This is an optimization exercise on Yosys and OpenROAD, whose aim is small area, not a production implementation. Function was checked by simulation only, so behaviour that the tests miss may differ from the original. Some runs may be left out. An edit can pass the tests and still lose a function that they never use.

===== flow/run.sh =====
#!/bin/bash
# synth_recipe.tcl (not shown) runs the flow's synth.tcl, then flattens the netlist and writes it again
# the make line also repeats each setting of config.mk as NAME=value (left out here)
make -C /OpenROAD-flow-scripts/flow DESIGN_CONFIG=/design/flow/config.mk WORK_HOME=/design/flow/orfs CLKGATE_MAP_FILE= SYNTH_SCRIPT=/design/flow/synth_recipe.tcl finish

===== flow/config.mk =====
export PLATFORM = sky130hd
export DESIGN_NAME = poly_unit
export DESIGN_NICKNAME = poly_unit
export VERILOG_FILES = /design/flow/design.v
export SDC_FILE = /design/flow/constraint.sdc
export NUM_CORES = 4
export LEC_CHECK = 0
export CAP_MARGIN = 20
export CORE_MARGIN = 2
export CORE_UTILIZATION = 40
export SLEW_MARGIN = 20

===== flow/constraint.sdc =====
create_clock -name core_clock -period 6.0 [get_ports {clk}]
set_input_delay 1.2000 -clock core_clock [delete_from_list [all_inputs] [get_ports {clk}]]
set_output_delay 1.2000 -clock core_clock [all_outputs]
set_load 0.01 [all_outputs]

===== flow/design.v =====
module poly_unit(clk, resetn, go, data_in, data_result, hex0, hex1);
    input clk;
    input resetn;
    input go;
    input [7:0] data_in;
    output reg [7:0] data_result;
    output [6:0] hex0, hex1;
    reg [3:0] st;
    reg [7:0] a, r2, r3, x;
    wire [7:0] y;
    wire ld_a    = st == 4'd0;
    wire ld_b    = st == 4'd2;
    wire ld_c    = st == 4'd4;
    wire ld_x    = ~st[3] & ~st[0];        
    wire cyc     = st[3];
    wire cyc0    = st == 4'd8;
    wire cyc4    = st[3] & st[2];
    wire adv     = cyc | (st[0] ^ go);
    always @(posedge clk) begin
        if (!resetn)
            st <= 4'd0;
        else if (cyc4)
            st <= 4'd0;
        else if (adv)
            st <= st + 4'd1;
    end
    always @(posedge clk) begin
        if (ld_a)
            a <= data_in;
        else if (cyc0)
            a <= y;
        if (ld_b | (ld_c & go))
            r3 <= data_in;
        if ((ld_c & go) | cyc)
            r2 <= r3;
        if (ld_x)
            x <= data_in;
    end
    always @(posedge clk) begin
        if (!resetn)
            data_result <= 8'd0;
        else if (cyc4)
            data_result <= y;
    end
    mac8 u_mac(.m(a), .q(x), .k(r2), .y(y));
    hex7 h0(.h(data_result[3:0]), .s(hex0));
    hex7 h1(.h(data_result[7:4]), .s(hex1));
endmodule
module hex7(input [3:0] h, output [6:0] s);
    wire [15:0] t0 = 16'h2812, t1 = 16'hd860, t2 = 16'hd004, t3 = 16'h8692,
                t4 = 16'h02ba, t5 = 16'h208e, t6 = 16'h1083;
    assign s = {t6[h], t5[h], t4[h], t3[h], t2[h], t1[h], t0[h]};
endmodule
module mac8(input [7:0] m, input [7:0] q, input [7:0] k, output [7:0] y);
    wire p1, p2, p3, p4, p5, p6, p7, p8, p9, p10, p11, p12, p13, p14, p15, p16, p17, p18, p19, p20, p21, p22, p23, p24, p25, p26, p27, p28, p29, p30, p31, p32, p33, p34, p35, p36, s37, c38, s39, c40, s41, c42, s43, c44, s45, c46, s47, c48, s49, c50, s51, c52, s53, c54, s55, c56, s57, c58, s59, c60, s61, c62, s63, c64, s65, c66, s67, c68, s69, c70, s71, c72, s73, c74, s75, c76, s77, c78, s79, c80, s81, c82, s83, c84, s85, c86, s87, c88, s89, c90, s91, c92, x93, x94, x95, x96, x97, x98, x99, x100, x101, x102, x103, x104, x105, x106, x107;
    assign p1 = m[0] & q[0];
    assign p2 = m[1] & q[0];
    assign p3 = m[2] & q[0];
    assign p4 = m[3] & q[0];
    assign p5 = m[4] & q[0];
    assign p6 = m[5] & q[0];
    assign p7 = m[6] & q[0];
    assign p8 = m[7] & q[0];
    assign p9 = m[0] & q[1];
    assign p10 = m[1] & q[1];
    assign p11 = m[2] & q[1];
    assign p12 = m[3] & q[1];
    assign p13 = m[4] & q[1];
    assign p14 = m[5] & q[1];
    assign p15 = m[6] & q[1];
    assign p16 = m[0] & q[2];
    assign p17 = m[1] & q[2];
    assign p18 = m[2] & q[2];
    assign p19 = m[3] & q[2];
    assign p20 = m[4] & q[2];
    assign p21 = m[5] & q[2];
    assign p22 = m[0] & q[3];
    assign p23 = m[1] & q[3];
    assign p24 = m[2] & q[3];
    assign p25 = m[3] & q[3];
    assign p26 = m[4] & q[3];
    assign p27 = m[0] & q[4];
    assign p28 = m[1] & q[4];
    assign p29 = m[2] & q[4];
    assign p30 = m[3] & q[4];
    assign p31 = m[0] & q[5];
    assign p32 = m[1] & q[5];
    assign p33 = m[2] & q[5];
    assign p34 = m[0] & q[6];
    assign p35 = m[1] & q[6];
    assign p36 = m[0] & q[7];
    assign s37 = k[0] ^ p1;
    assign c38 = k[0] & p1;
    assign s39 = k[1] ^ p2 ^ p9;
    assign c40 = (k[1] & p2) | (p9 & (k[1] ^ p2));
    assign s41 = c38 ^ s39;
    assign c42 = c38 & s39;
    assign s43 = k[2] ^ p10 ^ p16;
    assign c44 = (k[2] & p10) | (p16 & (k[2] ^ p10));
    assign s45 = p3 ^ c40 ^ s43;
    assign c46 = (p3 & c40) | (s43 & (p3 ^ c40));
    assign s47 = c42 ^ s45;
    assign c48 = c42 & s45;
    assign s49 = k[3] ^ p11 ^ p17;
    assign c50 = (k[3] & p11) | (p17 & (k[3] ^ p11));
    assign s51 = p22 ^ p4 ^ c44;
    assign c52 = (p22 & p4) | (c44 & (p22 ^ p4));
    assign s53 = s49 ^ c46 ^ s51;
    assign c54 = (s49 & c46) | (s51 & (s49 ^ c46));
    assign s55 = c48 ^ s53;
    assign c56 = c48 & s53;
    assign s57 = k[4] ^ p12 ^ p18;
    assign c58 = (k[4] & p12) | (p18 & (k[4] ^ p12));
    assign s59 = p23 ^ p27 ^ p5;
    assign c60 = (p23 & p27) | (p5 & (p23 ^ p27));
    assign s61 = c50 ^ s57 ^ s59;
    assign c62 = (c50 & s57) | (s59 & (c50 ^ s57));
    assign s63 = c52 ^ s61 ^ c54;
    assign c64 = (c52 & s61) | (c54 & (c52 ^ s61));
    assign s65 = c56 ^ s63;
    assign c66 = c56 & s63;
    assign s67 = k[5] ^ p13 ^ p19;
    assign c68 = (k[5] & p13) | (p19 & (k[5] ^ p13));
    assign s69 = p24 ^ p28 ^ p31;
    assign c70 = (p24 & p28) | (p31 & (p24 ^ p28));
    assign s71 = p6 ^ c58 ^ c60;
    assign c72 = (p6 & c58) | (c60 & (p6 ^ c58));
    assign s73 = s67 ^ s69 ^ c62;
    assign c74 = (s67 & s69) | (c62 & (s67 ^ s69));
    assign s75 = s71 ^ s73 ^ c64;
    assign c76 = (s71 & s73) | (c64 & (s71 ^ s73));
    assign s77 = c66 ^ s75;
    assign c78 = c66 & s75;
    assign s79 = k[6] ^ p14 ^ p20;
    assign c80 = (k[6] & p14) | (p20 & (k[6] ^ p14));
    assign s81 = p25 ^ p29 ^ p32;
    assign c82 = (p25 & p29) | (p32 & (p25 ^ p29));
    assign s83 = p34 ^ p7 ^ c68;
    assign c84 = (p34 & p7) | (c68 & (p34 ^ p7));
    assign s85 = c70 ^ s79 ^ s81;
    assign c86 = (c70 & s79) | (s81 & (c70 ^ s79));
    assign s87 = c72 ^ s83 ^ s85;
    assign c88 = (c72 & s83) | (s85 & (c72 ^ s83));
    assign s89 = c74 ^ s87 ^ c76;
    assign c90 = (c74 & s87) | (c76 & (c74 ^ s87));
    assign s91 = c78 ^ s89;
    assign c92 = c78 & s89;
    assign x93 = k[7] ^ p15;
    assign x94 = p21 ^ p26;
    assign x95 = p30 ^ p33;
    assign x96 = p35 ^ p36;
    assign x97 = p8 ^ x93;
    assign x98 = x94 ^ x95;
    assign x99 = x96 ^ c80;
    assign x100 = c82 ^ x97;
    assign x101 = x98 ^ x100;
    assign x102 = x99 ^ c84;
    assign x103 = c86 ^ x101;
    assign x104 = x102 ^ x103;
    assign x105 = c88 ^ x104;
    assign x106 = x105 ^ c90;
    assign x107 = c92 ^ x106;
    assign y = {x107, s91, s77, s65, s55, s47, s41, s37};
endmodule

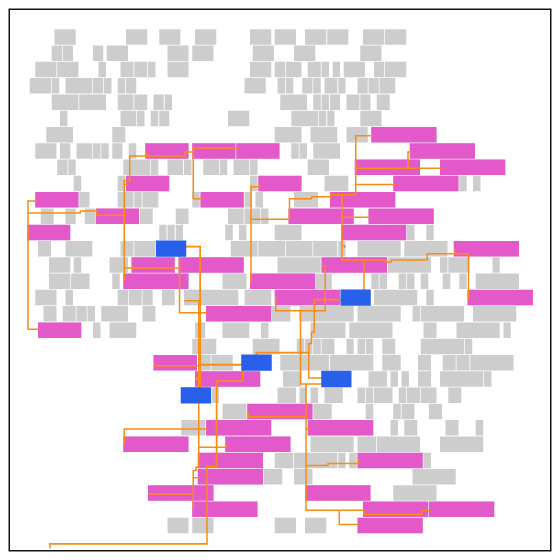
run_1/clk_routes.png
Key: clock wires = orange [length 575 µm]; flip-flops = magenta [count 44]; clock drivers = blue [count 5]
There are 6 routed clock nets.

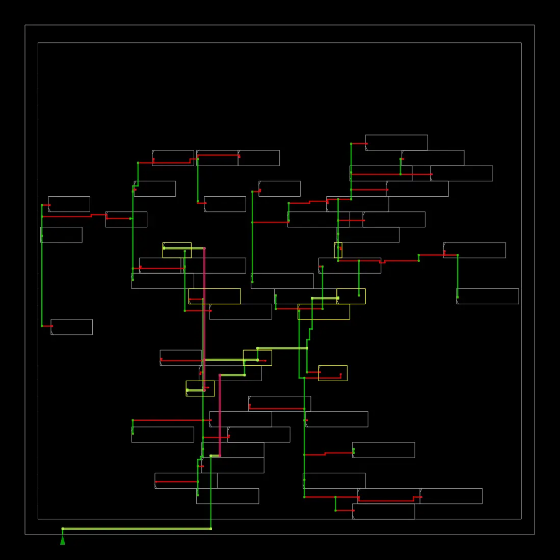
run_1/clocks.png
clock latency on the worst-skew pair: 0.30 ns
CLK BUF: 8
Setup Skew: 0.0120 ns
TritonCTS Sinks: 44

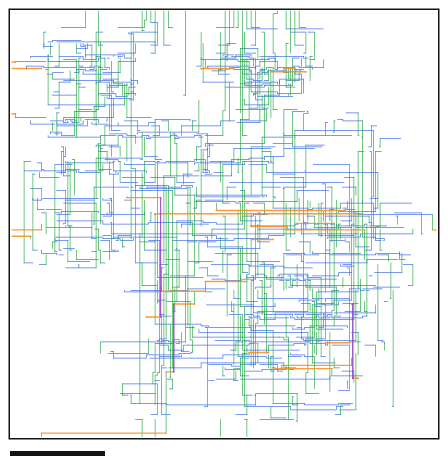
run_1/wires.png
The bar under the picture is 20 µm long.
Key: metal 2 = green [wire length 2830 µm]; metal 1 = blue [wire length 2790 µm]; metal 4 = purple [wire length 55.1 µm]; metal 3 = orange [wire length 241 µm]

==> run_results.csv, run 1 <==
group,metric,value,unit
yosys,ys_seq_elements,44,
clocking,clk_pin_slew,0.08,ns
global_routing,grt.total_usage,15.6,%
global_routing,grt_pass1_vias,1970,
cells_and_area,seqCellArea,0.00120,mm²
setup_path,r2r_start,"x[0]",
drt,drtIter0Drc,102,
timing,min_period,4.49,ns
timing,period_share,74.8,%
timing,worst_slack,1.51,ns
cells_and_area,multi_input_area,0.00163,mm²
cells_and_area,fillers,702,
setup_path,critPathLaunch,"x[0]",
floorplanning,fp.dieW,90.2,µm
cells_and_area,syn_to_final_growth,17.8,%
drt,routedWlPerCell,14.4,µm
setup_path,cp_cell_sequence,"nand2_1 > fa_1 > fa_1 > fa_1 > fa_1 > fa_1 > fa_1 > inv_1 > ha_1 > xor2_1 > xnor2_1 > xnor2_1 > xnor3_1 > mux2i_1",
drt,via_per_inst,4.83,
cells_and_area,layout-drive-gt1-share,6.09,%
placed_design,port_buffers,32,
floorplanning,initial_core_util,41.2,%
cells_and_area,nets,363,
yosys,ys_seq_area_share,40.4,%
yosys,synth_edf_count,32,
yosys,synth_nets,334,
timing,slew_headroom,27.8,%
setup_path,crit_arrival,4.63,ns
drt,via_count,1986,
setup_path,r2r_slack,1.51,ns
hold_path,whs_path_depth,0,
timing,setup-tns-final,0,ns
setup_path,crit_top_cell,"fa_1",
setup_path,cp_max_fo,8,
setup_path,critPathCaptureType,"flip-flop",
setup_path,max_stage_delay,0.52,ns
yosys,ys_types,32,
hold_path,hp-class,"flip-flop to flip-flop",
timing,slew_violations,0,
global_routing,grt_pass1_wl,10000,µm
cells_and_area,diodes,0,
floorplanning,placementRows,31,
clocking,holdBufCountCts,0,
setup_path,cp-endpoint,"a[7]",
yosys,netlist_area,0.00297,mm²
floorplanning,dieArea,0.00813,mm²
drt,remaining_drc_errors,0,
setup_path,critPathLaunchType,"flip-flop",
clocking,cts_tree,"yes",
timing,rsz0062_at_grt,"no",
setup_path,critPathSlowestCell,"edfxtp_1",
setup_path,cp_data_required_time,6.15,ns
yosys,syn_avg_cell_area,10.5,µm²
yosys,synthArstFlopShare,0,%
global_routing,grt_max_degree,20,
clocking,cts_buffers,5,
floorplanning,io_pins,33,
hold_path,min-delay-start,"r3[7]",
yosys,synth_flop_cell,"edfxtp_1",
placed_design,dpl_worst_slack,1.55,ns
clocking,root_buffer,"clkbuf_8",
job,maxCapViolations,0,
timing,hold_viol,0,
timing,setup_violations,0,
setup_path,reg2regPathDepth,14,
placed_design,place.gp.congestion,0.798,
drt,drt-total-wl,5920,µm
clocking,clk_path_buf_depth,2,
global_routing,overflow,0,
timing,worst_pin_slew,1.08,ns
timing,fin_hold_ws,0.424,ns
floorplanning,die_h,90.2,µm
cells_and_area,fin_util,48.5,%
placed_design,dp_hpwl,4520,µm
setup_path,reg2reg_to,"a[7]",
clocking,post_cts_resized,0,
setup_path,worstSetupPathType,"flip-flop to flip-flop",
clocking,postCtsSetupRepairBufs,0,
drt,antenna_left,0,
drt,drtPass1Iterations,4,
status,status,"complete, no violations",
yosys,syn_inst,282,
floorplanning,core,0.00721,mm²
global_routing,antenna_found_initial,0,
yosys,yosysWarnings,1,
timing,fmax,0.223,GHz
clocking,htree_num_levels,2,
run 1: worst min path at each step:
stage	end
2_1_floorplan	r2[0]
3_3_place_gp	r2[7]
3_5_place_dp	r2[0]
4_1_cts	r2[7]
5_1_grt	r2[0]
6_report	r2[7]
run 1: kinds of logic after synthesis:
logic type	share of synthesized area (%)
xor+xnor	5.14
simple gates	14.7
compound gates	7.83
flops	40.4
mux	4.67
buf+inv	4.72
fa+ha+maj	22.6
run 1: placed cells by master (no fill, tap or decap), drive strengths merged:
cell type,Yosys,routed
dfxtp,12,12
clkdlybuf4s50,0,32
a31oi,3,3
nor2b,4,4
o211ai,2,2
mux2,7,7
xnor3,1,1
clkbuf,8,8
nand3,2,2
inv,27,27
nand3b,1,1
ha,20,20
o22ai,1,1
o21ai,13,13
mux2i,6,6
a32o,1,1
xnor2,10,10
o31ai,1,1
a21oi,10,10
nor2,11,11
xor2,4,4
nand4b,1,1
edfxtp,32,32
fa,21,21
a21boi,8,8
nand2,51,51
and2,17,17
nand2b,6,6
run 1: cell type report:
cell class / instances / share of cell area (%)
Timing Repair Buffer: 32 / 9.15
Clock buffer: 8 / 3.50
Sequential cell: 44 / 34.3
Inverter: 27 / 2.90
Multi-Input combinational cell: 201 / 46.6
Tap cell: 99 / 3.54
run 1: stage by stage:
stage                     area (µm²)  std cells
after CTS                       3500        411
after global placement          3380        403
after floorplan                 2970        282
after global routing            3500        411
final                           3500        411
after detailed placement        3380        403
run 1: synth_stat cells (2+ instances only):
library cell / count / area (µm²)
nand2_1: 49 / 184
edfxtp_1: 32 / 961
inv_1: 27 / 101
fa_1: 21 / 420
ha_1: 20 / 250
and2_1: 15 / 93.8
o21ai_0: 13 / 65.1
dfxtp_1: 12 / 240
nor2_1: 11 / 41.3
a21oi_1: 10 / 50.1
xnor2_1: 9 / 78.8
a21boi_0: 8 / 60.1
clkbuf_1: 8 / 30.0
mux2_2: 7 / 78.8
mux2i_1: 6 / 60.1
nand2b_1: 6 / 37.5
nor2b_1: 4 / 25.0
xor2_1: 4 / 35.0
a31oi_1: 3 / 18.8
and2_2: 2 / 15.0
nand2_2: 2 / 12.5
nand3_1: 2 / 10.0
o211ai_1: 2 / 15.0
run 1: critical path, delay by kind of cell, from the launching register on:
| family | cells | cell delay, ns |
|---|---|---|
| DFF | 1 | 0.52 |
| and+or+nand+nor | 1 | 0.12 |
| buffers and inverters | 1 | 0.05 |
| xor gates and xnor gates | 4 | 0.75 |
| muxes | 1 | 0.14 |
| adders and majority gates | 7 | 2.76 |
run 1: per-layer routing:
layer	vias up	track usage (%)	share of wire, %
li1	979	-	-
met1	959	21.8	47
met5	-	0	0
met4	0	3.72	0.93
met2	41	24.7	48
met3	7	3.86	4.1
run 1: flip-flops by register name, indices dropped and copies added, names as in the netlist:
name and flops:
a 8, data_result 8, r2 8, r3 8, st 4, x 8
==> run 1 -> run 2 <==
--- a/flow/design.v
+++ b/flow/design.v
@@ -6,16 +6,14 @@
     output reg [7:0] data_result;
     output [6:0] hex0, hex1;
     reg [3:0] st;
-    reg [7:0] a, r2, r3, x;
+    reg [7:0] a, r2, r3, q;
     wire [7:0] y;
-    wire ld_a    = st == 4'd0;
-    wire ld_b    = st == 4'd2;
-    wire ld_c    = st == 4'd4;
-    wire ld_x    = ~st[3] & ~st[0];        
-    wire cyc     = st[3];
-    wire cyc0    = st == 4'd8;
-    wire cyc4    = st[3] & st[2];
-    wire adv     = cyc | (st[0] ^ go);
+    wire cyc  = st[3];
+    wire cyc0 = st == 4'd8;
+    wire cyc4 = st[3] & st[2];
+    wire sh   = ~st[3] & ~st[0] & go;      
+    wire ldx  = st[2] & st[1];             
+    wire adv  = cyc | (st[0] ^ go);
     always @(posedge clk) begin
         if (!resetn)
             st <= 4'd0;
@@ -25,16 +23,14 @@
             st <= st + 4'd1;
     end
     always @(posedge clk) begin
-        if (ld_a)
-            a <= data_in;
-        else if (cyc0)
-            a <= y;
-        if (ld_b | (ld_c & go))
-            r3 <= data_in;
-        if ((ld_c & go) | cyc)
+        if (sh) begin
+            q  <= data_in;
+            r3 <= q;
+        end
+        if (sh | cyc)
             r2 <= r3;
-        if (ld_x)
-            x <= data_in;
+        if (sh | cyc0)
+            a <= (ldx | cyc) ? y : 8'd0;
     end
     always @(posedge clk) begin
         if (!resetn)
@@ -42,7 +38,7 @@
         else if (cyc4)
             data_result <= y;
     end
-    mac8 u_mac(.m(a), .q(x), .k(r2), .y(y));
+    mac8 u_mac(.m(a), .q(q), .k(r2), .y(y));
     hex7 h0(.h(data_result[3:0]), .s(hex0));
     hex7 h1(.h(data_result[7:4]), .s(hex1));
 endmodule
==> flow/flow/run.sh (new file) <==
#!/bin/bash
# The standard layout (standard.sh) with these changes to how it is made:
#  - synthesis is the standard flow's own script (synth_recipe.tcl) with two changes:
#    Yosys's synth also skips its quick ABC pass (-noabc, besides -nofsm
#    -noshare), and the final ABC technology mapping runs
#    flow/abc_area.script, an area-oriented script. Registers are mapped
#    before ABC, so they are the standard synthesis's.
#  - the port buffers are sky130_fd_sc_hd__buf_1;
#  - the clock tree uses clkbuf_4 in clusters of at most 8 sinks, with no
#    dummy loads.
# Each tool's output goes to a log of its own in this folder.
set -euo pipefail
work=$(pwd)
{
  echo 'proc synth {args} { yosys synth -nofsm -noshare -noabc {*}$args }'
  cat <<TCL
proc abc {args} {
  set i [lsearch -exact \$args -script]
  if { \$i >= 0 } {
    set args [lreplace \$args \$i [expr {\$i + 1}] -script $work/flow/abc_area.script]
  }
  yosys abc {*}\$args
}
TCL
  # synth_recipe.tcl without its first line, the proc synth replaced above
  head -1 "$work/synth_recipe.tcl" | grep -q '^proc synth ' || { echo "unexpected synth_recipe.tcl" >&2; exit 1; }
  tail -n +2 "$work/synth_recipe.tcl"
} > "$work/area_synth.tcl"
args=("SYNTH_SCRIPT=$work/area_synth.tcl"
      "BUFFER_PORTS_ARGS=-buffer_cell sky130_fd_sc_hd__buf_1"
      "CTS_ARGS=-sink_clustering_enable -repair_clock_nets -dont_use_dummy_load -sink_clustering_size 8 -buf_list sky130_fd_sc_hd__clkbuf_4")
bash standard.sh "${args[@]}" synth > synth.log 2>&1
bash standard.sh "${args[@]}" finish > layout.log 2>&1
==> flow/flow/abc_area.script (new file) <==
strash
dch -f
map -a
mfs2
strash
dch -f
map -a
topo
==> flow/standard.sh (new file) <==
#!/bin/bash
# synth_recipe.tcl (not shown) runs the flow's synth.tcl, then flattens the netlist and writes it again
# the make line also repeats each setting of config.mk as NAME=value (left out here)
make -C /OpenROAD-flow-scripts/flow DESIGN_CONFIG=/design/flow/config.mk WORK_HOME=/design/flow/orfs CLKGATE_MAP_FILE= SYNTH_SCRIPT=/design/flow/synth_recipe.tcl "${@:-finish}"
--- a/flow/config.mk
+++ b/flow/config.mk
@@ -7,5 +7,5 @@
 export LEC_CHECK = 0
 export CAP_MARGIN = 20
 export CORE_MARGIN = 2
-export CORE_UTILIZATION = 40
+export CORE_UTILIZATION = 60
 export SLEW_MARGIN = 20
removed: flow/run.sh
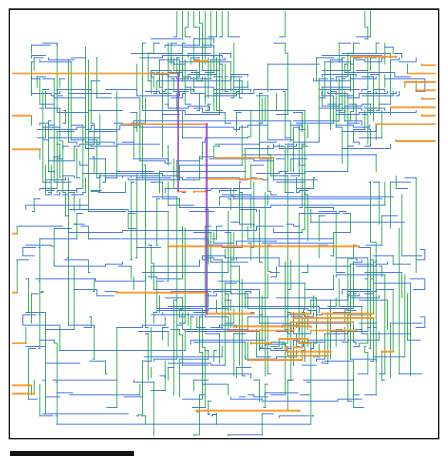
run_2/wires.png
The bar under the picture is 20 µm long.
Key: metal 2 = green [wire length 2210 µm]; metal 4 = purple [wire length 49.6 µm]; metal 3 = orange [wire length 301 µm]; metal 1 = blue [wire length 2260 µm]

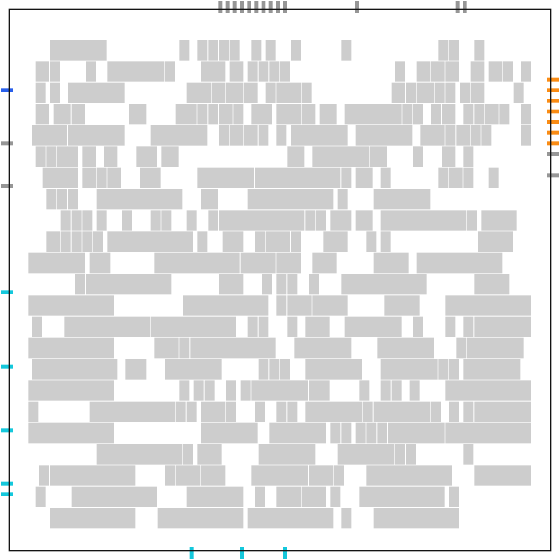
run_2/io_placement.png
Pins as bars across the die edge, other pins in gray.
Key: data_in = cyan [pins 8, direction input, edge 5 west, 3 south]; clk = blue [pins 1, direction input, edge west]; hex1 = orange [pins 7, direction output, edge east]

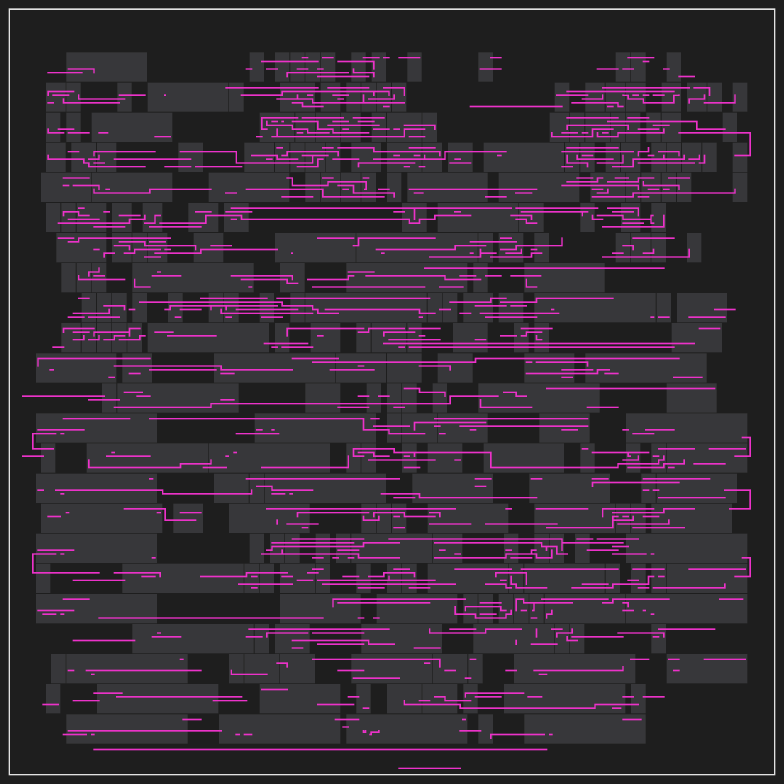
run_2/layer_met1.png
The layer holds 47% of the routed length. The wires run mostly horizontal. The layer carries 2260 µm of wire. The longest straight run is 40.9 µm. 294 nets have wire on it.

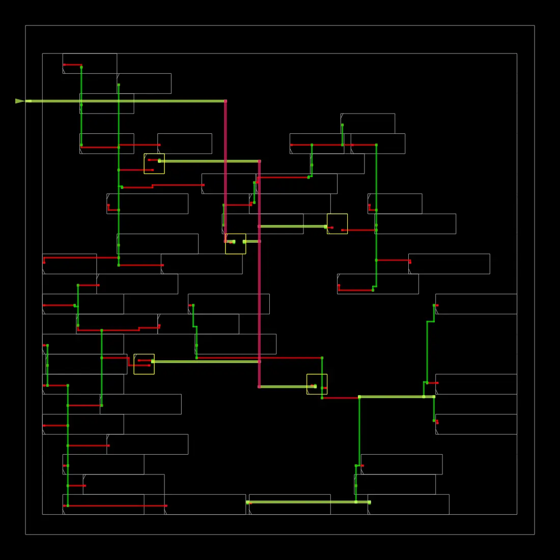
run_2/clocks.png
CLK BUF: 5
clock latency on the worst-skew pair: 0.35 ns

==> run 2 against run 1 <==
Compared with the run above: synthesized cell count down 14%; largest cell class unchanged; hold slack gained 0.012 ns; fmax down 5.5%; core utilization increased by 20 points; still clean on timing, DRC and antenna; final cell count shrank 19%; global-route usage increased by 6.1 points; routed wire length is 19% lower; via count shrank 8.2%; first-iteration DRC count up 24%.
==> run_results.csv, run 2 <==
group,metric,value,unit
clocking,cts_buffers,5,
hold_path,whs_path_depth,0,
yosys,ys_seq_area_share,47.3,%
setup_path,cp_max_fo,7,
setup_path,cp_data_required_time,6.08,ns
setup_path,worstSetupPathType,"flip-flop to flip-flop",
yosys,yosys-top-cells-count,"nor2_1 (48), clkinv_1 (36), edfxtp_1 (32)",
yosys,netlist_area,0.00254,mm²
setup_path,critPathLaunchType,"flip-flop",
setup_path,critPathSlowestCell,"fa_1",
floorplanning,die_h,69.1,µm
clocking,holdBufCountCts,0,
status,status,"complete, no violations",
cells_and_area,syn_to_final_growth,9.26,%
clocking,post_cts_resized,0,
floorplanning,placementRows,23,
cells_and_area,diodes,0,
drt,via_per_inst,5.49,
global_routing,antenna_found_initial,0,
clocking,clk_path_buf_depth,2,
clocking,root_buffer,"clkbuf_4",
timing,period_share,79.1,%
clocking,cts_tree,"yes",
drt,antenna_left,0,
setup_path,max_stage_delay,0.47,ns
clocking,clk_pin_slew,0.12,ns
global_routing,grt_pass1_vias,1781,
global_routing,grt_pass1_wl,8110,µm
clocking,htree_num_levels,2,
setup_path,path_buf_inv,1,
timing,fin_hold_ws,0.436,ns
yosys,ys_types,23,
drt,remaining_drc_errors,0,
timing,setup_violations,0,
job,maxCapViolations,0,
floorplanning,dieArea,0.00477,mm²
global_routing,grt_max_degree,17,
yosys,synth_most_common_cell,"nor2_1",
placed_design,dp_hpwl,3930,µm
floorplanning,core,0.00403,mm²
yosys,synth_flop_cell,"edfxtp_1",
drt,drt-total-wl,4820,µm
drt,drtIter0Drc,126,
clocking,cts_sinks,44,
timing,fmax,0.211,GHz
-- run 2: cell count changes in the layout (fill, tap and decap cells not counted), sizes merged, moves of 8 or more --
cell           previous run  this run
clkinv                    0        36
buf                       0        34
inv                      27         0
nand3                     2        13
and2                     17         0
o21ai                    13         5
nor2                     11        48
nand2                    51        24
clkdlybuf4s50            32         0
ha                       20         9
-- run 2: logic make-up (layout without fill, tap and decap cells) --
group | Yosys count | count (layout) | synth area share, %
flip-flops | 44 | 44 | 47.3
AO/OA/AOI/OAI | 29 | 29 | 7.19
XOR/XNOR | 15 | 15 | 5.17
buffers and inverters | 36 | 75 | 5.32
adder cells (fa/ha/maj) | 30 | 30 | 21.0
AND/OR/NAND/NOR | 89 | 89 | 14.1
-- run 2: metrics by stage --
step | utilization, % | setup slack, ns | cell area (µm²) | cells
finish | 68.9 | 1.25 | 2780 | 332
global route | 68.9 | 0.935 | 2780 | 332
CTS | 68.9 | 1.22 | 2780 | 332
detailed placement | 68.0 | 1.27 | 2740 | 327
global placement | 68.0 | 1.43 | 2740 | 327
floorplan | - | 1.59 | 2540 | 243
-- run 2: layer usage --
layer,part of all wire (%),GRT usage [%],up-vias
li1,-,-,888
met1,47,31.0,865
met2,46,32.8,64
met3,6.2,6.29,7
met4,1.0,6.10,0
met5,0,0,-
-- run 2: final timing paths --
path,start,endpoint,slack [ns]
worst max-delay path,a[0],a[7],1.25
worst min-delay path,r3[6],r2[6],0.44
worst max register to register,a[0],a[7],1.25
worst min register to register,r3[6],r2[6],0.44
-- run 2: layout make-up --
type	instances	area (µm²)	area share, %
inverter	36	135	4.87
sequential	44	1200	43.3
tap	50	62.6	2.25
multi-input combinational	163	1200	43.4
timing repair buffer	34	135	4.87
clock buffer	5	37.5	1.35
-- run 2: worst reg2reg max path, stage by stage (launching register included) --
cell and delay (ns):
edfxtp_1 0.38, clkinv_1 0.20, nor2_1 0.21, fa_1 0.46
fa_1 0.46, fa_1 0.42, fa_1 0.42, fa_1 0.39
fa_1 0.47, ha_1 0.22, xor2_1 0.18, xor2_1 0.19
xor2_1 0.18, xor2_1 0.22, nor2_1 0.07
==> run 2 -> run 3 <==
--- a/flow/design.v
+++ b/flow/design.v
@@ -9,7 +9,7 @@
     reg [7:0] a, r2, r3, q;
     wire [7:0] y;
     wire cyc  = st[3];
-    wire cyc0 = st == 4'd8;
+    wire cyc3 = st[3] & st[1] & st[0];    
     wire cyc4 = st[3] & st[2];
     wire sh   = ~st[3] & ~st[0] & go;      
     wire ldx  = st[2] & st[1];             
@@ -27,9 +27,9 @@
             q  <= data_in;
             r3 <= q;
         end
-        if (sh | cyc)
+        if (sh | cyc3)
             r2 <= r3;
-        if (sh | cyc0)
+        if (sh | cyc3)
             a <= (ldx | cyc) ? y : 8'd0;
     end
     always @(posedge clk) begin
--- a/flow/flow/run.sh
+++ b/flow/flow/run.sh
@@ -2,9 +2,10 @@
 # The standard layout (standard.sh) with these changes to how it is made:
 #  - synthesis is the standard flow's own script (synth_recipe.tcl) with two changes:
 #    Yosys's synth also skips its quick ABC pass (-noabc, besides -nofsm
-#    -noshare), and the final ABC technology mapping runs
-#    flow/abc_area.script, an area-oriented script. Registers are mapped
-#    before ABC, so they are the standard synthesis's.
+#    -noshare), extract_fa extracts only full adders (-fa), and the final
+#    ABC technology mapping runs flow/abc_area.script, an area-oriented
+#    script. Registers are mapped before ABC, so they are the standard
+#    synthesis's.
 #  - the port buffers are sky130_fd_sc_hd__buf_1;
 #  - the clock tree uses clkbuf_4 in clusters of at most 8 sinks, with no
 #    dummy loads.
@@ -14,6 +15,7 @@
 {
   echo 'proc synth {args} { yosys synth -nofsm -noshare -noabc {*}$args }'
   cat <<TCL
+proc extract_fa {args} { yosys extract_fa -fa {*}\$args }
 proc abc {args} {
   set i [lsearch -exact \$args -script]
   if { \$i >= 0 } {
==> flow/flow/abc_area.script (replaced) <==
strash
dc2
dch -f
map -a
mfs2
strash
dc2
dch -f
amap
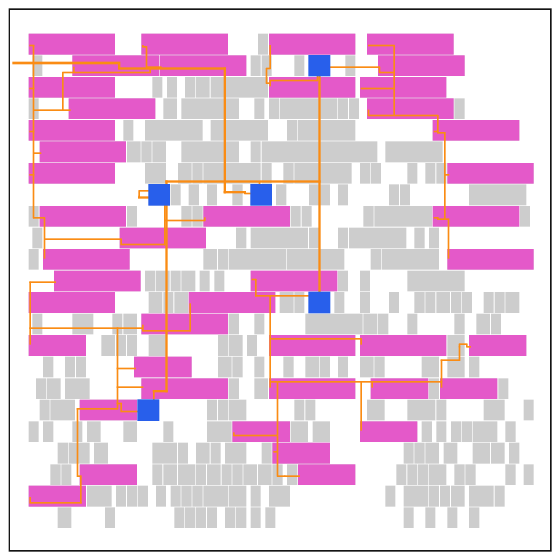
run_3/clk_routes.png
Key: flip-flops = magenta [count 44]; clock drivers = blue [count 5]; clock wires = orange [length 468 µm]
Position of the flops: spread over the die.

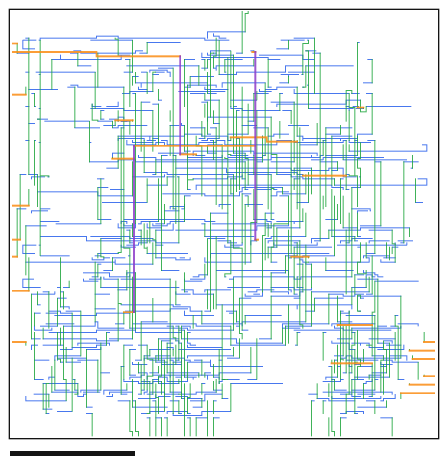
run_3/wires.png
The bar under the picture is 20 µm long.
Key: metal 3 = orange [wire length 123 µm]; metal 2 = green [wire length 2120 µm]; metal 1 = blue [wire length 2290 µm]; metal 4 = purple [wire length 72.1 µm]

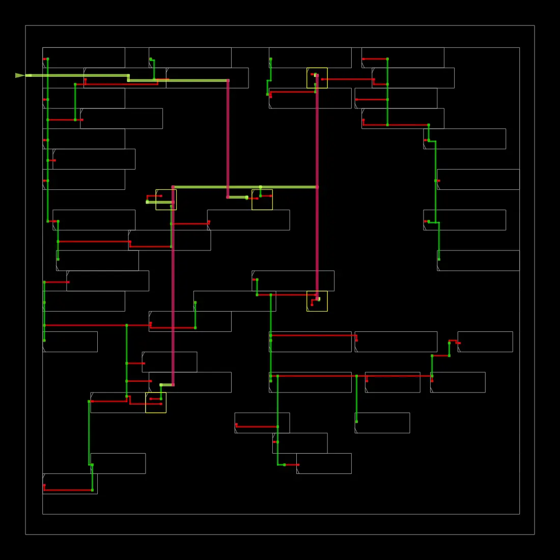
run_3/clocks.png
Seq cells: 44
Setup Skew: 0.0148 ns

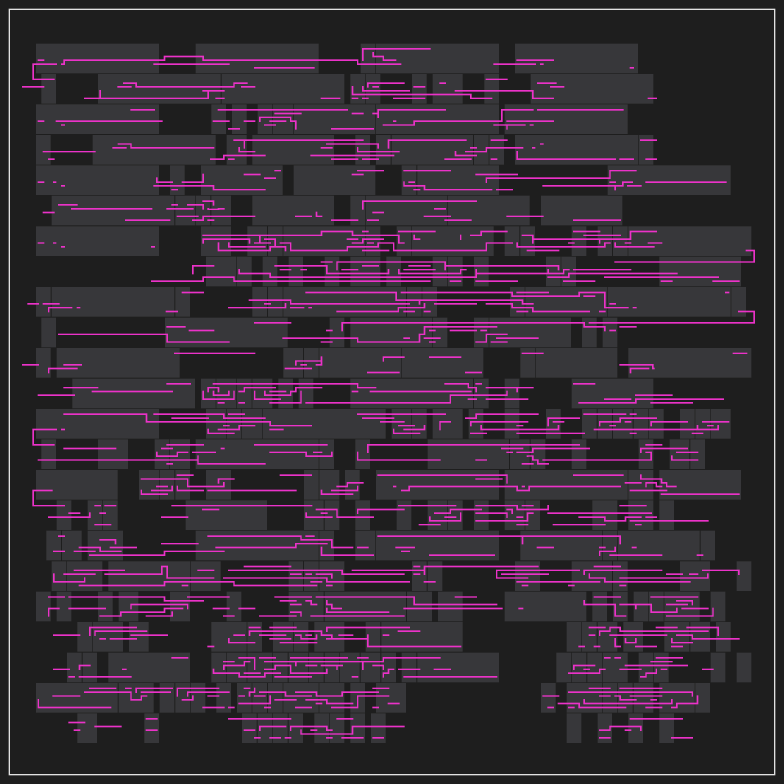
run_3/layer_met1.png
The wires run mostly horizontal. The layer holds 50% of the routed length.

==> run 3 against run 2 <==
Compared with the run above: critical path depth up 4; clock skew up 0.00072 ns; fmax up 0.77%.
==> run_results.csv, run 3 <==
group,metric,value,unit
timing,setup_violations,0,
floorplanning,io_pins,33,
clocking,clk_pin_slew,0.12,ns
status,status,"complete, no violations",
cells_and_area,design_area,0.00271,mm²
setup_path,max_stage_delay,0.47,ns
yosys,netlist_area,0.00248,mm²
drt,drtIter0Drc,82,
yosys,syn_avg_cell_area,9.71,µm²
yosys,ys_seq_elements,44,
timing,setup-tns-final,0,ns
timing,worst_slack,1.29,ns
floorplanning,placementRows,23,
setup_path,critPathSlowestCell,"fa_1",
setup_path,cp_max_fo,7,
clocking,root_buffer,"clkbuf_4",
floorplanning,dieArea,0.00466,mm²
timing,fmax,0.212,GHz
cells_and_area,layout-drive-gt1-share,2.38,%
yosys,yosysTopAreaCell,"edfxtp_1",
setup_path,critPathLaunchType,"flip-flop",
drt,routedWlPerCell,13.4,µm
job,maxCapViolations,0,
setup_path,crit_arrival,4.79,ns
clocking,htree_num_levels,2,
global_routing,antenna_found_initial,0,
yosys,yosys-top-cells-count,"nor2_1 (80), clkinv_1 (35), edfxtp_1 (32)",
floorplanning,die_h,68.2,µm
clocking,post_cts_resized,0,
setup_path,cp_cell_sequence,"clkinv_1 > nor2_1 > fa_1 > fa_1 > fa_1 > fa_1 > fa_1 > fa_1 > a21oi_1 > nor2_1 > a21oi_1 > nor2_1 > a21oi_1 > nor2_1 > a21oi_1 > nor2_1 > a21oi_1 > nor2_1",
cells_and_area,syn_to_final_growth,9.50,%
global_routing,grt.total_usage,22.0,%
placed_design,port_buffers,32,
global_routing,grt_pass1_wl,7450,µm
floorplanning,core,0.00400,mm²
yosys,synth_flop_cell,"edfxtp_1",
clocking,postCtsSetupRepairBufs,0,
yosys,ys_types,21,
setup_path,cp_data_required_time,6.08,ns
timing,slew_violations,0,
yosys,synthTopCellsByArea,"edfxtp_1 (39%), fa_1 (17%), nor2_1 (12%), dfxtp_1 (9.7%), clkinv_1 (5.3%)",
yosys,yosysWarnings,1,
timing,worst_pin_slew,0.786,ns
yosys,synth_most_common_cell,"nor2_1",
clocking,clk_latency,0.35,ns
placed_design,dp_hpwl,3570,µm
placed_design,dp.cells,339,
clocking,clk_path_buf_depth,2,
cells_and_area,stdcell_count,344,
clocking,cts_buffers,5,
setup_path,critPathCaptureType,"flip-flop",
global_routing,grt_max_degree,17,
yosys,ys_seq_area_share,48.5,%
timing,rsz0062_at_grt,"no",
global_routing,grt_pass1_vias,1652,
drt,antenna_left,0,
clocking,cts_tree,"yes",
drt,remaining_drc_errors,0,
cells_and_area,mostFrequentLayoutCells,"nor2_1 (80), clkinv_1 (35), edfxtp_1 (32), buf_1 (32), fa_1 (21)",
clocking,cts_sinks,44,
drt,via_per_inst,5.40,
floorplanning,initial_core_util,61.9,%
clocking,holdBufCountCts,0,
placed_design,placed_cell_area,0.00267,mm²
placed_design,dpl_worst_slack,1.32,ns
timing,period_share,78.5,%
drt,drt-total-wl,4600,µm
cells_and_area,diodes,0,
setup_path,worstSetupPathType,"flip-flop to flip-flop",
run 3: layout make-up:
cell class	instances	area (µm²)
clock buffers	5	37.5
flip-flops and latches	44	1200
well taps	50	62.6
fillers	318	1290
multi-input cells	176	1140
repair buffers	34	135
inverters	35	131
run 3: cells by family after synthesis:
| family | count (synthesis) | share of synthesized area, % |
|---|---|---|
| AO/OA/AOI/OAI | 52 | 12.9 |
| adder cells (fa/ha/maj) | 21 | 17.0 |
| AND/OR/NAND/NOR | 103 | 16.3 |
| buffers and inverters | 35 | 5.31 |
| flip-flops | 44 | 48.5 |
run 3: through the flow:
step                util, %  hold WS, ns
finish                 67.8        0.425
global route           67.8        0.434
CTS                    67.8        0.416
detailed placement     66.8        0.406
global placement       66.8        0.401
floorplan                 -        0.400
run 3: metal layers:
layer	track usage, %	routed length, µm	vias up
met5	0	0	-
met2	33.9	2120	33
li1	-	-	947
met1	31.5	2290	870
met4	8.00	72	0
met3	3.62	122	8
run 3: final timing paths:
| path | slack (ns) | startpoint | cells past startpoint | end |
|---|---|---|---|---|
| min reg2reg | 0.43 | r3[0] | 0 | r2[0] |
| max reg2reg | 1.29 | a[0] | 18 | a[7] |
| min | 0.43 | r3[0] | 0 | r2[0] |
| max | 1.29 | a[0] | 18 | a[7] |
run 3: worst max-delay path: cells and delay by family (launching register included):
kind,cells,cell delay (ns)
adder cells (fa/ha/maj),6,2.57
AO/OA/AOI/OAI,5,0.80
AND/OR/NAND/NOR,6,0.52
flip-flops,1,0.37
buffers and inverters,1,0.18
==> run 3 -> run 4 <==
--- a/flow/flow/run.sh
+++ b/flow/flow/run.sh
@@ -30,6 +30,6 @@
 } > "$work/area_synth.tcl"
 args=("SYNTH_SCRIPT=$work/area_synth.tcl"
       "BUFFER_PORTS_ARGS=-buffer_cell sky130_fd_sc_hd__buf_1"
-      "CTS_ARGS=-sink_clustering_enable -repair_clock_nets -dont_use_dummy_load -sink_clustering_size 8 -buf_list sky130_fd_sc_hd__clkbuf_4")
+      "CTS_ARGS=-sink_clustering_enable -repair_clock_nets -dont_use_dummy_load -sink_clustering_size 50 -buf_list sky130_fd_sc_hd__clkbuf_8")
 bash standard.sh "${args[@]}" synth > synth.log 2>&1
 bash standard.sh "${args[@]}" finish > layout.log 2>&1
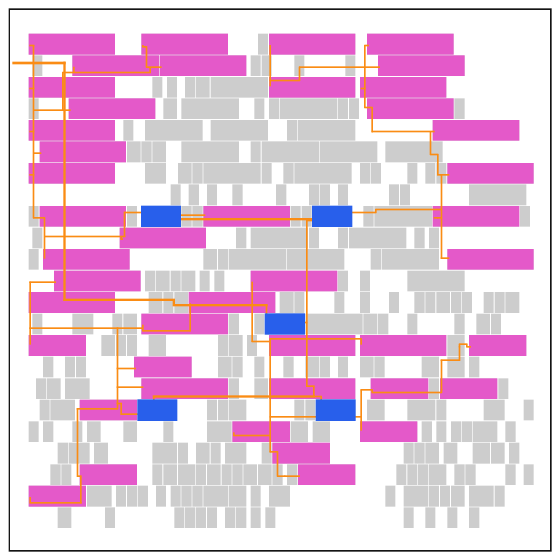
run_4/clk_routes.png
Key: clock drivers = blue [count 5]; flip-flops = magenta [count 44]; clock wires = orange [length 467 µm]
Position of the flops: spread over the die. There are 6 routed clock nets.

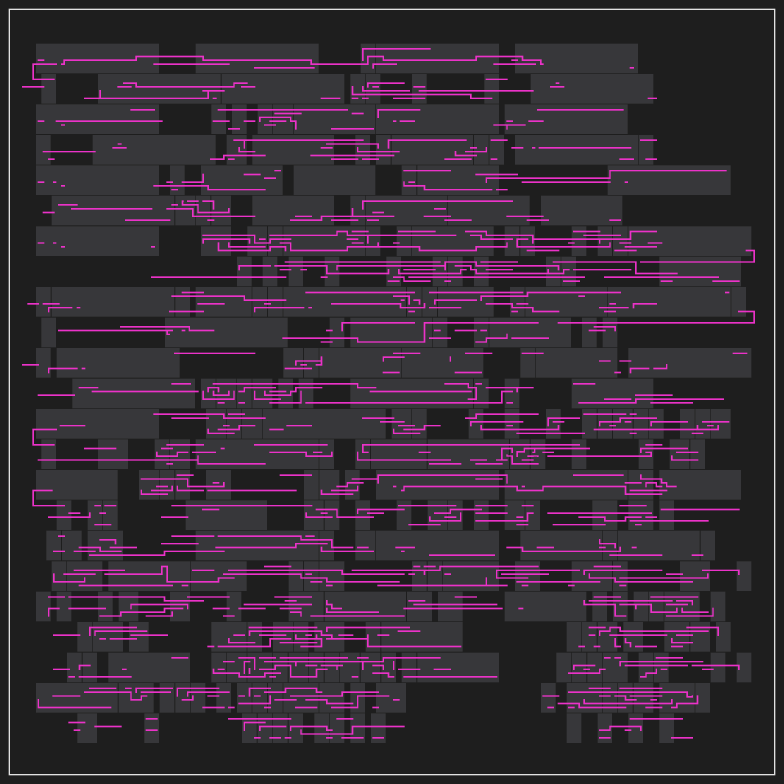
run_4/layer_met1.png
298 nets have wire on it. The layer holds 49% of the routed length. The layer carries 2230 µm of wire. The wires run mostly horizontal.

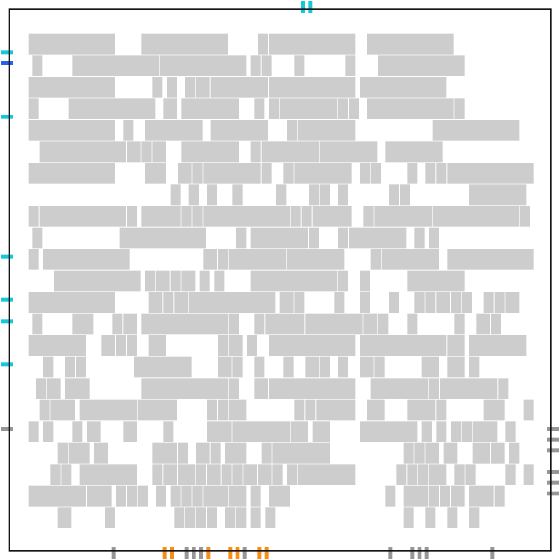
run_4/io_placement.png
Pins as bars across the die edge, other pins in gray.
Key: clk = blue [pins 1, direction input, edge west]; data_in = cyan [pins 8, direction input, edge 6 west, 2 north]; hex1 = orange [pins 7, direction output, edge south]
All pins by edge: 17 south, 8 west, 6 east, 2 north.

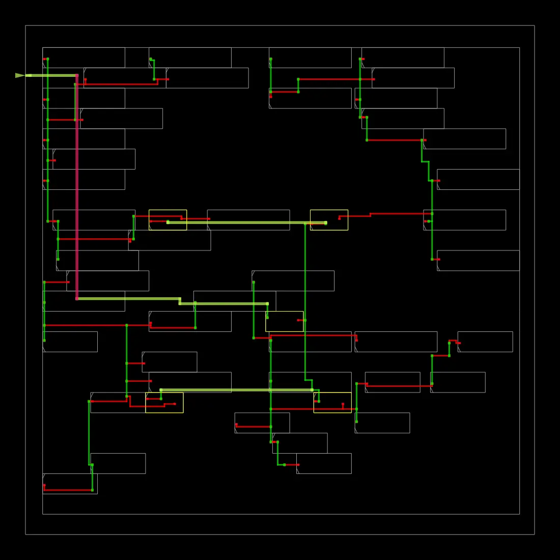
run_4/clocks.png
Setup Skew: 0.00719 ns
clock latency on the worst-skew pair: 0.29 ns

==> run 4 against run 3 <==
Compared with the run above: non-clock buffer count is the same; synthesized cell count is the same; sequential cell count is the same; die area is the same; routed wire length grew 0.11%; core utilization grew 0.78 points; final cell count is the same; sequential share of layout area shrank 0.51 points; critical path type unchanged; critical endpoint unchanged.
==> run_results.csv, run 4 <==
group,metric,value,unit
floorplanning,placementRows,23,
global_routing,antenna_found_initial,0,
timing,rsz0062_at_grt,"no",
hold_path,hold_path_end,"r2[2]",
clocking,root_buffer,"clkbuf_8",
drt,drtPass1Iterations,4,
clocking,postCtsSetupRepairBufs,0,
timing,setup-tns-final,0,ns
timing,worst_slack,1.28,ns
global_routing,overflow,0,
floorplanning,initial_core_util,61.9,%
yosys,yosysTopAreaCell,"edfxtp_1",
timing,worst_pin_slew,0.789,ns
setup_path,cp_max_fo,7,
yosys,syn_avg_cell_area,9.71,µm²
clocking,htree_num_levels,2,
setup_path,r2r_slack,1.28,ns
setup_path,critPathLaunchType,"flip-flop",
setup_path,critPathCaptureType,"flip-flop",
yosys,synth_most_common_cell,"nor2_1",
placed_design,dp_hpwl,3570,µm
floorplanning,io_pins,33,
hold_path,whs_path_depth,0,
setup_path,reg2regPathDepth,18,
setup_path,reg2reg_to,"a[7]",
drt,drtIter0Drc,97,
yosys,ys_seq_area_share,48.5,%
cells_and_area,fillers,312,
cells_and_area,mostFrequentLayoutCells,"nor2_1 (80), clkinv_1 (35), edfxtp_1 (32), buf_1 (32), fa_1 (21)",
yosys,netlist_area,0.00248,mm²
global_routing,grt_pass1_vias,1635,
clocking,holdBufCountCts,0,
yosys,synthTopCellsByArea,"edfxtp_1 (39%), fa_1 (17%), nor2_1 (12%), dfxtp_1 (9.7%), clkinv_1 (5.3%)",
timing,setup_violations,0,
yosys,synth_nets,287,
cells_and_area,layout-drive-gt1-share,2.38,%
clocking,cts_tree,"yes",
placed_design,port_buffers,32,
placed_design,place.gp.congestion,0.880,
global_routing,grt_max_degree,17,
drt,routedWlPerCell,13.4,µm
cells_and_area,multi_input_area,0.00114,mm²
yosys,synth_flop_cell,"edfxtp_1",
yosys,ys_seq_elements,44,
yosys,yosysWarnings,1,
timing,slew_violations,0,
global_routing,grt.total_usage,22.1,%
setup_path,cp_data_required_time,6.01,ns
hold_path,min-delay-start,"r3[2]",
cells_and_area,fin_util,68.6,%
drt,antenna_left,0,
status,status,"complete, no violations",
setup_path,r2r_start,"q[2]",
clocking,cts_buffers,5,
floorplanning,core,0.00400,mm²
clocking,cts_sinks,44,
cells_and_area,diodes,0,
global_routing,grt_pass1_wl,7440,µm
floorplanning,die_h,68.2,µm
setup_path,worstSetupPathType,"flip-flop to flip-flop",
timing,fmax,0.212,GHz
cells_and_area,stdcell_count,344,
drt,drt-total-wl,4600,µm
cells_and_area,syn_to_final_growth,10.8,%
yosys,synth_top_area_share,38.8,%
yosys,yosys-top-cells-count,"nor2_1 (80), clkinv_1 (35), edfxtp_1 (32)",
drt,via_per_inst,5.37,
floorplanning,dieArea,0.00466,mm²
setup_path,crit_arrival,4.73,ns
clocking,clk_path_buf_depth,2,
clocking,clk_pin_slew,0.07,ns
cells_and_area,seqCellArea,0.00120,mm²
timing,period_share,78.7,%
placed_design,dpl_worst_slack,1.32,ns
timing,hold_viol,0,
yosys,ys_types,21,
drt,remaining_drc_errors,0,
placed_design,dp.cells,339,
job,maxCapViolations,0,
clocking,post_cts_resized,0,
-- run 4: per-stage QoR --
stage | area, µm² | hold WS (ns)
after floorplan | 2480 | 0.400
after global placement | 2670 | 0.401
after detailed placement | 2670 | 0.406
after CTS | 2740 | 0.416
after global routing | 2740 | 0.431
final | 2740 | 0.421
-- run 4: layout make-up --
| type | count | share of cell area [%] |
|---|---|---|
| multi-input cells | 176 | 41.7 |
| repair buffers | 34 | 4.93 |
| clock buffers | 5 | 2.51 |
| inverters | 35 | 4.79 |
| flip-flops and latches | 44 | 43.8 |
| well taps | 50 | 2.28 |
-- run 4: worst max-delay path by stage --
stage,slack (ns),end,startpoint
finish,1.28,a[7],q[2]
global route,0.88,a[7],q[2]
CTS,1.30,a[7],q[2]
detailed placement,1.32,a[7],q[2]
global placement,1.46,a[7],a[0]
floorplan,1.61,a[7],a[0]
-- run 4: worst max-delay path: stages, from the launching register on --
cell      delay [ns]
edfxtp_1        0.36
clkinv_1        0.20
nor2_1          0.20
fa_1            0.47
fa_1            0.45
fa_1            0.41
fa_1            0.43
fa_1            0.40
fa_1            0.41
a21oi_1         0.17
nor2_1          0.06
a21oi_1         0.15
nor2_1          0.07
a21oi_1         0.16
nor2_1          0.06
a21oi_1         0.15
nor2_1          0.06
a21oi_1         0.16
nor2_1          0.07
-- run 4: metal layers --
metal	vias to the layer above	GRT usage, %	routed length (µm)
met3	2	4.93	184
li1	943	-	-
met5	-	0	0
met1	864	31.6	2230
met4	0	6.00	29
met2	39	34.1	2160
-- run 4: kinds of logic (layout without fill, tap and decap cells) --
family          after synthesis  after routing  synth area share (%)
compound gates               52             52                  12.9
fa+ha+maj                    21             21                  17.0
simple gates                103            103                  16.3
flops                        44             44                  48.5
buf+inv                      35             74                  5.31
==> run 4 -> run 5 <==
--- a/flow/design.v
+++ b/flow/design.v
@@ -6,13 +6,11 @@
     output reg [7:0] data_result;
     output [6:0] hex0, hex1;
     reg [3:0] st;
-    reg [7:0] a, r2, r3, q;
+    reg [7:0] a, r2, r3;
     wire [7:0] y;
     wire cyc  = st[3];
-    wire cyc3 = st[3] & st[1] & st[0];    
     wire cyc4 = st[3] & st[2];
     wire sh   = ~st[3] & ~st[0] & go;      
-    wire ldx  = st[2] & st[1];             
     wire adv  = cyc | (st[0] ^ go);
     always @(posedge clk) begin
         if (!resetn)
@@ -24,13 +22,10 @@
     end
     always @(posedge clk) begin
         if (sh) begin
-            q  <= data_in;
-            r3 <= q;
+            r3 <= data_in;
+            r2 <= r3;
+            a  <= st[2] ? y : 8'd0;        
         end
-        if (sh | cyc3)
-            r2 <= r3;
-        if (sh | cyc3)
-            a <= (ldx | cyc) ? y : 8'd0;
     end
     always @(posedge clk) begin
         if (!resetn)
@@ -38,7 +33,7 @@
         else if (cyc4)
             data_result <= y;
     end
-    mac8 u_mac(.m(a), .q(q), .k(r2), .y(y));
+    mac8 u_mac(.m(a), .q(cyc ? r3 : data_in), .k(r2), .y(y));
     hex7 h0(.h(data_result[3:0]), .s(hex0));
     hex7 h1(.h(data_result[7:4]), .s(hex1));
 endmodule
--- a/flow/flow/run.sh
+++ b/flow/flow/run.sh
@@ -30,6 +30,6 @@
 } > "$work/area_synth.tcl"
 args=("SYNTH_SCRIPT=$work/area_synth.tcl"
       "BUFFER_PORTS_ARGS=-buffer_cell sky130_fd_sc_hd__buf_1"
-      "CTS_ARGS=-sink_clustering_enable -repair_clock_nets -dont_use_dummy_load -sink_clustering_size 50 -buf_list sky130_fd_sc_hd__clkbuf_8")
+      "CTS_ARGS=-sink_clustering_enable -repair_clock_nets -dont_use_dummy_load -sink_clustering_size 8 -buf_list sky130_fd_sc_hd__clkbuf_4")
 bash standard.sh "${args[@]}" synth > synth.log 2>&1
 bash standard.sh "${args[@]}" finish > layout.log 2>&1
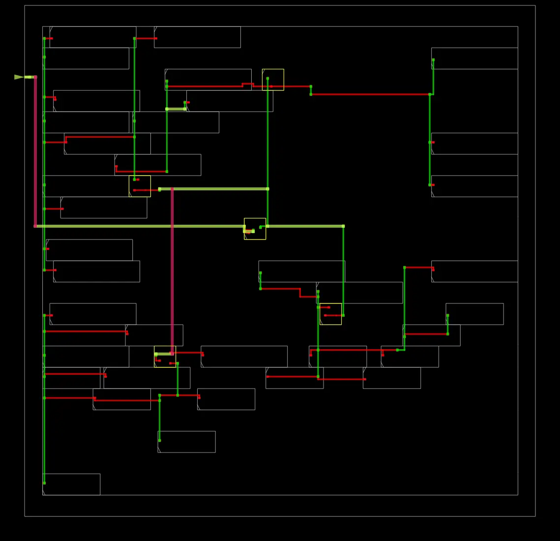
run_5/clocks.png
Seq cells: 36

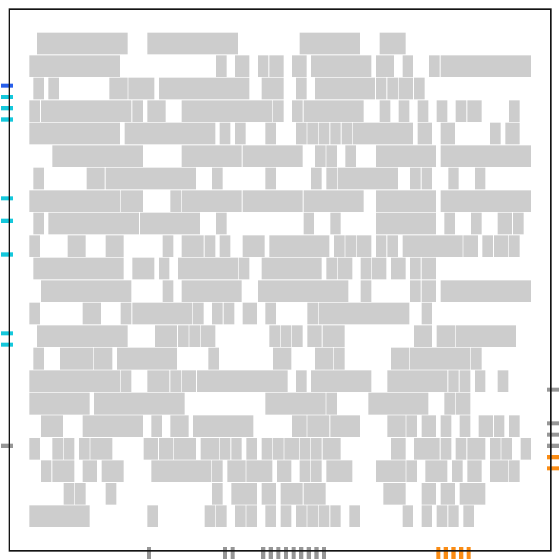
run_5/io_placement.png
Pins as bars across the die edge, other pins in gray.
Key: hex1 = orange [pins 7, direction output, edge 5 south, 2 east]; clk = blue [pins 1, direction input, edge west]; data_in = cyan [pins 8, direction input, edge west]
All pins by edge: 17 south, 10 west, 6 east.

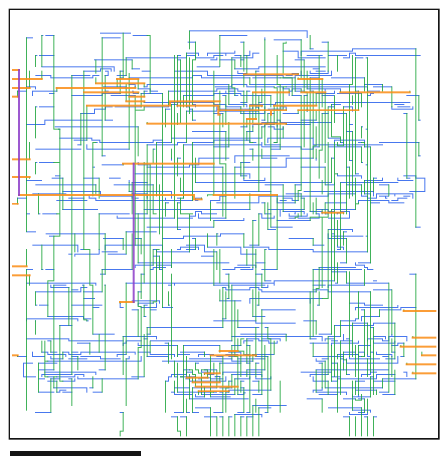
run_5/wires.png
The bar under the picture is 20 µm long.
Key: metal 2 = green [wire length 2110 µm]; metal 1 = blue [wire length 2140 µm]; metal 3 = orange [wire length 278 µm]; metal 4 = purple [wire length 40.1 µm]

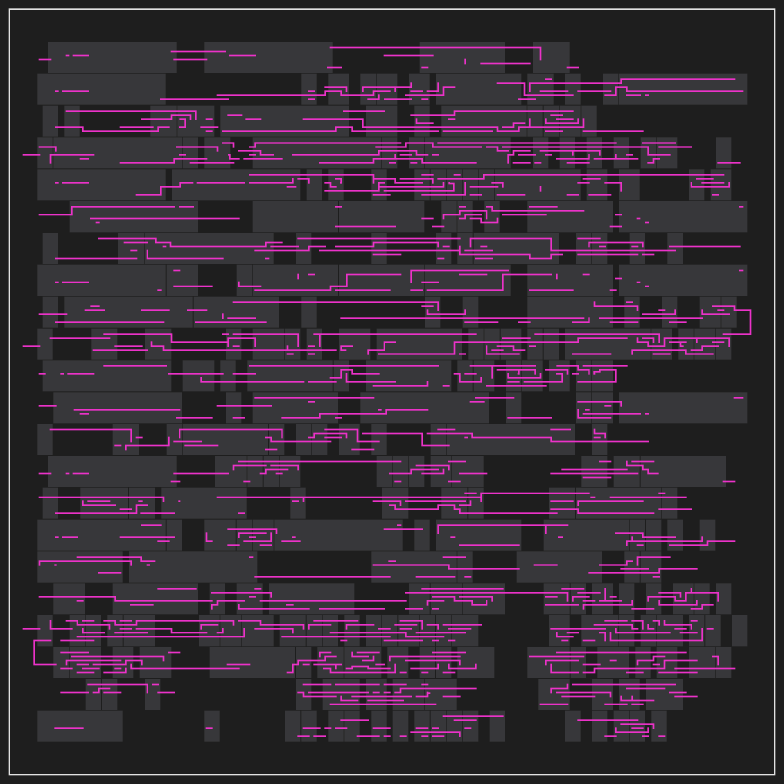
run_5/layer_met1.png
The longest straight run is 22.5 µm. The layer holds 47% of the routed length. The layer carries 2140 µm of wire.

==> run 5 against run 4 <==
Compared with the run above: sequential cell count is 8 lower; highest routed layer unchanged; sequential share of layout area is 5.5 points lower; critical path type unchanged; core utilization is 0.41 points higher; synthesized area is 9.1% lower; register-to-register slack worse by 0.60 ns.
==> run_results.csv, run 5 <==
group,metric,value,unit
status,status,"complete, no violations",
cells_and_area,syn_to_final_growth,11.3,%
floorplanning,io_pins,33,
global_routing,grt_pass1_vias,1674,
global_routing,grt_max_degree,25,
drt,drtIter0Drc,115,
setup_path,reg2regPathDepth,19,
yosys,synth_top_area_share,32.0,%
placed_design,place.gp.congestion,0.910,
floorplanning,initial_core_util,61.9,%
floorplanning,die_h,65.3,µm
setup_path,critPathCaptureType,"flip-flop",
yosys,yosysTopAreaCell,"edfxtp_1",
timing,fmax,0.188,GHz
clocking,cts_sinks,36,
clocking,postCtsSetupRepairBufs,0,
yosys,netlist_area,0.00225,mm²
cells_and_area,diodes,0,
setup_path,cp_data_required_time,6.09,ns
global_routing,antenna_found_initial,0,
drt,drt-total-wl,4560,µm
drt,routedWlPerCell,13.8,µm
timing,skew,0.00888,ns
setup_path,cp_top_family,"adder cells",
clocking,clk_latency,0.33,ns
setup_path,cp_cell_sequence,"clkinv_1 > o22ai_1 > nor2_1 > fa_1 > fa_1 > fa_1 > fa_1 > fa_1 > fa_1 > a21oi_1 > nor2_1 > a21oi_1 > nor2_1 > a21oi_1 > nor2_1 > a21oi_1 > nand2_1 > o21ai_0 > nor2_1",
yosys,ys_types,24,
setup_path,cp_max_fo,11,
global_routing,grt_pass1_wl,7580,µm
drt,antenna_left,0,
setup_path,crit_top_cell,"fa_1",
yosys,ys_seq_area_share,42.7,%
cells_and_area,layout-drive-gt1-share,3.53,%
yosys,yosysWarnings,1,
yosys,synth_most_common_cell,"nor2_1",
timing,worst_pin_slew,0.658,ns
clocking,htree_num_levels,2,
drt,via_per_inst,5.69,
floorplanning,core,0.00363,mm²
yosys,syn_avg_cell_area,9.30,µm²
yosys,synth_flop_cell,"edfxtp_1",
yosys,ys_seq_elements,36,
global_routing,grt.total_usage,23.8,%
floorplanning,dieArea,0.00426,mm²
setup_path,cp.depth,19,
setup_path,crit_arrival,5.41,ns
drt,remaining_drc_errors,0,
yosys,syn_inst,242,
hold_path,hp-class,"flip-flop to flip-flop",
yosys,synthTopCellsByArea,"edfxtp_1 (32%), fa_1 (19%), nor2_1 (13%), dfxtp_1 (11%), o22ai_1 (4.4%)",
clocking,post_cts_resized,0,
timing,period_share,88.6,%
cells_and_area,nets,317,
yosys,synth_nets,274,
clocking,cts_tree,"yes",
global_routing,overflow,0,
setup_path,critPathSlowestCell,"dfxtp_1",
setup_path,worstSetupPathType,"flip-flop to flip-flop",
cells_and_area,final_common_cell,"nor2_1",
clocking,cts_buffers,5,
yosys,synthArstFlopShare,0,%
cells_and_area,fillers,324,
timing,slew_violations,0,
timing,setup-tns-final,0,ns
clocking,root_buffer,"clkbuf_4",
clocking,holdBufCountCts,0,
timing,setup_violations,0,
timing,slew_headroom,56.0,%
drt,via_count,1882,
floorplanning,fp.dieW,65.3,µm
setup_path,path_buf_inv,1,
floorplanning,placementRows,22,
cells_and_area,mostFrequentLayoutCells,"nor2_1 (74), buf_1 (32), clkinv_1 (24), edfxtp_1 (24), fa_1 (21)",
drt,drtPass1Iterations,4,
timing,rsz0062_at_grt,"no",
timing,hold_viol,0,
clocking,clk_pin_slew,0.10,ns
placed_design,port_buffers,32,
hold_path,whs_path_depth,0,
yosys,synth_edf_count,24,
timing,fin_hold_ws,0.462,ns
setup_path,max_stage_delay,0.57,ns
yosys,yosys-top-cells-count,"nor2_1 (75), clkinv_1 (24), edfxtp_1 (24)",
job,maxCapViolations,0,
placed_design,dp_hpwl,3560,µm
timing,min_period,5.32,ns
setup_path,critPathLaunchType,"flip-flop",
clocking,clk_path_buf_depth,2,
[run 5: cells by family (layout without fill, tap and decap cells)]
family | after synthesis | after routing | share of synthesized area, %
xor gates and xnor gates | 1 | 1 | 0.389
AOI/OAI and AO/OA | 60 | 60 | 16.4
adders and majority gates | 21 | 21 | 18.7
DFF | 36 | 36 | 42.7
and+or+nand+nor | 100 | 100 | 17.8
buffers and inverters | 24 | 65 | 4.00
[run 5: worst paths after layout]
| path | startpoint | endpoint | slack, ns |
|---|---|---|---|
| max | st[3] | a[7] | 0.68 |
| min | r3[0] | r2[0] | 0.46 |
| max reg2reg | st[3] | a[7] | 0.68 |
| min reg2reg | r3[0] | r2[0] | 0.46 |
[run 5: per-stage QoR]
step	cells	setup slack, ns	util, %	instance area [µm²]
finish	331	0.682	69.0	2510
global route	331	0.229	69.0	2510
CTS	331	0.681	68.8	2500
detailed placement	326	0.416	67.8	2460
global placement	326	0.479	67.8	2460
floorplan	242	0.599	-	2250
[run 5: layout make-up]
cell class	count	area [µm²]	share of cell area, %
tap	48	60.1	2.40
clock buffer	5	37.5	1.50
multi-input combinational	182	1210	48.2
sequential	36	961	38.3
inverter	24	90.1	3.59
timing repair buffer	36	150	5.99
[run 5: worst register-to-register path, stage by stage, from the launching register on]
cell and delay (ns):
dfxtp_1 0.57, clkinv_1 0.38, o22ai_1 0.31, nor2_1 0.09, fa_1 0.41, fa_1 0.52
fa_1 0.46, fa_1 0.44, fa_1 0.40, fa_1 0.42, a21oi_1 0.21, nor2_1 0.06
a21oi_1 0.16, nor2_1 0.07, a21oi_1 0.16, nor2_1 0.07, a21oi_1 0.15, nand2_1 0.06
o21ai_0 0.10, nor2_1 0.06
[run 5: routing by layer]
layer	up-vias	GRT usage, %	wire length (µm)
li1	932	-	-
met1	870	34.0	2140
met2	76	37.1	2110
met3	4	4.62	278
met4	0	7.03	40
met5	-	0	0
==> run 5 -> run 6 <==
--- a/flow/flow/run.sh
+++ b/flow/flow/run.sh
@@ -30,6 +30,6 @@
 } > "$work/area_synth.tcl"
 args=("SYNTH_SCRIPT=$work/area_synth.tcl"
       "BUFFER_PORTS_ARGS=-buffer_cell sky130_fd_sc_hd__buf_1"
-      "CTS_ARGS=-sink_clustering_enable -repair_clock_nets -dont_use_dummy_load -sink_clustering_size 8 -buf_list sky130_fd_sc_hd__clkbuf_4")
+      "CTS_ARGS=-sink_clustering_enable -repair_clock_nets -dont_use_dummy_load -sink_clustering_size 12 -buf_list sky130_fd_sc_hd__clkbuf_4")
 bash standard.sh "${args[@]}" synth > synth.log 2>&1
 bash standard.sh "${args[@]}" finish > layout.log 2>&1
--- a/flow/config.mk
+++ b/flow/config.mk
@@ -5,7 +5,8 @@
 export SDC_FILE = /design/flow/constraint.sdc
 export NUM_CORES = 4
 export LEC_CHECK = 0
-export CAP_MARGIN = 20
+export CAP_MARGIN = 0
 export CORE_MARGIN = 2
 export CORE_UTILIZATION = 60
-export SLEW_MARGIN = 20
+export GPL_TIMING_DRIVEN = 0
+export SLEW_MARGIN = 0
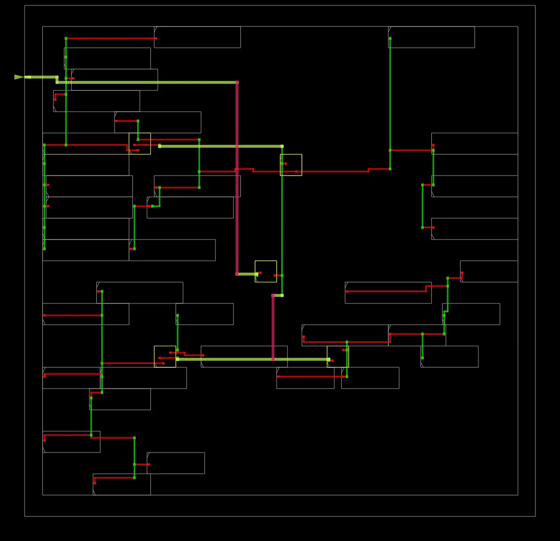
run_6/clocks.png
CTS Buf Count: 5
TritonCTS Sinks: 36
clock latency on the worst-skew pair: 0.33 ns
Setup Skew: 0.0135 ns

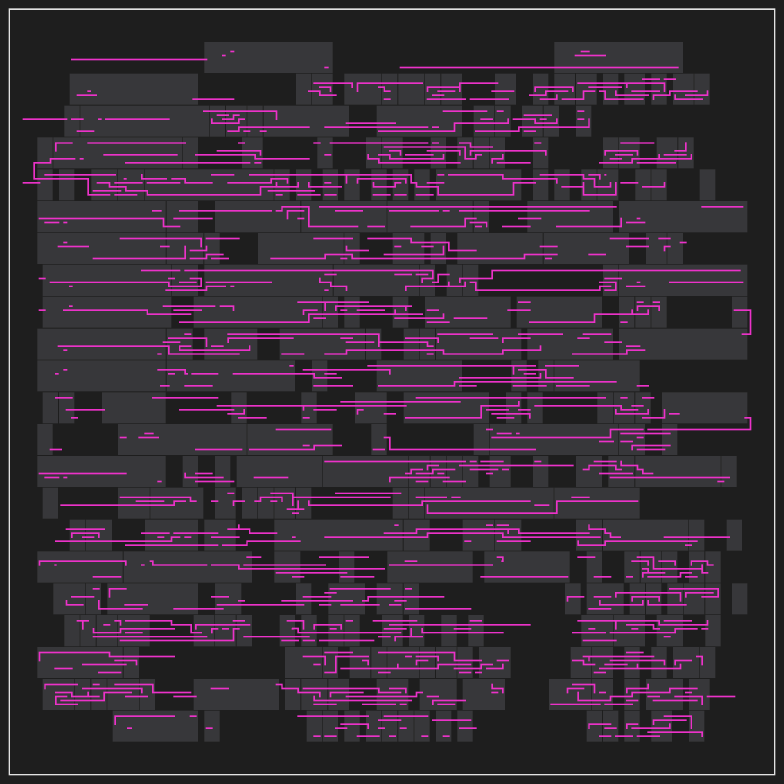
run_6/layer_met1.png
The longest straight run is 25.3 µm. The wires run mostly horizontal. The layer holds 46% of the routed length. The layer carries 2140 µm of wire.

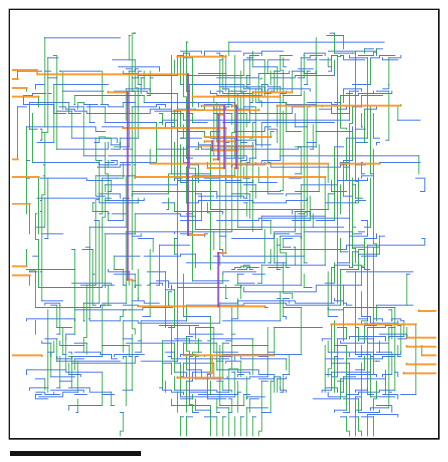
run_6/wires.png
The bar under the picture is 20 µm long.
Key: metal 2 = green [wire length 2130 µm]; metal 4 = purple [wire length 88.4 µm]; metal 3 = orange [wire length 307 µm]; metal 1 = blue [wire length 2140 µm]

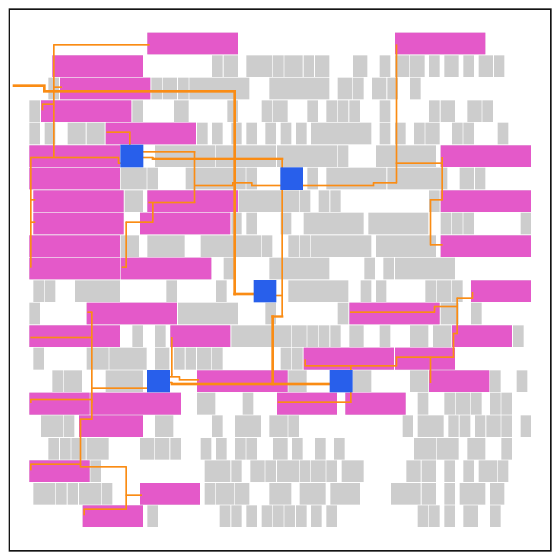
run_6/clk_routes.png
Key: clock wires = orange [length 416 µm]; clock drivers = blue [count 5]; flip-flops = magenta [count 36]
There are 6 routed clock nets.

==> run 6 against run 5 <==
Compared with the run above: worst setup slack got worse by 0.22 ns; hold slack got worse by 0.015 ns; fmax fell by 3.9%; via count fell by 0.96%; synthesized area did not move; sequential share of layout area barely moved; routed wire length rose by 2.1%; highest routed layer unchanged.
==> run_results.csv, run 6 <==
group,metric,value,unit
floorplanning,dieArea,0.00426,mm²
yosys,yosys-top-cells-count,"nor2_1 (75), clkinv_1 (24), edfxtp_1 (24)",
yosys,synth_flop_cell,"edfxtp_1",
timing,rsz0062_at_grt,"no",
global_routing,grt_pass1_wl,8220,µm
clocking,htree_num_levels,2,
global_routing,antenna_found_initial,0,
yosys,synth-adder-area-share,18.7,%
yosys,ys_seq_area_share,42.7,%
setup_path,worstSetupPathType,"input port to flip-flop",
job,maxCapViolations,0,
floorplanning,core,0.00363,mm²
setup_path,cp_cell_sequence,"buf_1 > o22ai_2 > nor2_1 > fa_1 > fa_1 > fa_1 > fa_1 > fa_1 > fa_1 > a21oi_1 > nor2_1 > a21oi_1 > nor2_1 > a21oi_1 > a21oi_1 > o21ai_0 > nor2_1",
setup_path,crit_arrival,5.62,ns
floorplanning,die_h,65.3,µm
clocking,cts_tree,"yes",
yosys,syn_inst,242,
cells_and_area,final_common_cell,"nor2_1",
cells_and_area,nets,314,
yosys,ys_seq_elements,36,
setup_path,critPathCaptureType,"flip-flop",
cells_and_area,fillers,311,
yosys,synth_nets,274,
yosys,synth_simple_gate_area_share,17.8,%
clocking,clk_pin_slew,0.10,ns
drt,antenna_left,0,
drt,drt-total-wl,4660,µm
cells_and_area,layout-drive-gt1-share,4.29,%
global_routing,overflow,0,
yosys,synth_most_common_cell,"nor2_1",
cells_and_area,diodes,0,
setup_path,cp_max_fo,7,
drt,drtIter0Drc,119,
status,status,"complete, no violations",
yosys,synth_compound_area_share,16.4,%
floorplanning,fp.dieW,65.3,µm
clocking,postCtsSetupRepairBufs,0,
yosys,synth_top_family_by_area,"adder cells",
drt,drtPass1Iterations,5,
setup_path,cp_top_family,"adder cells",
-- run 6: cell counts after synthesis --
Identical to the previous run, type by type.
-- run 6: worst register-to-register path, cell delays in order, from the launching register on --
cell and delay, ns:
dfxtp_2 0.50, clkinvlp_4 0.29, o22ai_2 0.39, nor2_1 0.11, fa_1 0.42, fa_1 0.52, fa_1 0.48, fa_1 0.43
fa_1 0.40, fa_1 0.43, a21oi_1 0.20, nor2_1 0.05, a21oi_1 0.16, nor2_1 0.07, a21oi_1 0.17, a21oi_1 0.11
o21ai_0 0.34, nor2_1 0.07
-- run 6: cell families (layout without fill, tap and decap cells) --
| logic type | Yosys count | after routing |
|---|---|---|
| AO/OA/AOI/OAI | 60 | 60 |
| XOR/XNOR | 1 | 1 |
| adder cells (fa/ha/maj) | 21 | 21 |
| buffers and inverters | 24 | 62 |
| flip-flops | 36 | 36 |
| AND/OR/NAND/NOR | 100 | 100 |
-- run 6: what timing repair did --
item                       CTS  global route
setup endpoints to repair    0             2
resized for setup            0             5
hold buffers                 0             0
hold endpoints to repair     0             0
-- run 6: metrics by stage --
stage,hold slack (ns),setup TNS (ns),instance area [µm²],setup WS (ns)
global placement,0.431,0,2430,0.0256
detailed placement,0.435,-0.134,2450,-0.0886
finish,0.447,0,2510,0.466
floorplan,0.427,0,2250,0.599
global route,0.475,0,2510,0.167
CTS,0.454,0,2490,0.222
-- run 6: worst paths after layout --
check,from,endpoint,slack (ns),cells after the start
setup / recovery,data_in[1],a[7],0.47,17
hold / removal,r3[5],r2[5],0.45,0
hold reg to reg,r3[5],r2[5],0.45,0
setup reg to reg,st[3],a[7],0.62,17
-- run 6: area by class of cell --
type                    instances  area, µm²  area share (%)
multi-input cells             182       1220            48.7
flip-flops and latches         36        962            38.3
well taps                      48       60.1            2.39
repair buffers                 33        135            5.38
clock buffers                   5       37.5            1.50
inverters                      24       93.8            3.74
-- run 6: metal layers --
metal	wire, µm	part of all wire (%)	track usage, %
met5	0	0	0
met4	88	1.9	8.07
met3	307	6.6	5.65
met2	2130	46	40.3
met1	2130	46	35.6
==> run 6 -> run 7 <==
--- a/flow/design.v
+++ b/flow/design.v
@@ -38,9 +38,30 @@
     hex7 h1(.h(data_result[7:4]), .s(hex1));
 endmodule
 module hex7(input [3:0] h, output [6:0] s);
-    wire [15:0] t0 = 16'h2812, t1 = 16'hd860, t2 = 16'hd004, t3 = 16'h8692,
-                t4 = 16'h02ba, t5 = 16'h208e, t6 = 16'h1083;
-    assign s = {t6[h], t5[h], t4[h], t3[h], t2[h], t1[h], t0[h]};
+    wire _00_, _01_, _02_, _03_, _04_, _05_, _06_, _07_, _08_, _09_, _10_, _11_, _12_, _13_, _14_, _15_, _16_, _17_, _18_, _19_, _20_, _21_, _22_, _23_, _24_, _25_, _26_, _27_, _28_, _29_, _30_, _31_, _32_, _33_, _34_, _35_, _36_, _37_, _38_;
+    assign _00_ = (~h[2]);
+    assign _01_ = (~h[3]);
+    assign _02_ = (~h[1]&~h[0]);
+    assign _03_ = (~h[1]) | (~h[0]);
+    assign _04_ = (~_00_) | (~_03_);
+    assign _05_ = (~_02_&~_04_);
+    assign _06_ = (~_00_&~h[1]);
+    assign _07_ = (~_01_&~_06_);
+    assign _08_ = (~_01_&~_07_) | (~_06_&~_07_);
+    assign s[5] = (h[0]&_08_) | (_05_&_08_);
+    assign _09_ = (~_01_&~_05_);
+    assign _10_ = (~h[0]&~_06_);
+    assign _11_ = (~h[0]&~_10_) | (~_04_&~_10_);
+    assign _12_ = (~h[3]&~_11_);
+    assign s[3] = (~_09_&~_12_) | (~_00_&~_03_);
+    assign _13_ = (~_02_&~s[3]);
+    assign _14_ = (~_01_&~s[5]);
+    assign s[2] = (_05_&_12_) | (h[2]&_14_);
+    assign _15_ = (~_13_&~s[2]);
+    assign s[1] = (~s[5]&~_15_);
+    assign s[4] = (~_09_&~_10_);
+    assign s[6] = (~_13_&_08_);
+    assign s[0] = (~_03_&~h[2]&~_12_) | (~_03_&~_14_&~_12_) | (~_14_&~h[2]&~_12_) | (~_14_&~_14_&~_12_);
 endmodule
 module mac8(input [7:0] m, input [7:0] q, input [7:0] k, output [7:0] y);
     wire p1, p2, p3, p4, p5, p6, p7, p8, p9, p10, p11, p12, p13, p14, p15, p16, p17, p18, p19, p20, p21, p22, p23, p24, p25, p26, p27, p28, p29, p30, p31, p32, p33, p34, p35, p36, s37, c38, s39, c40, s41, c42, s43, c44, s45, c46, s47, c48, s49, c50, s51, c52, s53, c54, s55, c56, s57, c58, s59, c60, s61, c62, s63, c64, s65, c66, s67, c68, s69, c70, s71, c72, s73, c74, s75, c76, s77, c78, s79, c80, s81, c82, s83, c84, s85, c86, s87, c88, s89, c90, s91, c92, x93, x94, x95, x96, x97, x98, x99, x100, x101, x102, x103, x104, x105, x106, x107;
--- a/flow/flow/run.sh
+++ b/flow/flow/run.sh
@@ -30,6 +30,6 @@
 } > "$work/area_synth.tcl"
 args=("SYNTH_SCRIPT=$work/area_synth.tcl"
       "BUFFER_PORTS_ARGS=-buffer_cell sky130_fd_sc_hd__buf_1"
-      "CTS_ARGS=-sink_clustering_enable -repair_clock_nets -dont_use_dummy_load -sink_clustering_size 12 -buf_list sky130_fd_sc_hd__clkbuf_4")
+      "CTS_ARGS=-sink_clustering_enable -repair_clock_nets -dont_use_dummy_load -sink_clustering_size 8 -buf_list sky130_fd_sc_hd__clkbuf_4")
 bash standard.sh "${args[@]}" synth > synth.log 2>&1
 bash standard.sh "${args[@]}" finish > layout.log 2>&1
==> flow/flow/abc_area.script (replaced) <==
strash
dch -f
map -a
mfs2
strash
dch -f
map -a
mfs2
strash
dch -f
amap
==> flow/config.mk (replaced) <==
export PLATFORM = sky130hd
export DESIGN_NAME = poly_unit
export DESIGN_NICKNAME = poly_unit
export VERILOG_FILES = /design/flow/design.v
export SDC_FILE = /design/flow/constraint.sdc
export NUM_CORES = 4
export LEC_CHECK = 0
export CAP_MARGIN = 20
export CORE_MARGIN = 2
export CORE_UTILIZATION = 75
export PLACE_DENSITY = 0.8
export SLEW_MARGIN = 20
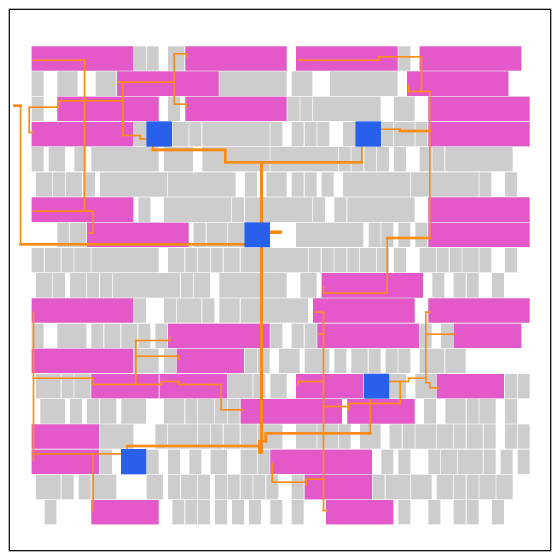
run_7/clk_routes.png
Key: flip-flops = magenta [count 36]; clock wires = orange [length 412 µm]; clock drivers = blue [count 5]
Position of the flops: spread over the die. There are 6 routed clock nets.

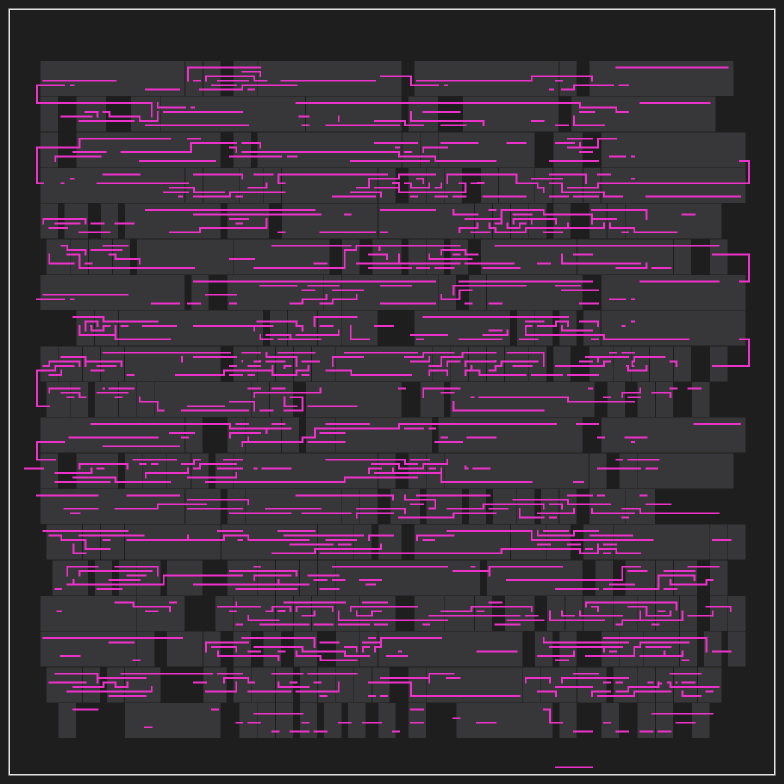
run_7/layer_met1.png
The layer holds 37% of the routed length. The wires run mostly horizontal.

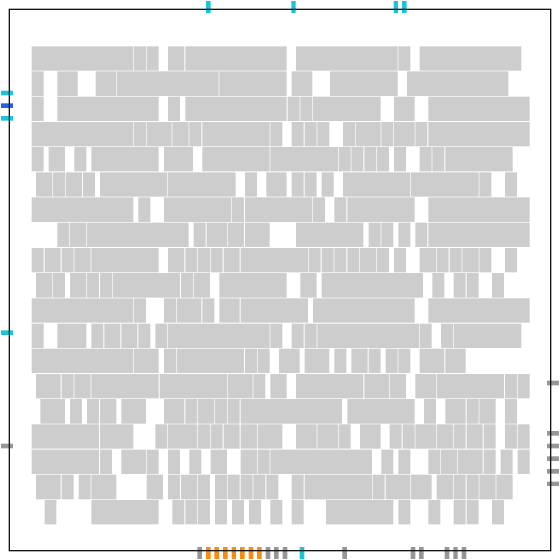
run_7/io_placement.png
Pins as bars across the die edge, other pins in gray.
Key: clk = blue [pins 1, direction input, edge west]; data_in = cyan [pins 8, direction input, edge 4 north, 3 west, 1 south]; hex1 = orange [pins 7, direction output, edge south]
All pins by edge: 18 south, 6 east, 5 west, 4 north.

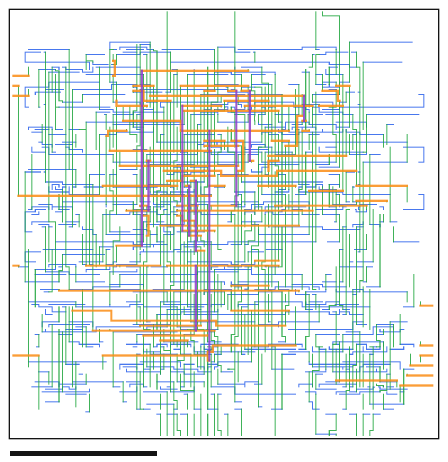
run_7/wires.png
The bar under the picture is 20 µm long.
Key: metal 1 = blue [wire length 1910 µm]; metal 3 = orange [wire length 577 µm]; metal 4 = purple [wire length 133 µm]; metal 2 = green [wire length 2500 µm]

==> run 7 against run 6 <==
Compared with the run above: register-to-register slack improved by 0.54 ns; critical path type unchanged; global-route usage rose by 7.6 points; clock skew fell by 0.0017 ns; still clean on timing, DRC and antenna.
==> run_results.csv, run 7 <==
group,metric,value,unit
drt,antenna_left,0,
job,maxCapViolations,0,
yosys,synth_nets,272,
setup_path,cp_max_fo,7,
setup_path,cp_top_family,"adder cells",
timing,min_period,5.22,ns
drt,drt-total-wl,5120,µm
clocking,holdBufCountCts,0,
clocking,htree_num_levels,2,
timing,hold_viol,0,
cells_and_area,nets,316,
setup_path,path_buf_inv,1,
hold_path,hp-class,"flip-flop to flip-flop",
yosys,yosys-top-cells-count,"nor2_1 (73), clkinv_1 (28), edfxtp_1 (24)",
drt,routedWlPerCell,16.4,µm
timing,worst_pin_slew,0.759,ns
global_routing,overflow,0,
setup_path,critPathCaptureType,"flip-flop",
clocking,clk_path_buf_depth,2,
cells_and_area,layout-drive-gt1-share,3.90,%
floorplanning,fp.dieW,58.3,µm
cells_and_area,final_common_cell,"nor2_1",
setup_path,critPathLaunchType,"input port",
status,status,"complete, no violations",
yosys,synthArstFlopShare,0,%
global_routing,antenna_found_initial,0,
setup_path,crit_top_cell,"fa_1",
floorplanning,die_h,58.3,µm
yosys,synthTopCellsByArea,"edfxtp_1 (33%), fa_1 (19%), nor2_1 (12%), dfxtp_1 (11%), a21oi_1 (5.0%)",
floorplanning,placementRows,19,
setup_path,critPathSlowestCell,"fa_1",
clocking,clk_pin_slew,0.10,ns
yosys,synth_edf_count,24,
yosys,yosysWarnings,1,
setup_path,worstSetupPathType,"input port to flip-flop",
drt,drtPass1Iterations,6,
yosys,syn_inst,240,
timing,fmax,0.191,GHz
global_routing,grt_pass1_wl,8140,µm
placed_design,port_buffers,32,
drt,drtIter0Drc,169,
placed_design,place.gp.congestion,0.927,
clocking,postCtsSetupRepairBufs,0,
cells_and_area,diodes,0,
yosys,yosysTopAreaCell,"edfxtp_1",
timing,skew,0.0118,ns
setup_path,cp_cell_sequence,"buf_1 > o22ai_1 > nor2_1 > fa_1 > fa_1 > fa_1 > fa_1 > fa_1 > fa_1 > nand2_1 > nor2_1 > a21oi_1 > o21ai_0 > nor2_1",
clocking,clk_latency,0.35,ns
setup_path,crit_arrival,5.33,ns
drt,remaining_drc_errors,0,
setup_path,cp_data_required_time,6.10,ns
timing,setup-tns-final,0,ns
yosys,ys_seq_elements,36,
floorplanning,dieArea,0.00339,mm²
timing,rsz0062_at_grt,"no",
timing,slew_headroom,48.8,%
global_routing,grt.total_usage,33.1,%
floorplanning,core,0.00278,mm²
clocking,root_buffer,"clkbuf_4",
yosys,synth_most_common_cell,"nor2_1",
clocking,post_cts_resized,0,
yosys,synth_flop_cell,"edfxtp_1",
yosys,netlist_area,0.00221,mm²
floorplanning,io_pins,33,
cells_and_area,fillers,155,
timing,setup_violations,0,
clocking,cts_tree,"yes",
clocking,cts_buffers,5,
clocking,cts_sinks,36,
yosys,ys_seq_area_share,43.5,%
timing,slew_violations,0,
run 7: changes by cell type after synthesis, moves of 2 or more:
cell	before	now
a21oi_1	13	22
a31o_1	3	0
clkinv_1	24	28
nor2_1	75	73
nor4_1	2	0
o211a_1	2	0
o211ai_1	0	3
o21a_1	2	0
o21ai_0	16	13
o31ai_1	3	0
run 7: stage by stage:
stage	worst slack (ns)	util [%]	cells	instance area (µm²)	hold slack [ns]
3_3_place_gp	0.785	86.6	308	2410	0.432
3_5_place_dp	0.506	86.6	308	2410	0.436
6_report	0.778	88.0	313	2450	0.461
5_1_grt	0.639	88.0	313	2450	0.465
4_1_cts	0.882	88.0	313	2450	0.457
2_1_floorplan	1.01	-	240	2210	0.427
run 7: final cells by class:
| type | count | area, µm² | area share, % |
|---|---|---|---|
| flip-flops and latches | 36 | 961 | 39.3 |
| multi-input cells | 176 | 1150 | 46.9 |
| repair buffers | 37 | 158 | 6.44 |
| inverters | 28 | 105 | 4.29 |
| well taps | 31 | 38.8 | 1.58 |
| clock buffers | 5 | 37.5 | 1.53 |
run 7: routing by layer:
metal	GRT usage, %	up-vias	routed length [µm]
li1	-	903	-
met1	42.9	874	1910
met2	53.3	138	2500
met3	10.7	21	576
met4	11.0	0	132
met5	0	-	0
run 7: path summary, 6_finish.rpt:
kind | start | end | slack (ns) | cells past startpoint
setup / recovery | data_in[1] | a[7] | 0.78 | 14
hold / removal | r3[5] | r2[5] | 0.46 | 0
setup reg to reg | st[3] | a[7] | 1.16 | 14
hold reg to reg | r3[5] | r2[5] | 0.46 | 0
run 7: cell families after synthesis:
family / Yosys count / synth area share [%]
XOR/XNOR: 1 / 0.397
flip-flops: 36 / 43.5
AO/OA/AOI/OAI: 60 / 15.6
AND/OR/NAND/NOR: 94 / 16.7
buffers and inverters: 28 / 4.76
adder cells (fa/ha/maj): 21 / 19.0
==> run 7 -> run 8 <==
--- a/flow/config.mk
+++ b/flow/config.mk
@@ -7,6 +7,5 @@
 export LEC_CHECK = 0
 export CAP_MARGIN = 20
 export CORE_MARGIN = 2
-export CORE_UTILIZATION = 75
-export PLACE_DENSITY = 0.8
+export CORE_UTILIZATION = 60
 export SLEW_MARGIN = 20
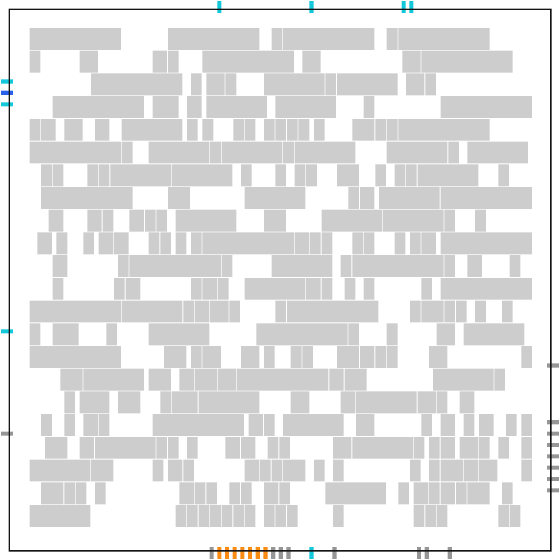
run_8/io_placement.png
Pins as bars across the die edge, other pins in gray.
Key: data_in = cyan [pins 8, direction input, edge 4 north, 3 west, 1 south]; hex1 = orange [pins 7, direction output, edge south]; clk = blue [pins 1, direction input, edge west]

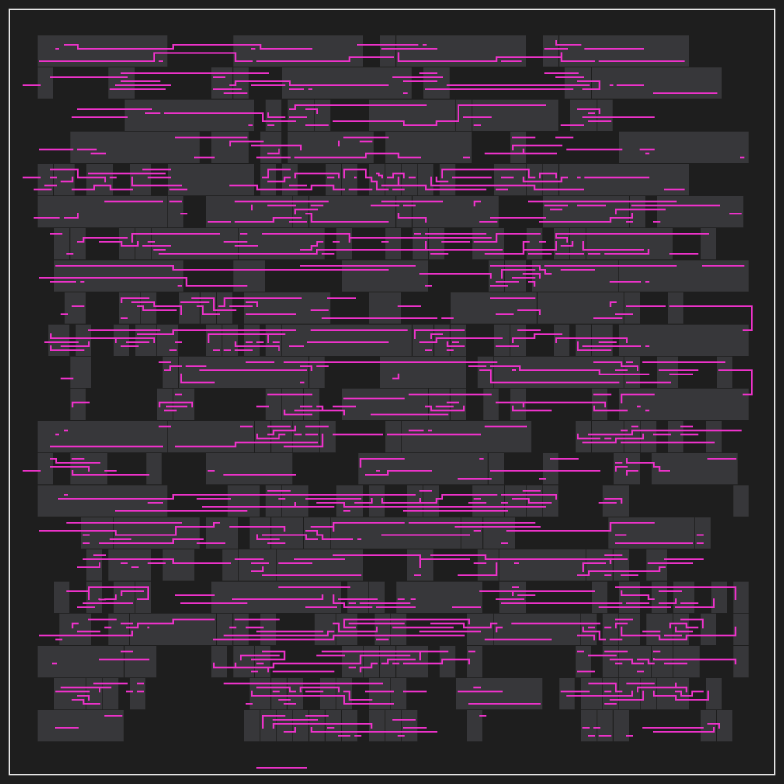
run_8/layer_met1.png
The longest straight run is 20.5 µm. The wires run mostly horizontal. The layer carries 2160 µm of wire. 289 nets have wire on it. The layer holds 45% of the routed length.

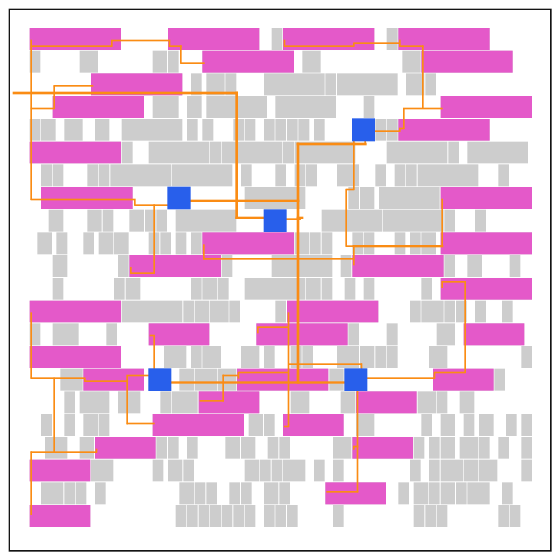
run_8/clk_routes.png
Key: clock drivers = blue [count 5]; clock wires = orange [length 450 µm]; flip-flops = magenta [count 36]
Position of the flops: spread over the die.

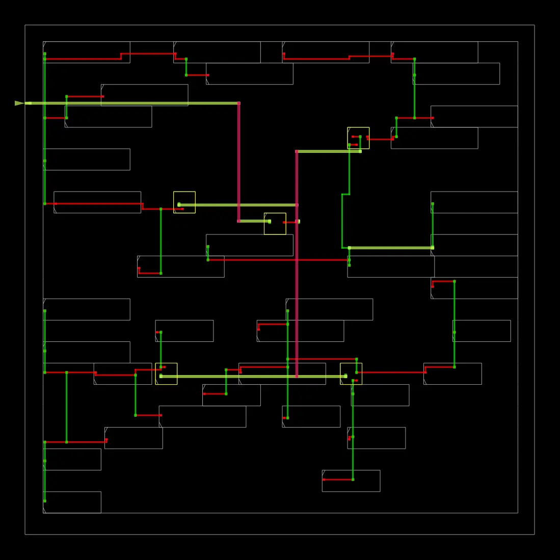
run_8/clocks.png
Setup Skew: 0.0242 ns
clock latency on the worst-skew pair: 0.34 ns

==> run 8 against run 7 <==
Compared with the run above: critical endpoint unchanged; routed wire length down 7.2%; clock-buffer cell count did not move; final cell count increased by 5.4%; synthesized cell count unchanged; design area is 0.87% higher; via count fell by 4.3%; still clean on timing, DRC and antenna; clock skew up 0.012 ns; first-iteration DRC count fell by 36%.
==> run_results.csv, run 8 <==
group,metric,value,unit
floorplanning,core,0.00361,mm²
drt,drtPass1Iterations,5,
floorplanning,die_h,64.7,µm
floorplanning,io_pins,33,
cells_and_area,fillers,312,
clocking,root_buffer,"clkbuf_4",
clocking,htree_num_levels,2,
global_routing,grt.total_usage,24.3,%
yosys,synth_simple_gate_area_share,16.7,%
drt,drtIter0Drc,108,
placed_design,placed_cell_area,0.00243,mm²
cells_and_area,nets,316,
job,maxCapViolations,0,
hold_path,hp-class,"flip-flop to flip-flop",
yosys,yosysTopAreaCell,"edfxtp_1",
drt,antenna_left,0,
yosys,synth_flop_cell,"edfxtp_1",
global_routing,overflow,0,
clocking,cts_buffers,5,
status,status,"complete, no violations",
clocking,post_cts_resized,0,
clocking,clk_pin_slew,0.11,ns
global_routing,grt_pass1_wl,7560,µm
cells_and_area,design_area,0.00247,mm²
timing,min_period,5.00,ns
yosys,synth_compound_area_share,15.6,%
yosys,synth_nets,272,
setup_path,cp_data_required_time,6.08,ns
floorplanning,fp.dieW,64.7,µm
drt,routedWlPerCell,14.4,µm
timing,setup-tns-final,0,ns
timing,hold_viol,0,
setup_path,r2r_slack,1.30,ns
yosys,synth-adder-area-share,19.0,%
setup_path,worstSetupPathType,"input port to flip-flop",
yosys,synthTopCellsByArea,"edfxtp_1 (33%), fa_1 (19%), nor2_1 (12%), dfxtp_1 (11%), a21oi_1 (5.0%)",
yosys,synth_xor_area_share,0.397,%
timing,worst_pin_slew,0.576,ns
drt,drt-total-wl,4750,µm
cells_and_area,stdcell_count,330,
clocking,cts_sinks,36,
clocking,postCtsSetupRepairBufs,0,
timing,slew_violations,0,
yosys,synthArstFlopShare,0,%
yosys,synth_top_family_by_area,"adder cells",
timing,fin_hold_ws,0.439,ns
clocking,cts_tree,"yes",
timing,setup_violations,0,
yosys,syn_inst,240,
yosys,synth_edf_count,24,
global_routing,antenna_found_initial,0,
setup_path,cp_max_fo,7,
cells_and_area,layout-drive-gt1-share,3.90,%
setup_path,critPathLaunchType,"input port",
yosys,yosys-top-cells-count,"nor2_1 (73), clkinv_1 (28), edfxtp_1 (24)",
cells_and_area,final_common_cell,"nor2_1",
timing,slew_headroom,61.6,%
timing,fmax,0.200,GHz
placed_design,place.gp.congestion,0.874,
yosys,ys_seq_area_share,43.5,%
floorplanning,dieArea,0.00418,mm²
==> run 8: cell counts after synthesis <==
Identical to the previous run, type by type.
==> run 8: cells by family (layout without fill, tap and decap cells) <==
kind of cell / Yosys count / after routing
and+or+nand+nor: 94 / 94
AOI/OAI and AO/OA: 60 / 60
DFF: 36 / 36
buffers and inverters: 28 / 70
adders and majority gates: 21 / 21
xor gates and xnor gates: 1 / 1
==> run 8: layout make-up <==
class | instances | area [µm²] | area share, %
flip-flops and latches | 36 | 961 | 38.9
inverters | 28 | 105 | 4.26
repair buffers | 37 | 158 | 6.39
multi-input cells | 176 | 1150 | 46.5
clock buffers | 5 | 37.5 | 1.52
well taps | 48 | 60.1 | 2.43
==> run 8: critical path, stage by stage <==
cell and delay (ns):
buf_1 0.08, o22ai_1 0.45, nor2_1 0.11, fa_1 0.42
fa_1 0.52, fa_1 0.45, fa_1 0.41, fa_1 0.39
fa_1 0.53, nand2_1 0.08, nor2_1 0.09, a21oi_1 0.05
o21ai_0 0.22, nor2_1 0.08
==> run 8: final timing paths <==
kind / start / end / cells after the start
max: data_in[1] / a[7] / 14
min: r3[0] / r2[0] / 0
max reg2reg: st[3] / a[7] / 15
min reg2reg: r3[0] / r2[0] / 0
==> run 8: layer usage <==
| layer | share of wire (%) | GRT usage, % | routed length [µm] | vias up |
|---|---|---|---|---|
| met5 | 0 | 0 | 0 | - |
| met4 | 0.90 | 5.59 | 43 | 0 |
| met3 | 5.9 | 5.73 | 280 | 6 |
| met2 | 48 | 37.5 | 2270 | 64 |
| met1 | 45 | 35.5 | 2160 | 869 |
| li1 | - | - | - | 914 |
==> run 8: per-stage QoR <==
step                      setup WS, ns
after floorplan                   1.01
after global placement           0.771
after detailed placement         0.656
after CTS                         1.01
after global routing             0.840
final                            0.997
==> run 8 -> run 9 <==
--- a/flow/flow/run.sh
+++ b/flow/flow/run.sh
@@ -4,7 +4,8 @@
 #    Yosys's synth also skips its quick ABC pass (-noabc, besides -nofsm
 #    -noshare), extract_fa extracts only full adders (-fa), and the final
 #    ABC technology mapping runs flow/abc_area.script, an area-oriented
-#    script. Registers are mapped before ABC, so they are the standard
+#    script, without the weak _0 cells and clkinv_1, which have same-area
+#    twins. Registers are mapped before ABC, so they are the standard
 #    synthesis's.
 #  - the port buffers are sky130_fd_sc_hd__buf_1;
 #  - the clock tree uses clkbuf_4 in clusters of at most 8 sinks, with no
@@ -21,6 +22,11 @@
   if { \$i >= 0 } {
     set args [lreplace \$args \$i [expr {\$i + 1}] -script $work/flow/abc_area.script]
   }
+  # weak cells with a same-area _1 (or inv_1) twin: leave them out so that the
+  # placer need not buffer their nets
+  foreach c {o21ai_0 a21boi_0 and2_0 o311ai_0 or2_0 clkinv_1} {
+    lappend args -dont_use sky130_fd_sc_hd__\$c
+  }
   yosys abc {*}\$args
 }
 TCL
==> flow/flow/abc_area.script (replaced) <==
strash
dch -f
amap
mfs2
strash
dch -f
amap
mfs2
strash
dch -f
amap
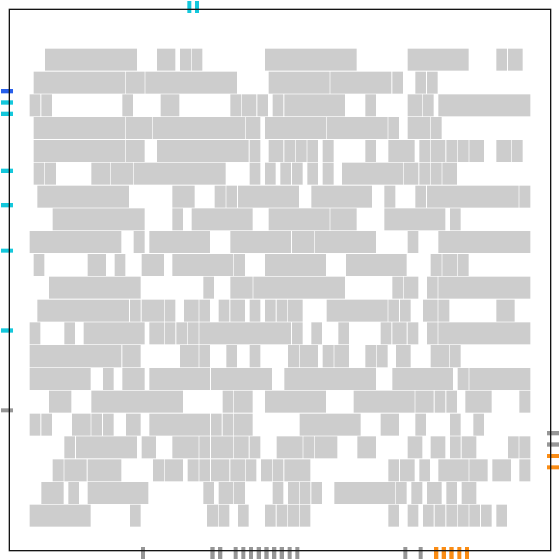
run_9/io_placement.png
Pins as bars across the die edge, other pins in gray.
Key: hex1 = orange [pins 7, direction output, edge 5 south, 2 east]; clk = blue [pins 1, direction input, edge west]; data_in = cyan [pins 8, direction input, edge 6 west, 2 north]
All pins by edge: 19 south, 8 west, 4 east, 2 north.

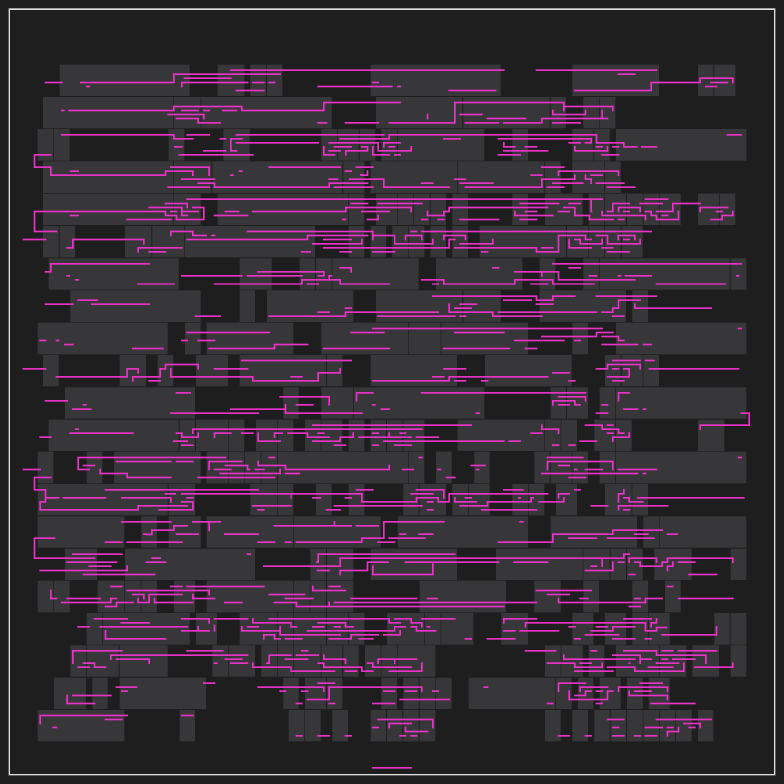
run_9/layer_met1.png
The wires run mostly horizontal. The longest straight run is 35.0 µm. The layer holds 47% of the routed length. 275 nets have wire on it.

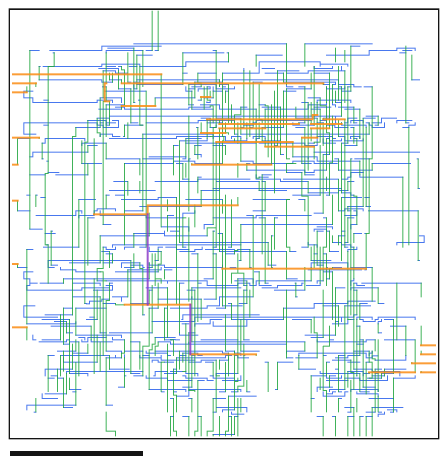
run_9/wires.png
The bar under the picture is 20 µm long.
Key: metal 1 = blue [wire length 2090 µm]; metal 3 = orange [wire length 241 µm]; metal 2 = green [wire length 2090 µm]; metal 4 = purple [wire length 21.1 µm]

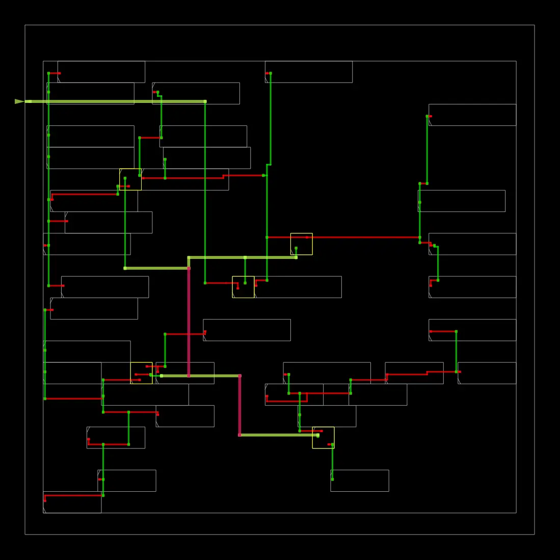
run_9/clocks.png
Setup Skew: 0.0164 ns

==> run 9 against run 8 <==
Compared with the run above: first-iteration DRC count up 53%; critical path depth rose by 3; routed wire length decreased by 6.5%; design area decreased by 1.4%; sequential share of layout area rose by 0.54 points; hold slack better by 0.017 ns.
==> run_results.csv, run 9 <==
group,metric,value,unit
floorplanning,die_h,64.4,µm
yosys,synthTopCellsByArea,"edfxtp_1 (33%), fa_1 (19%), nor2_1 (13%), dfxtp_1 (11%), o22ai_1 (5.1%)",
global_routing,grt.total_usage,24.4,%
drt,drtPass1Iterations,4,
global_routing,grt_pass1_wl,7550,µm
yosys,synth_nets,264,
cells_and_area,nets,306,
cells_and_area,layout-drive-gt1-share,3.31,%
setup_path,worstSetupPathType,"input port to flip-flop",
floorplanning,io_pins,33,
drt,drtIter0Drc,165,
timing,setup-tns-final,0,ns
setup_path,r2r_slack,1.00,ns
setup_path,cp_max_fo,3,
setup_path,critPathLaunchType,"input port",
placed_design,place.gp.congestion,0.843,
clocking,root_buffer,"clkbuf_4",
setup_path,cp_data_required_time,6.09,ns
yosys,yosys-top-cells-count,"nor2_1 (73), inv_1 (25), edfxtp_1 (24)",
yosys,ys_seq_area_share,43.9,%
clocking,cts_buffers,5,
cells_and_area,design_area,0.00243,mm²
timing,slew_violations,0,
drt,drt-total-wl,4450,µm
cells_and_area,stdcell_count,318,
timing,setup_violations,0,
clocking,htree_num_levels,2,
global_routing,antenna_found_initial,0,
timing,hold_viol,0,
status,status,"complete, no violations",
floorplanning,dieArea,0.00415,mm²
timing,worst_pin_slew,0.865,ns
global_routing,overflow,0,
clocking,cts_sinks,36,
-- run 9: cell types whose count changed in the layout (fill, tap and decap cells not counted), moves of 2 or more --
cell / previous run / this run
o211ai_1: 3 / 1
a21oi_1: 22 / 18
o21ai_0: 13 / 0
nor3_1: 2 / 0
o22ai_1: 16 / 18
clkinv_1: 28 / 0
o21ai_1: 0 / 12
inv_1: 0 / 25
a22o_1: 0 / 2
buf_4: 5 / 3
-- run 9: final timing paths --
| kind | startpoint | end | cells after the start |
|---|---|---|---|
| min | r3[3] | r2[3] | 0 |
| max | data_in[1] | a[7] | 17 |
| min reg2reg | r3[3] | r2[3] | 0 |
| max reg2reg | st[3] | a[7] | 17 |
-- run 9: cells by family (layout without fill, tap and decap cells) --
| family | after synthesis | count (layout) | share of synthesized area [%] |
|---|---|---|---|
| buf+inv | 25 | 65 | 4.29 |
| fa+ha+maj | 21 | 21 | 19.2 |
| compound gates | 58 | 58 | 15.8 |
| xor+xnor | 2 | 2 | 0.800 |
| simple gates | 90 | 90 | 16.0 |
| flops | 36 | 36 | 43.9 |
-- run 9: worst max-delay path: stages --
cell and delay (ns):
buf_1 0.08, o22ai_1 0.22, nor2_1 0.09, fa_1 0.42, fa_1 0.54, fa_1 0.46, fa_1 0.43, fa_1 0.40
fa_1 0.42, xor2_1 0.23, nor2_1 0.06, a21oi_1 0.16, nor2_1 0.07, a21oi_1 0.16, nand2_1 0.07, o21ai_1 0.10
nor2_1 0.05
-- run 9: metal layers --
layer  track usage [%]  up-vias  part of all wire [%]
met5                 0        -                     0
met4              7.71        0                  0.47
met3              5.38        4                   5.4
met2              36.1       53                    47
met1              36.3      846                    47
li1                  -      883                     -
-- run 9: cell type report --
class	instances	area share [%]
Clock buffer	5	1.54
Inverter	25	3.85
Multi-Input combinational cell	171	46.9
Sequential cell	36	39.5
Tap cell	46	2.36
Timing Repair Buffer	35	5.86
-- run 9: metrics by stage --
step           setup WS (ns)  hold slack, ns
6_report               0.926           0.457
5_1_grt                0.651           0.475
4_1_cts                0.901           0.455
3_5_place_dp           0.533           0.436
3_3_place_gp           0.675           0.435
2_1_floorplan          0.777           0.427
==> run 9 -> run 10 <==
==> flow/flow/abc_area.script (replaced) <==
strash
dch -f
map -a
mfs2
strash
dch -f
map -a
mfs2
strash
dch -f
amap
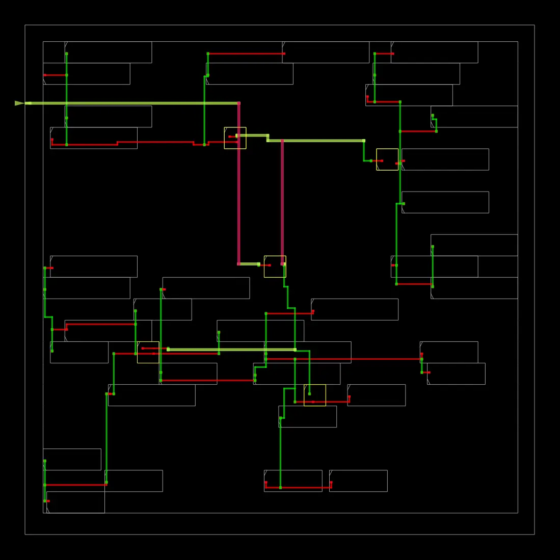
run_10/clocks.png
Setup Skew: 0.0368 ns
clock latency on the worst-skew pair: 0.35 ns

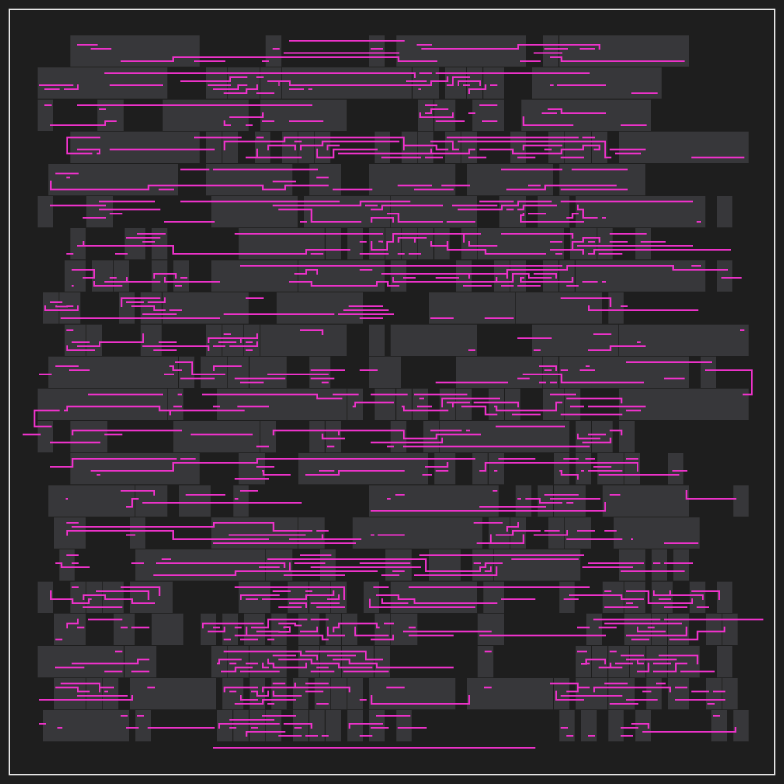
run_10/layer_met1.png
The layer carries 2130 µm of wire. 278 nets have wire on it. The layer holds 48% of the routed length. The longest straight run is 27.1 µm. The wires run mostly horizontal.

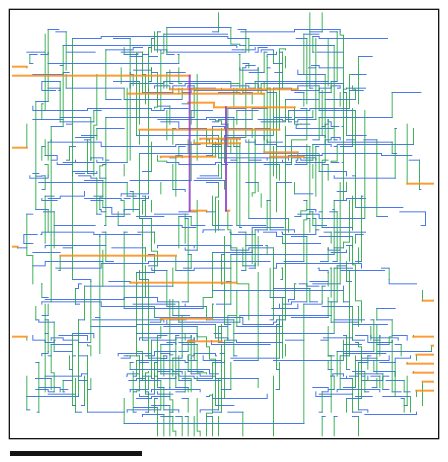
run_10/wires.png
The bar under the picture is 20 µm long.
Key: metal 3 = orange [wire length 214 µm]; metal 4 = purple [wire length 36.0 µm]; metal 2 = green [wire length 2080 µm]; metal 1 = blue [wire length 2130 µm]

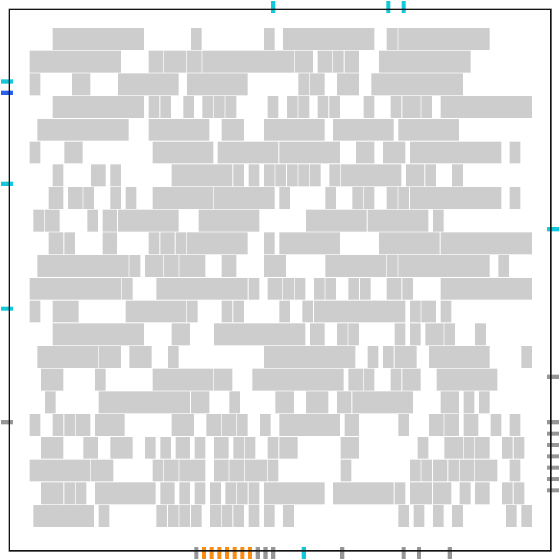
run_10/io_placement.png
Pins as bars across the die edge, other pins in gray.
Key: hex1 = orange [pins 7, direction output, edge south]; data_in = cyan [pins 8, direction input, edge 3 north, 3 west, 1 south, 1 east]; clk = blue [pins 1, direction input, edge west]

==> run 10 against run 9 <==
Compared with the run above: still clean; sequential cell count is the same; routed wire length grew 0.34%; clock-buffer cell count is the same; core utilization shrank 3.2 points; sequential share of layout area shrank 0.30 points; critical path depth shrank 3; critical endpoint unchanged; highest routed layer unchanged.
==> run_results.csv, run 10 <==
group,metric,value,unit
floorplanning,fp.dieW,64.7,µm
setup_path,crit_top_cell,"fa_1",
clocking,cts_sinks,36,
global_routing,antenna_found_initial,0,
status,status,"complete, no violations",
cells_and_area,nets,312,
floorplanning,io_pins,33,
setup_path,r2r_start,"st[3]",
drt,drtPass1Iterations,4,
hold_path,min-delay-start,"r3[0]",
timing,fmax,0.200,GHz
timing,worst_slack,1.00,ns
floorplanning,die_h,64.7,µm
placed_design,dp_hpwl,3470,µm
yosys,synthTopCellsByArea,"edfxtp_1 (33%), fa_1 (19%), nor2_1 (12%), dfxtp_1 (11%), inv_1 (4.8%)",
timing,worst_pin_slew,0.894,ns
global_routing,grt_pass1_wl,7580,µm
yosys,synth_nets,270,
global_routing,overflow,0,
timing,hold_viol,0,
cells_and_area,syn_to_final_growth,11.1,%
cells_and_area,layout-drive-gt1-share,3.24,%
setup_path,cp_max_fo,7,
setup_path,max_stage_delay,0.54,ns
drt,via_per_inst,5.60,
setup_path,critPathCaptureType,"flip-flop",
timing,slew_violations,0,
setup_path,path_buf_inv,1,
timing,setup-tns-final,0,ns
yosys,ys_seq_area_share,43.5,%
setup_path,worstSetupPathType,"input port to flip-flop",
floorplanning,dieArea,0.00418,mm²
clocking,cts_buffers,5,
placed_design,place.gp.congestion,0.929,
yosys,synth_flop_cell,"edfxtp_1",
drt,antenna_left,0,
setup_path,crit_arrival,5.11,ns
timing,fin_hold_ws,0.452,ns
setup_path,critPathLaunch,"data_in[2]",
setup_path,cp_data_required_time,6.11,ns
clocking,htree_num_levels,2,
yosys,yosys-top-cells-count,"nor2_1 (69), inv_1 (28), edfxtp_1 (24)",
timing,setup_violations,0,
yosys,ys_seq_elements,36,
setup_path,cp_cell_sequence,"buf_1 > o22ai_1 > nor2_1 > fa_1 > fa_1 > fa_1 > fa_1 > fa_1 > fa_1 > nand2_1 > xor2_1 > nand2_1 > o21ai_1 > nor2_1",
yosys,ys_types,20,
global_routing,grt_pass1_vias,1651,
drt,drt-total-wl,4460,µm
hold_path,hp-class,"flip-flop to flip-flop",
placed_design,dpl_worst_slack,0.614,ns
clocking,root_buffer,"clkbuf_4",
floorplanning,core,0.00361,mm²
drt,drtIter0Drc,119,
yosys,syn_inst,238,
setup_path,critPathSlowestCell,"fa_1",
setup_path,cp_top_family,"adder cells",
setup_path,critPathLaunchType,"input port",
global_routing,grt.total_usage,24.3,%
## run 10: cell families after synthesis
logic type / synth area share [%]
buffers and inverters: 4.76
flip-flops: 43.5
AND/OR/NAND/NOR: 16.0
AO/OA/AOI/OAI: 16.3
XOR/XNOR: 0.397
adder cells (fa/ha/maj): 19.0
## run 10: path summary, 6_finish.rpt
path	cells after the start	endpoint	slack (ns)
worst min register to register	0	r2[0]	0.45
worst max-delay path	14	a[7]	1.00
worst min-delay path	0	r2[0]	0.45
worst max register to register	14	a[7]	1.38
## run 10: area by class of cell
class                      count  area, µm²
fill                         335       1150
multi-input combinational    174       1150
sequential                    36        961
timing repair buffer          35        143
inverter                      28        105
tap                           48       60.1
clock buffer                   5       37.5
## run 10: layer usage
layer  vias up  part of all wire [%]  GRT usage (%)
met3         4                   4.8           6.08
li1        903                     -              -
met1       871                    48           35.4
met2        47                    47           37.0
met4         0                  0.81           6.38
met5         -                     0              0
## run 10: per-stage QoR
step / std cells / cell area (µm²)
global route: 326 / 2450
finish: 326 / 2450
CTS: 326 / 2450
floorplan: 238 / 2210
detailed placement: 321 / 2420
global placement: 321 / 2420
## run 10: worst reg2reg max path: stages (launching register included)
cell     delay (ns)
dfxtp_1        0.34
inv_1          0.19
o22ai_1        0.50
nor2_1         0.12
fa_1           0.44
fa_1           0.52
fa_1           0.45
fa_1           0.42
fa_1           0.39
fa_1           0.54
nand2_1        0.08
xor2_1         0.18
nand2_1        0.07
o21ai_1        0.11
nor2_1         0.05
==> run 10 -> run 11 <==
--- a/flow/config.mk
+++ b/flow/config.mk
@@ -8,4 +8,5 @@
 export CAP_MARGIN = 20
 export CORE_MARGIN = 2
 export CORE_UTILIZATION = 60
+export GPL_TIMING_DRIVEN = 0
 export SLEW_MARGIN = 20
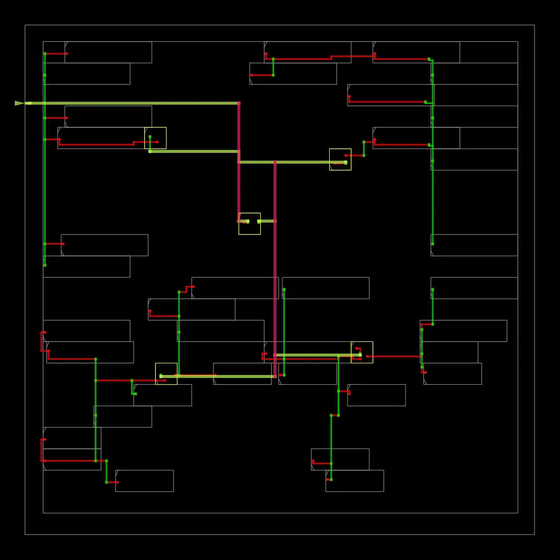
run_11/clocks.png
clock latency on the worst-skew pair: 0.34 ns
Setup Skew: 0.0292 ns

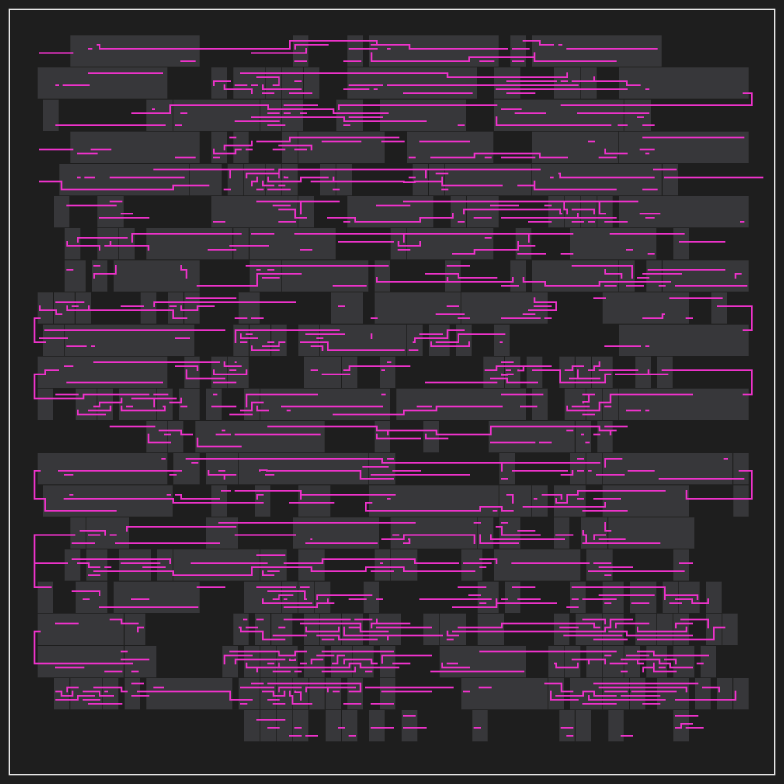
run_11/layer_met1.png
The layer holds 47% of the routed length. The layer carries 2090 µm of wire. The wires run mostly horizontal. 282 nets have wire on it.

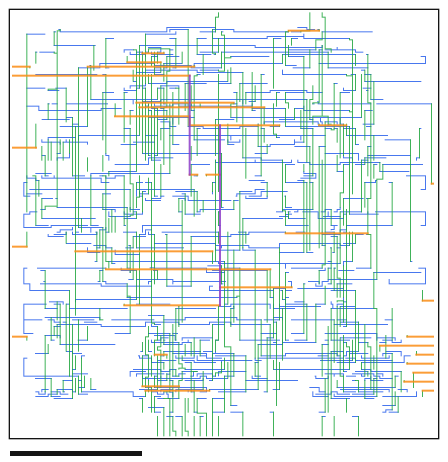
run_11/wires.png
The bar under the picture is 20 µm long.
Key: metal 4 = purple [wire length 42.2 µm]; metal 2 = green [wire length 2050 µm]; metal 3 = orange [wire length 262 µm]; metal 1 = blue [wire length 2090 µm]

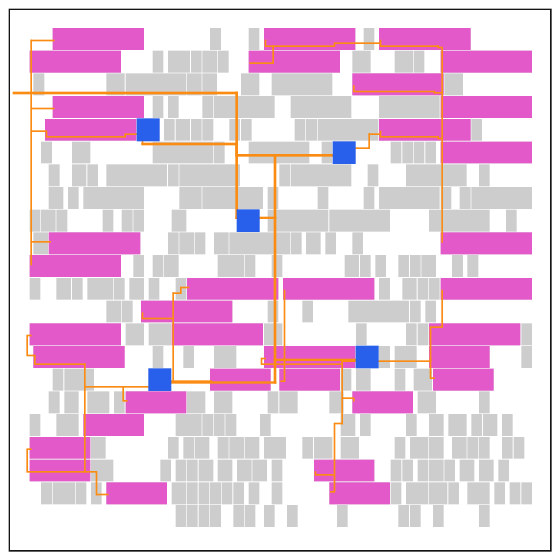
run_11/clk_routes.png
Key: clock drivers = blue [count 5]; clock wires = orange [length 395 µm]; flip-flops = magenta [count 36]
There are 6 routed clock nets. Position of the flops: spread over the die.

==> run 11 against run 10 <==
Compared with the run above: via count is 2.0% lower; hold slack better by 0.0063 ns; sequential cell count stayed put; core utilization is 0.21 points lower; largest cell class unchanged; highest routed layer unchanged; non-clock buffer count is 1 lower; fmax is 6.2% lower.
==> run_results.csv, run 11 <==
group,metric,value,unit
yosys,synth_nets,270,
floorplanning,fp.dieW,64.7,µm
clocking,cts_sinks,36,
yosys,syn_inst,238,
placed_design,port_buffers,32,
drt,via_per_inst,5.50,
timing,fmax,0.188,GHz
cells_and_area,final_common_cell,"nor2_1",
drt,antenna_left,0,
clocking,holdBufCountCts,0,
setup_path,reg2regPathDepth,14,
floorplanning,placementRows,22,
yosys,yosysWarnings,1,
yosys,ys_seq_area_share,43.5,%
hold_path,hold_path_end,"r2[6]",
yosys,ys_types,20,
placed_design,place.gp.congestion,0.841,
clocking,clk_path_buf_depth,2,
timing,slew_violations,0,
cells_and_area,nets,311,
cells_and_area,syn_to_final_growth,10.8,%
drt,remaining_drc_errors,0,
placed_design,dp_hpwl,3510,µm
setup_path,crit_arrival,5.43,ns
yosys,ys_seq_elements,36,
floorplanning,initial_core_util,61.2,%
floorplanning,core,0.00361,mm²
setup_path,r2r_slack,0.67,ns
yosys,netlist_area,0.00221,mm²
setup_path,crit_top_cell,"fa_1",
clocking,cts_buffers,5,
yosys,syn_avg_cell_area,9.28,µm²
yosys,yosys-top-cells-count,"nor2_1 (69), inv_1 (28), edfxtp_1 (24)",
setup_path,worstSetupPathType,"flip-flop to flip-flop",
hold_path,min-delay-start,"r3[6]",
yosys,synth_flop_cell,"edfxtp_1",
status,status,"complete, no violations",
setup_path,cp_cell_sequence,"inv_1 > o22ai_1 > nor2_1 > fa_1 > fa_1 > fa_1 > fa_1 > fa_1 > fa_1 > nand2_1 > xor2_1 > nand2_1 > o21ai_1 > nor2_1",
global_routing,antenna_found_initial,0,
job,maxCapViolations,0,
timing,setup-tns-final,0,ns
clocking,post_cts_resized,0,
setup_path,critPathLaunch,"st[3]",
global_routing,grt_pass1_wl,7140,µm
global_routing,overflow,0,
timing,rsz0062_at_grt,"no",
timing,min_period,5.33,ns
yosys,synthTopCellsByArea,"edfxtp_1 (33%), fa_1 (19%), nor2_1 (12%), dfxtp_1 (11%), inv_1 (4.8%)",
timing,period_share,88.8,%
floorplanning,die_h,64.7,µm
clocking,clk_pin_slew,0.10,ns
yosys,synthArstFlopShare,0,%
timing,hold_viol,0,
yosys,yosysTopAreaCell,"edfxtp_1",
clocking,root_buffer,"clkbuf_4",
drt,via_count,1788,
setup_path,critPathLaunchType,"flip-flop",
setup_path,cp_data_required_time,6.10,ns
setup_path,reg2reg_to,"a[7]",
setup_path,cp_max_fo,13,
yosys,synth_most_common_cell,"nor2_1",
cells_and_area,mostFrequentLayoutCells,"nor2_1 (69), buf_1 (32), inv_1 (28)",
cells_and_area,design_area,0.00245,mm²
cells_and_area,diodes,0,
cells_and_area,fin_util,67.8,%
drt,drtPass1Iterations,4,
timing,setup_violations,0,
timing,slew_headroom,44.5,%
floorplanning,dieArea,0.00418,mm²
clocking,cts_tree,"yes",
cells_and_area,layout-drive-gt1-share,2.89,%
clocking,htree_num_levels,2,
global_routing,grt_max_degree,14,
clocking,postCtsSetupRepairBufs,0,
placed_design,placed_cell_area,0.00241,mm²
hold_path,whs_path_depth,0,
drt,routedWlPerCell,13.7,µm
yosys,synth_edf_count,24,
setup_path,max_stage_delay,0.68,ns
global_routing,grt.total_usage,23.0,%
drt,drt-total-wl,4450,µm
timing,worst_pin_slew,0.826,ns
setup_path,critPathSlowestCell,"dfxtp_1",
setup_path,r2r_start,"st[3]",
drt,drtIter0Drc,140,
hold_path,hp-class,"flip-flop to flip-flop",
yosys,synth_top_area_share,32.6,%
floorplanning,io_pins,33,
setup_path,critPathCaptureType,"flip-flop",
global_routing,grt_pass1_vias,1559,
## run 11: cell counts after synthesis
Identical to the previous run, type by type.
## run 11: area by class of cell
| cell class | count | area [µm²] |
|---|---|---|
| clock buffers | 5 | 37.5 |
| fillers | 312 | 1160 |
| inverters | 28 | 105 |
| multi-input cells | 174 | 1150 |
| flip-flops and latches | 36 | 961 |
| well taps | 48 | 60.1 |
| repair buffers | 34 | 135 |
## run 11: cells by family (layout without fill, tap and decap cells)
family | after synthesis | after routing | share of synthesized area (%)
AOI/OAI and AO/OA | 62 | 62 | 16.3
xor gates and xnor gates | 1 | 1 | 0.397
adders and majority gates | 21 | 21 | 19.0
buffers and inverters | 28 | 67 | 4.76
DFF | 36 | 36 | 43.5
and+or+nand+nor | 90 | 90 | 16.0
## run 11: worst max path at each step
stage,endpoint,slack (ns),cells past startpoint
floorplan,a[7],0.96,13
global placement,a[7],0.58,14
detailed placement,a[7],0.50,14
CTS,a[7],0.66,14
global route,a[7],0.35,14
finish,a[7],0.67,14
## run 11: routing by layer
| metal | vias up | track usage (%) | routed length (µm) |
|---|---|---|---|
| met5 | - | 0 | 0 |
| met4 | 0 | 6.12 | 42 |
| met3 | 6 | 5.90 | 262 |
| met2 | 47 | 34.6 | 2050 |
| met1 | 834 | 33.4 | 2090 |
| li1 | 901 | - | - |
## run 11: metrics by stage
stage	setup WS, ns	hold slack (ns)	instances
floorplan	0.963	0.427	238
global placement	0.581	0.429	318
detailed placement	0.502	0.436	320
CTS	0.659	0.463	325
global route	0.347	0.469	325
finish	0.673	0.458	325
## run 11: worst max-delay path: cells and delay by family (launching register included)
kind                       cells  cell delay [ns]
adders and majority gates      6             2.79
AOI/OAI and AO/OA              2             0.70
DFF                            1             0.68
and+or+nand+nor                4             0.36
buffers and inverters          1             0.35
xor gates and xnor gates       1             0.20

-- re-timing with driven ports --
The results above use ideal ports. As a check the final layouts listed here were re-extracted and re-timed, cells and wires unchanged.
Step 1 assumes that a clkbuf_16 drives the clock port and a buf_2 every other input.
Step 2, shift: input delay + t, output delay - t, t = (earliest + latest rising clock arrival at the registers) / 2. This alone moves slack from input paths to output paths.
a / b / c = ideal / step 1 / step 2; a / b = the first two.
| run | t (ns) | setup slack, ns | pins driven straight from the clock port |
|---|---|---|---|
| run 1 | 0.321 | 1.514 / 1.514 / 1.514 | 1 |
| run 2 | 0.366 | 1.254 / 1.254 / 1.254 | 1 |
| run 3 | 0.367 | 1.290 / 1.290 / 1.290 | 1 |
| run 4 | 0.309 | 1.280 / 1.280 / 1.280 | 1 |
| run 5 | 0.348 | 0.682 / 0.682 / 0.406 | 1 |
| run 6 | 0.344 | 0.466 / 0.471 / 0.127 | 1 |
| run 7 | 0.362 | 0.778 / 0.780 / 0.418 | 1 |
| run 8 | 0.354 | 0.997 / 0.996 / 0.642 | 1 |
| run 9 | 0.350 | 0.926 / 0.929 / 0.579 | 1 |
| run 10 | 0.351 | 1.004 / 1.007 / 0.656 | 1 |
| run 11 | 0.347 | 0.673 / 0.673 / 0.492 | 1 |
After both steps every run listed still meets setup and hold. For run 7, which loses most, drivers alone change the setup slack by +0.002 ns; drivers and shift together by -0.360 ns.
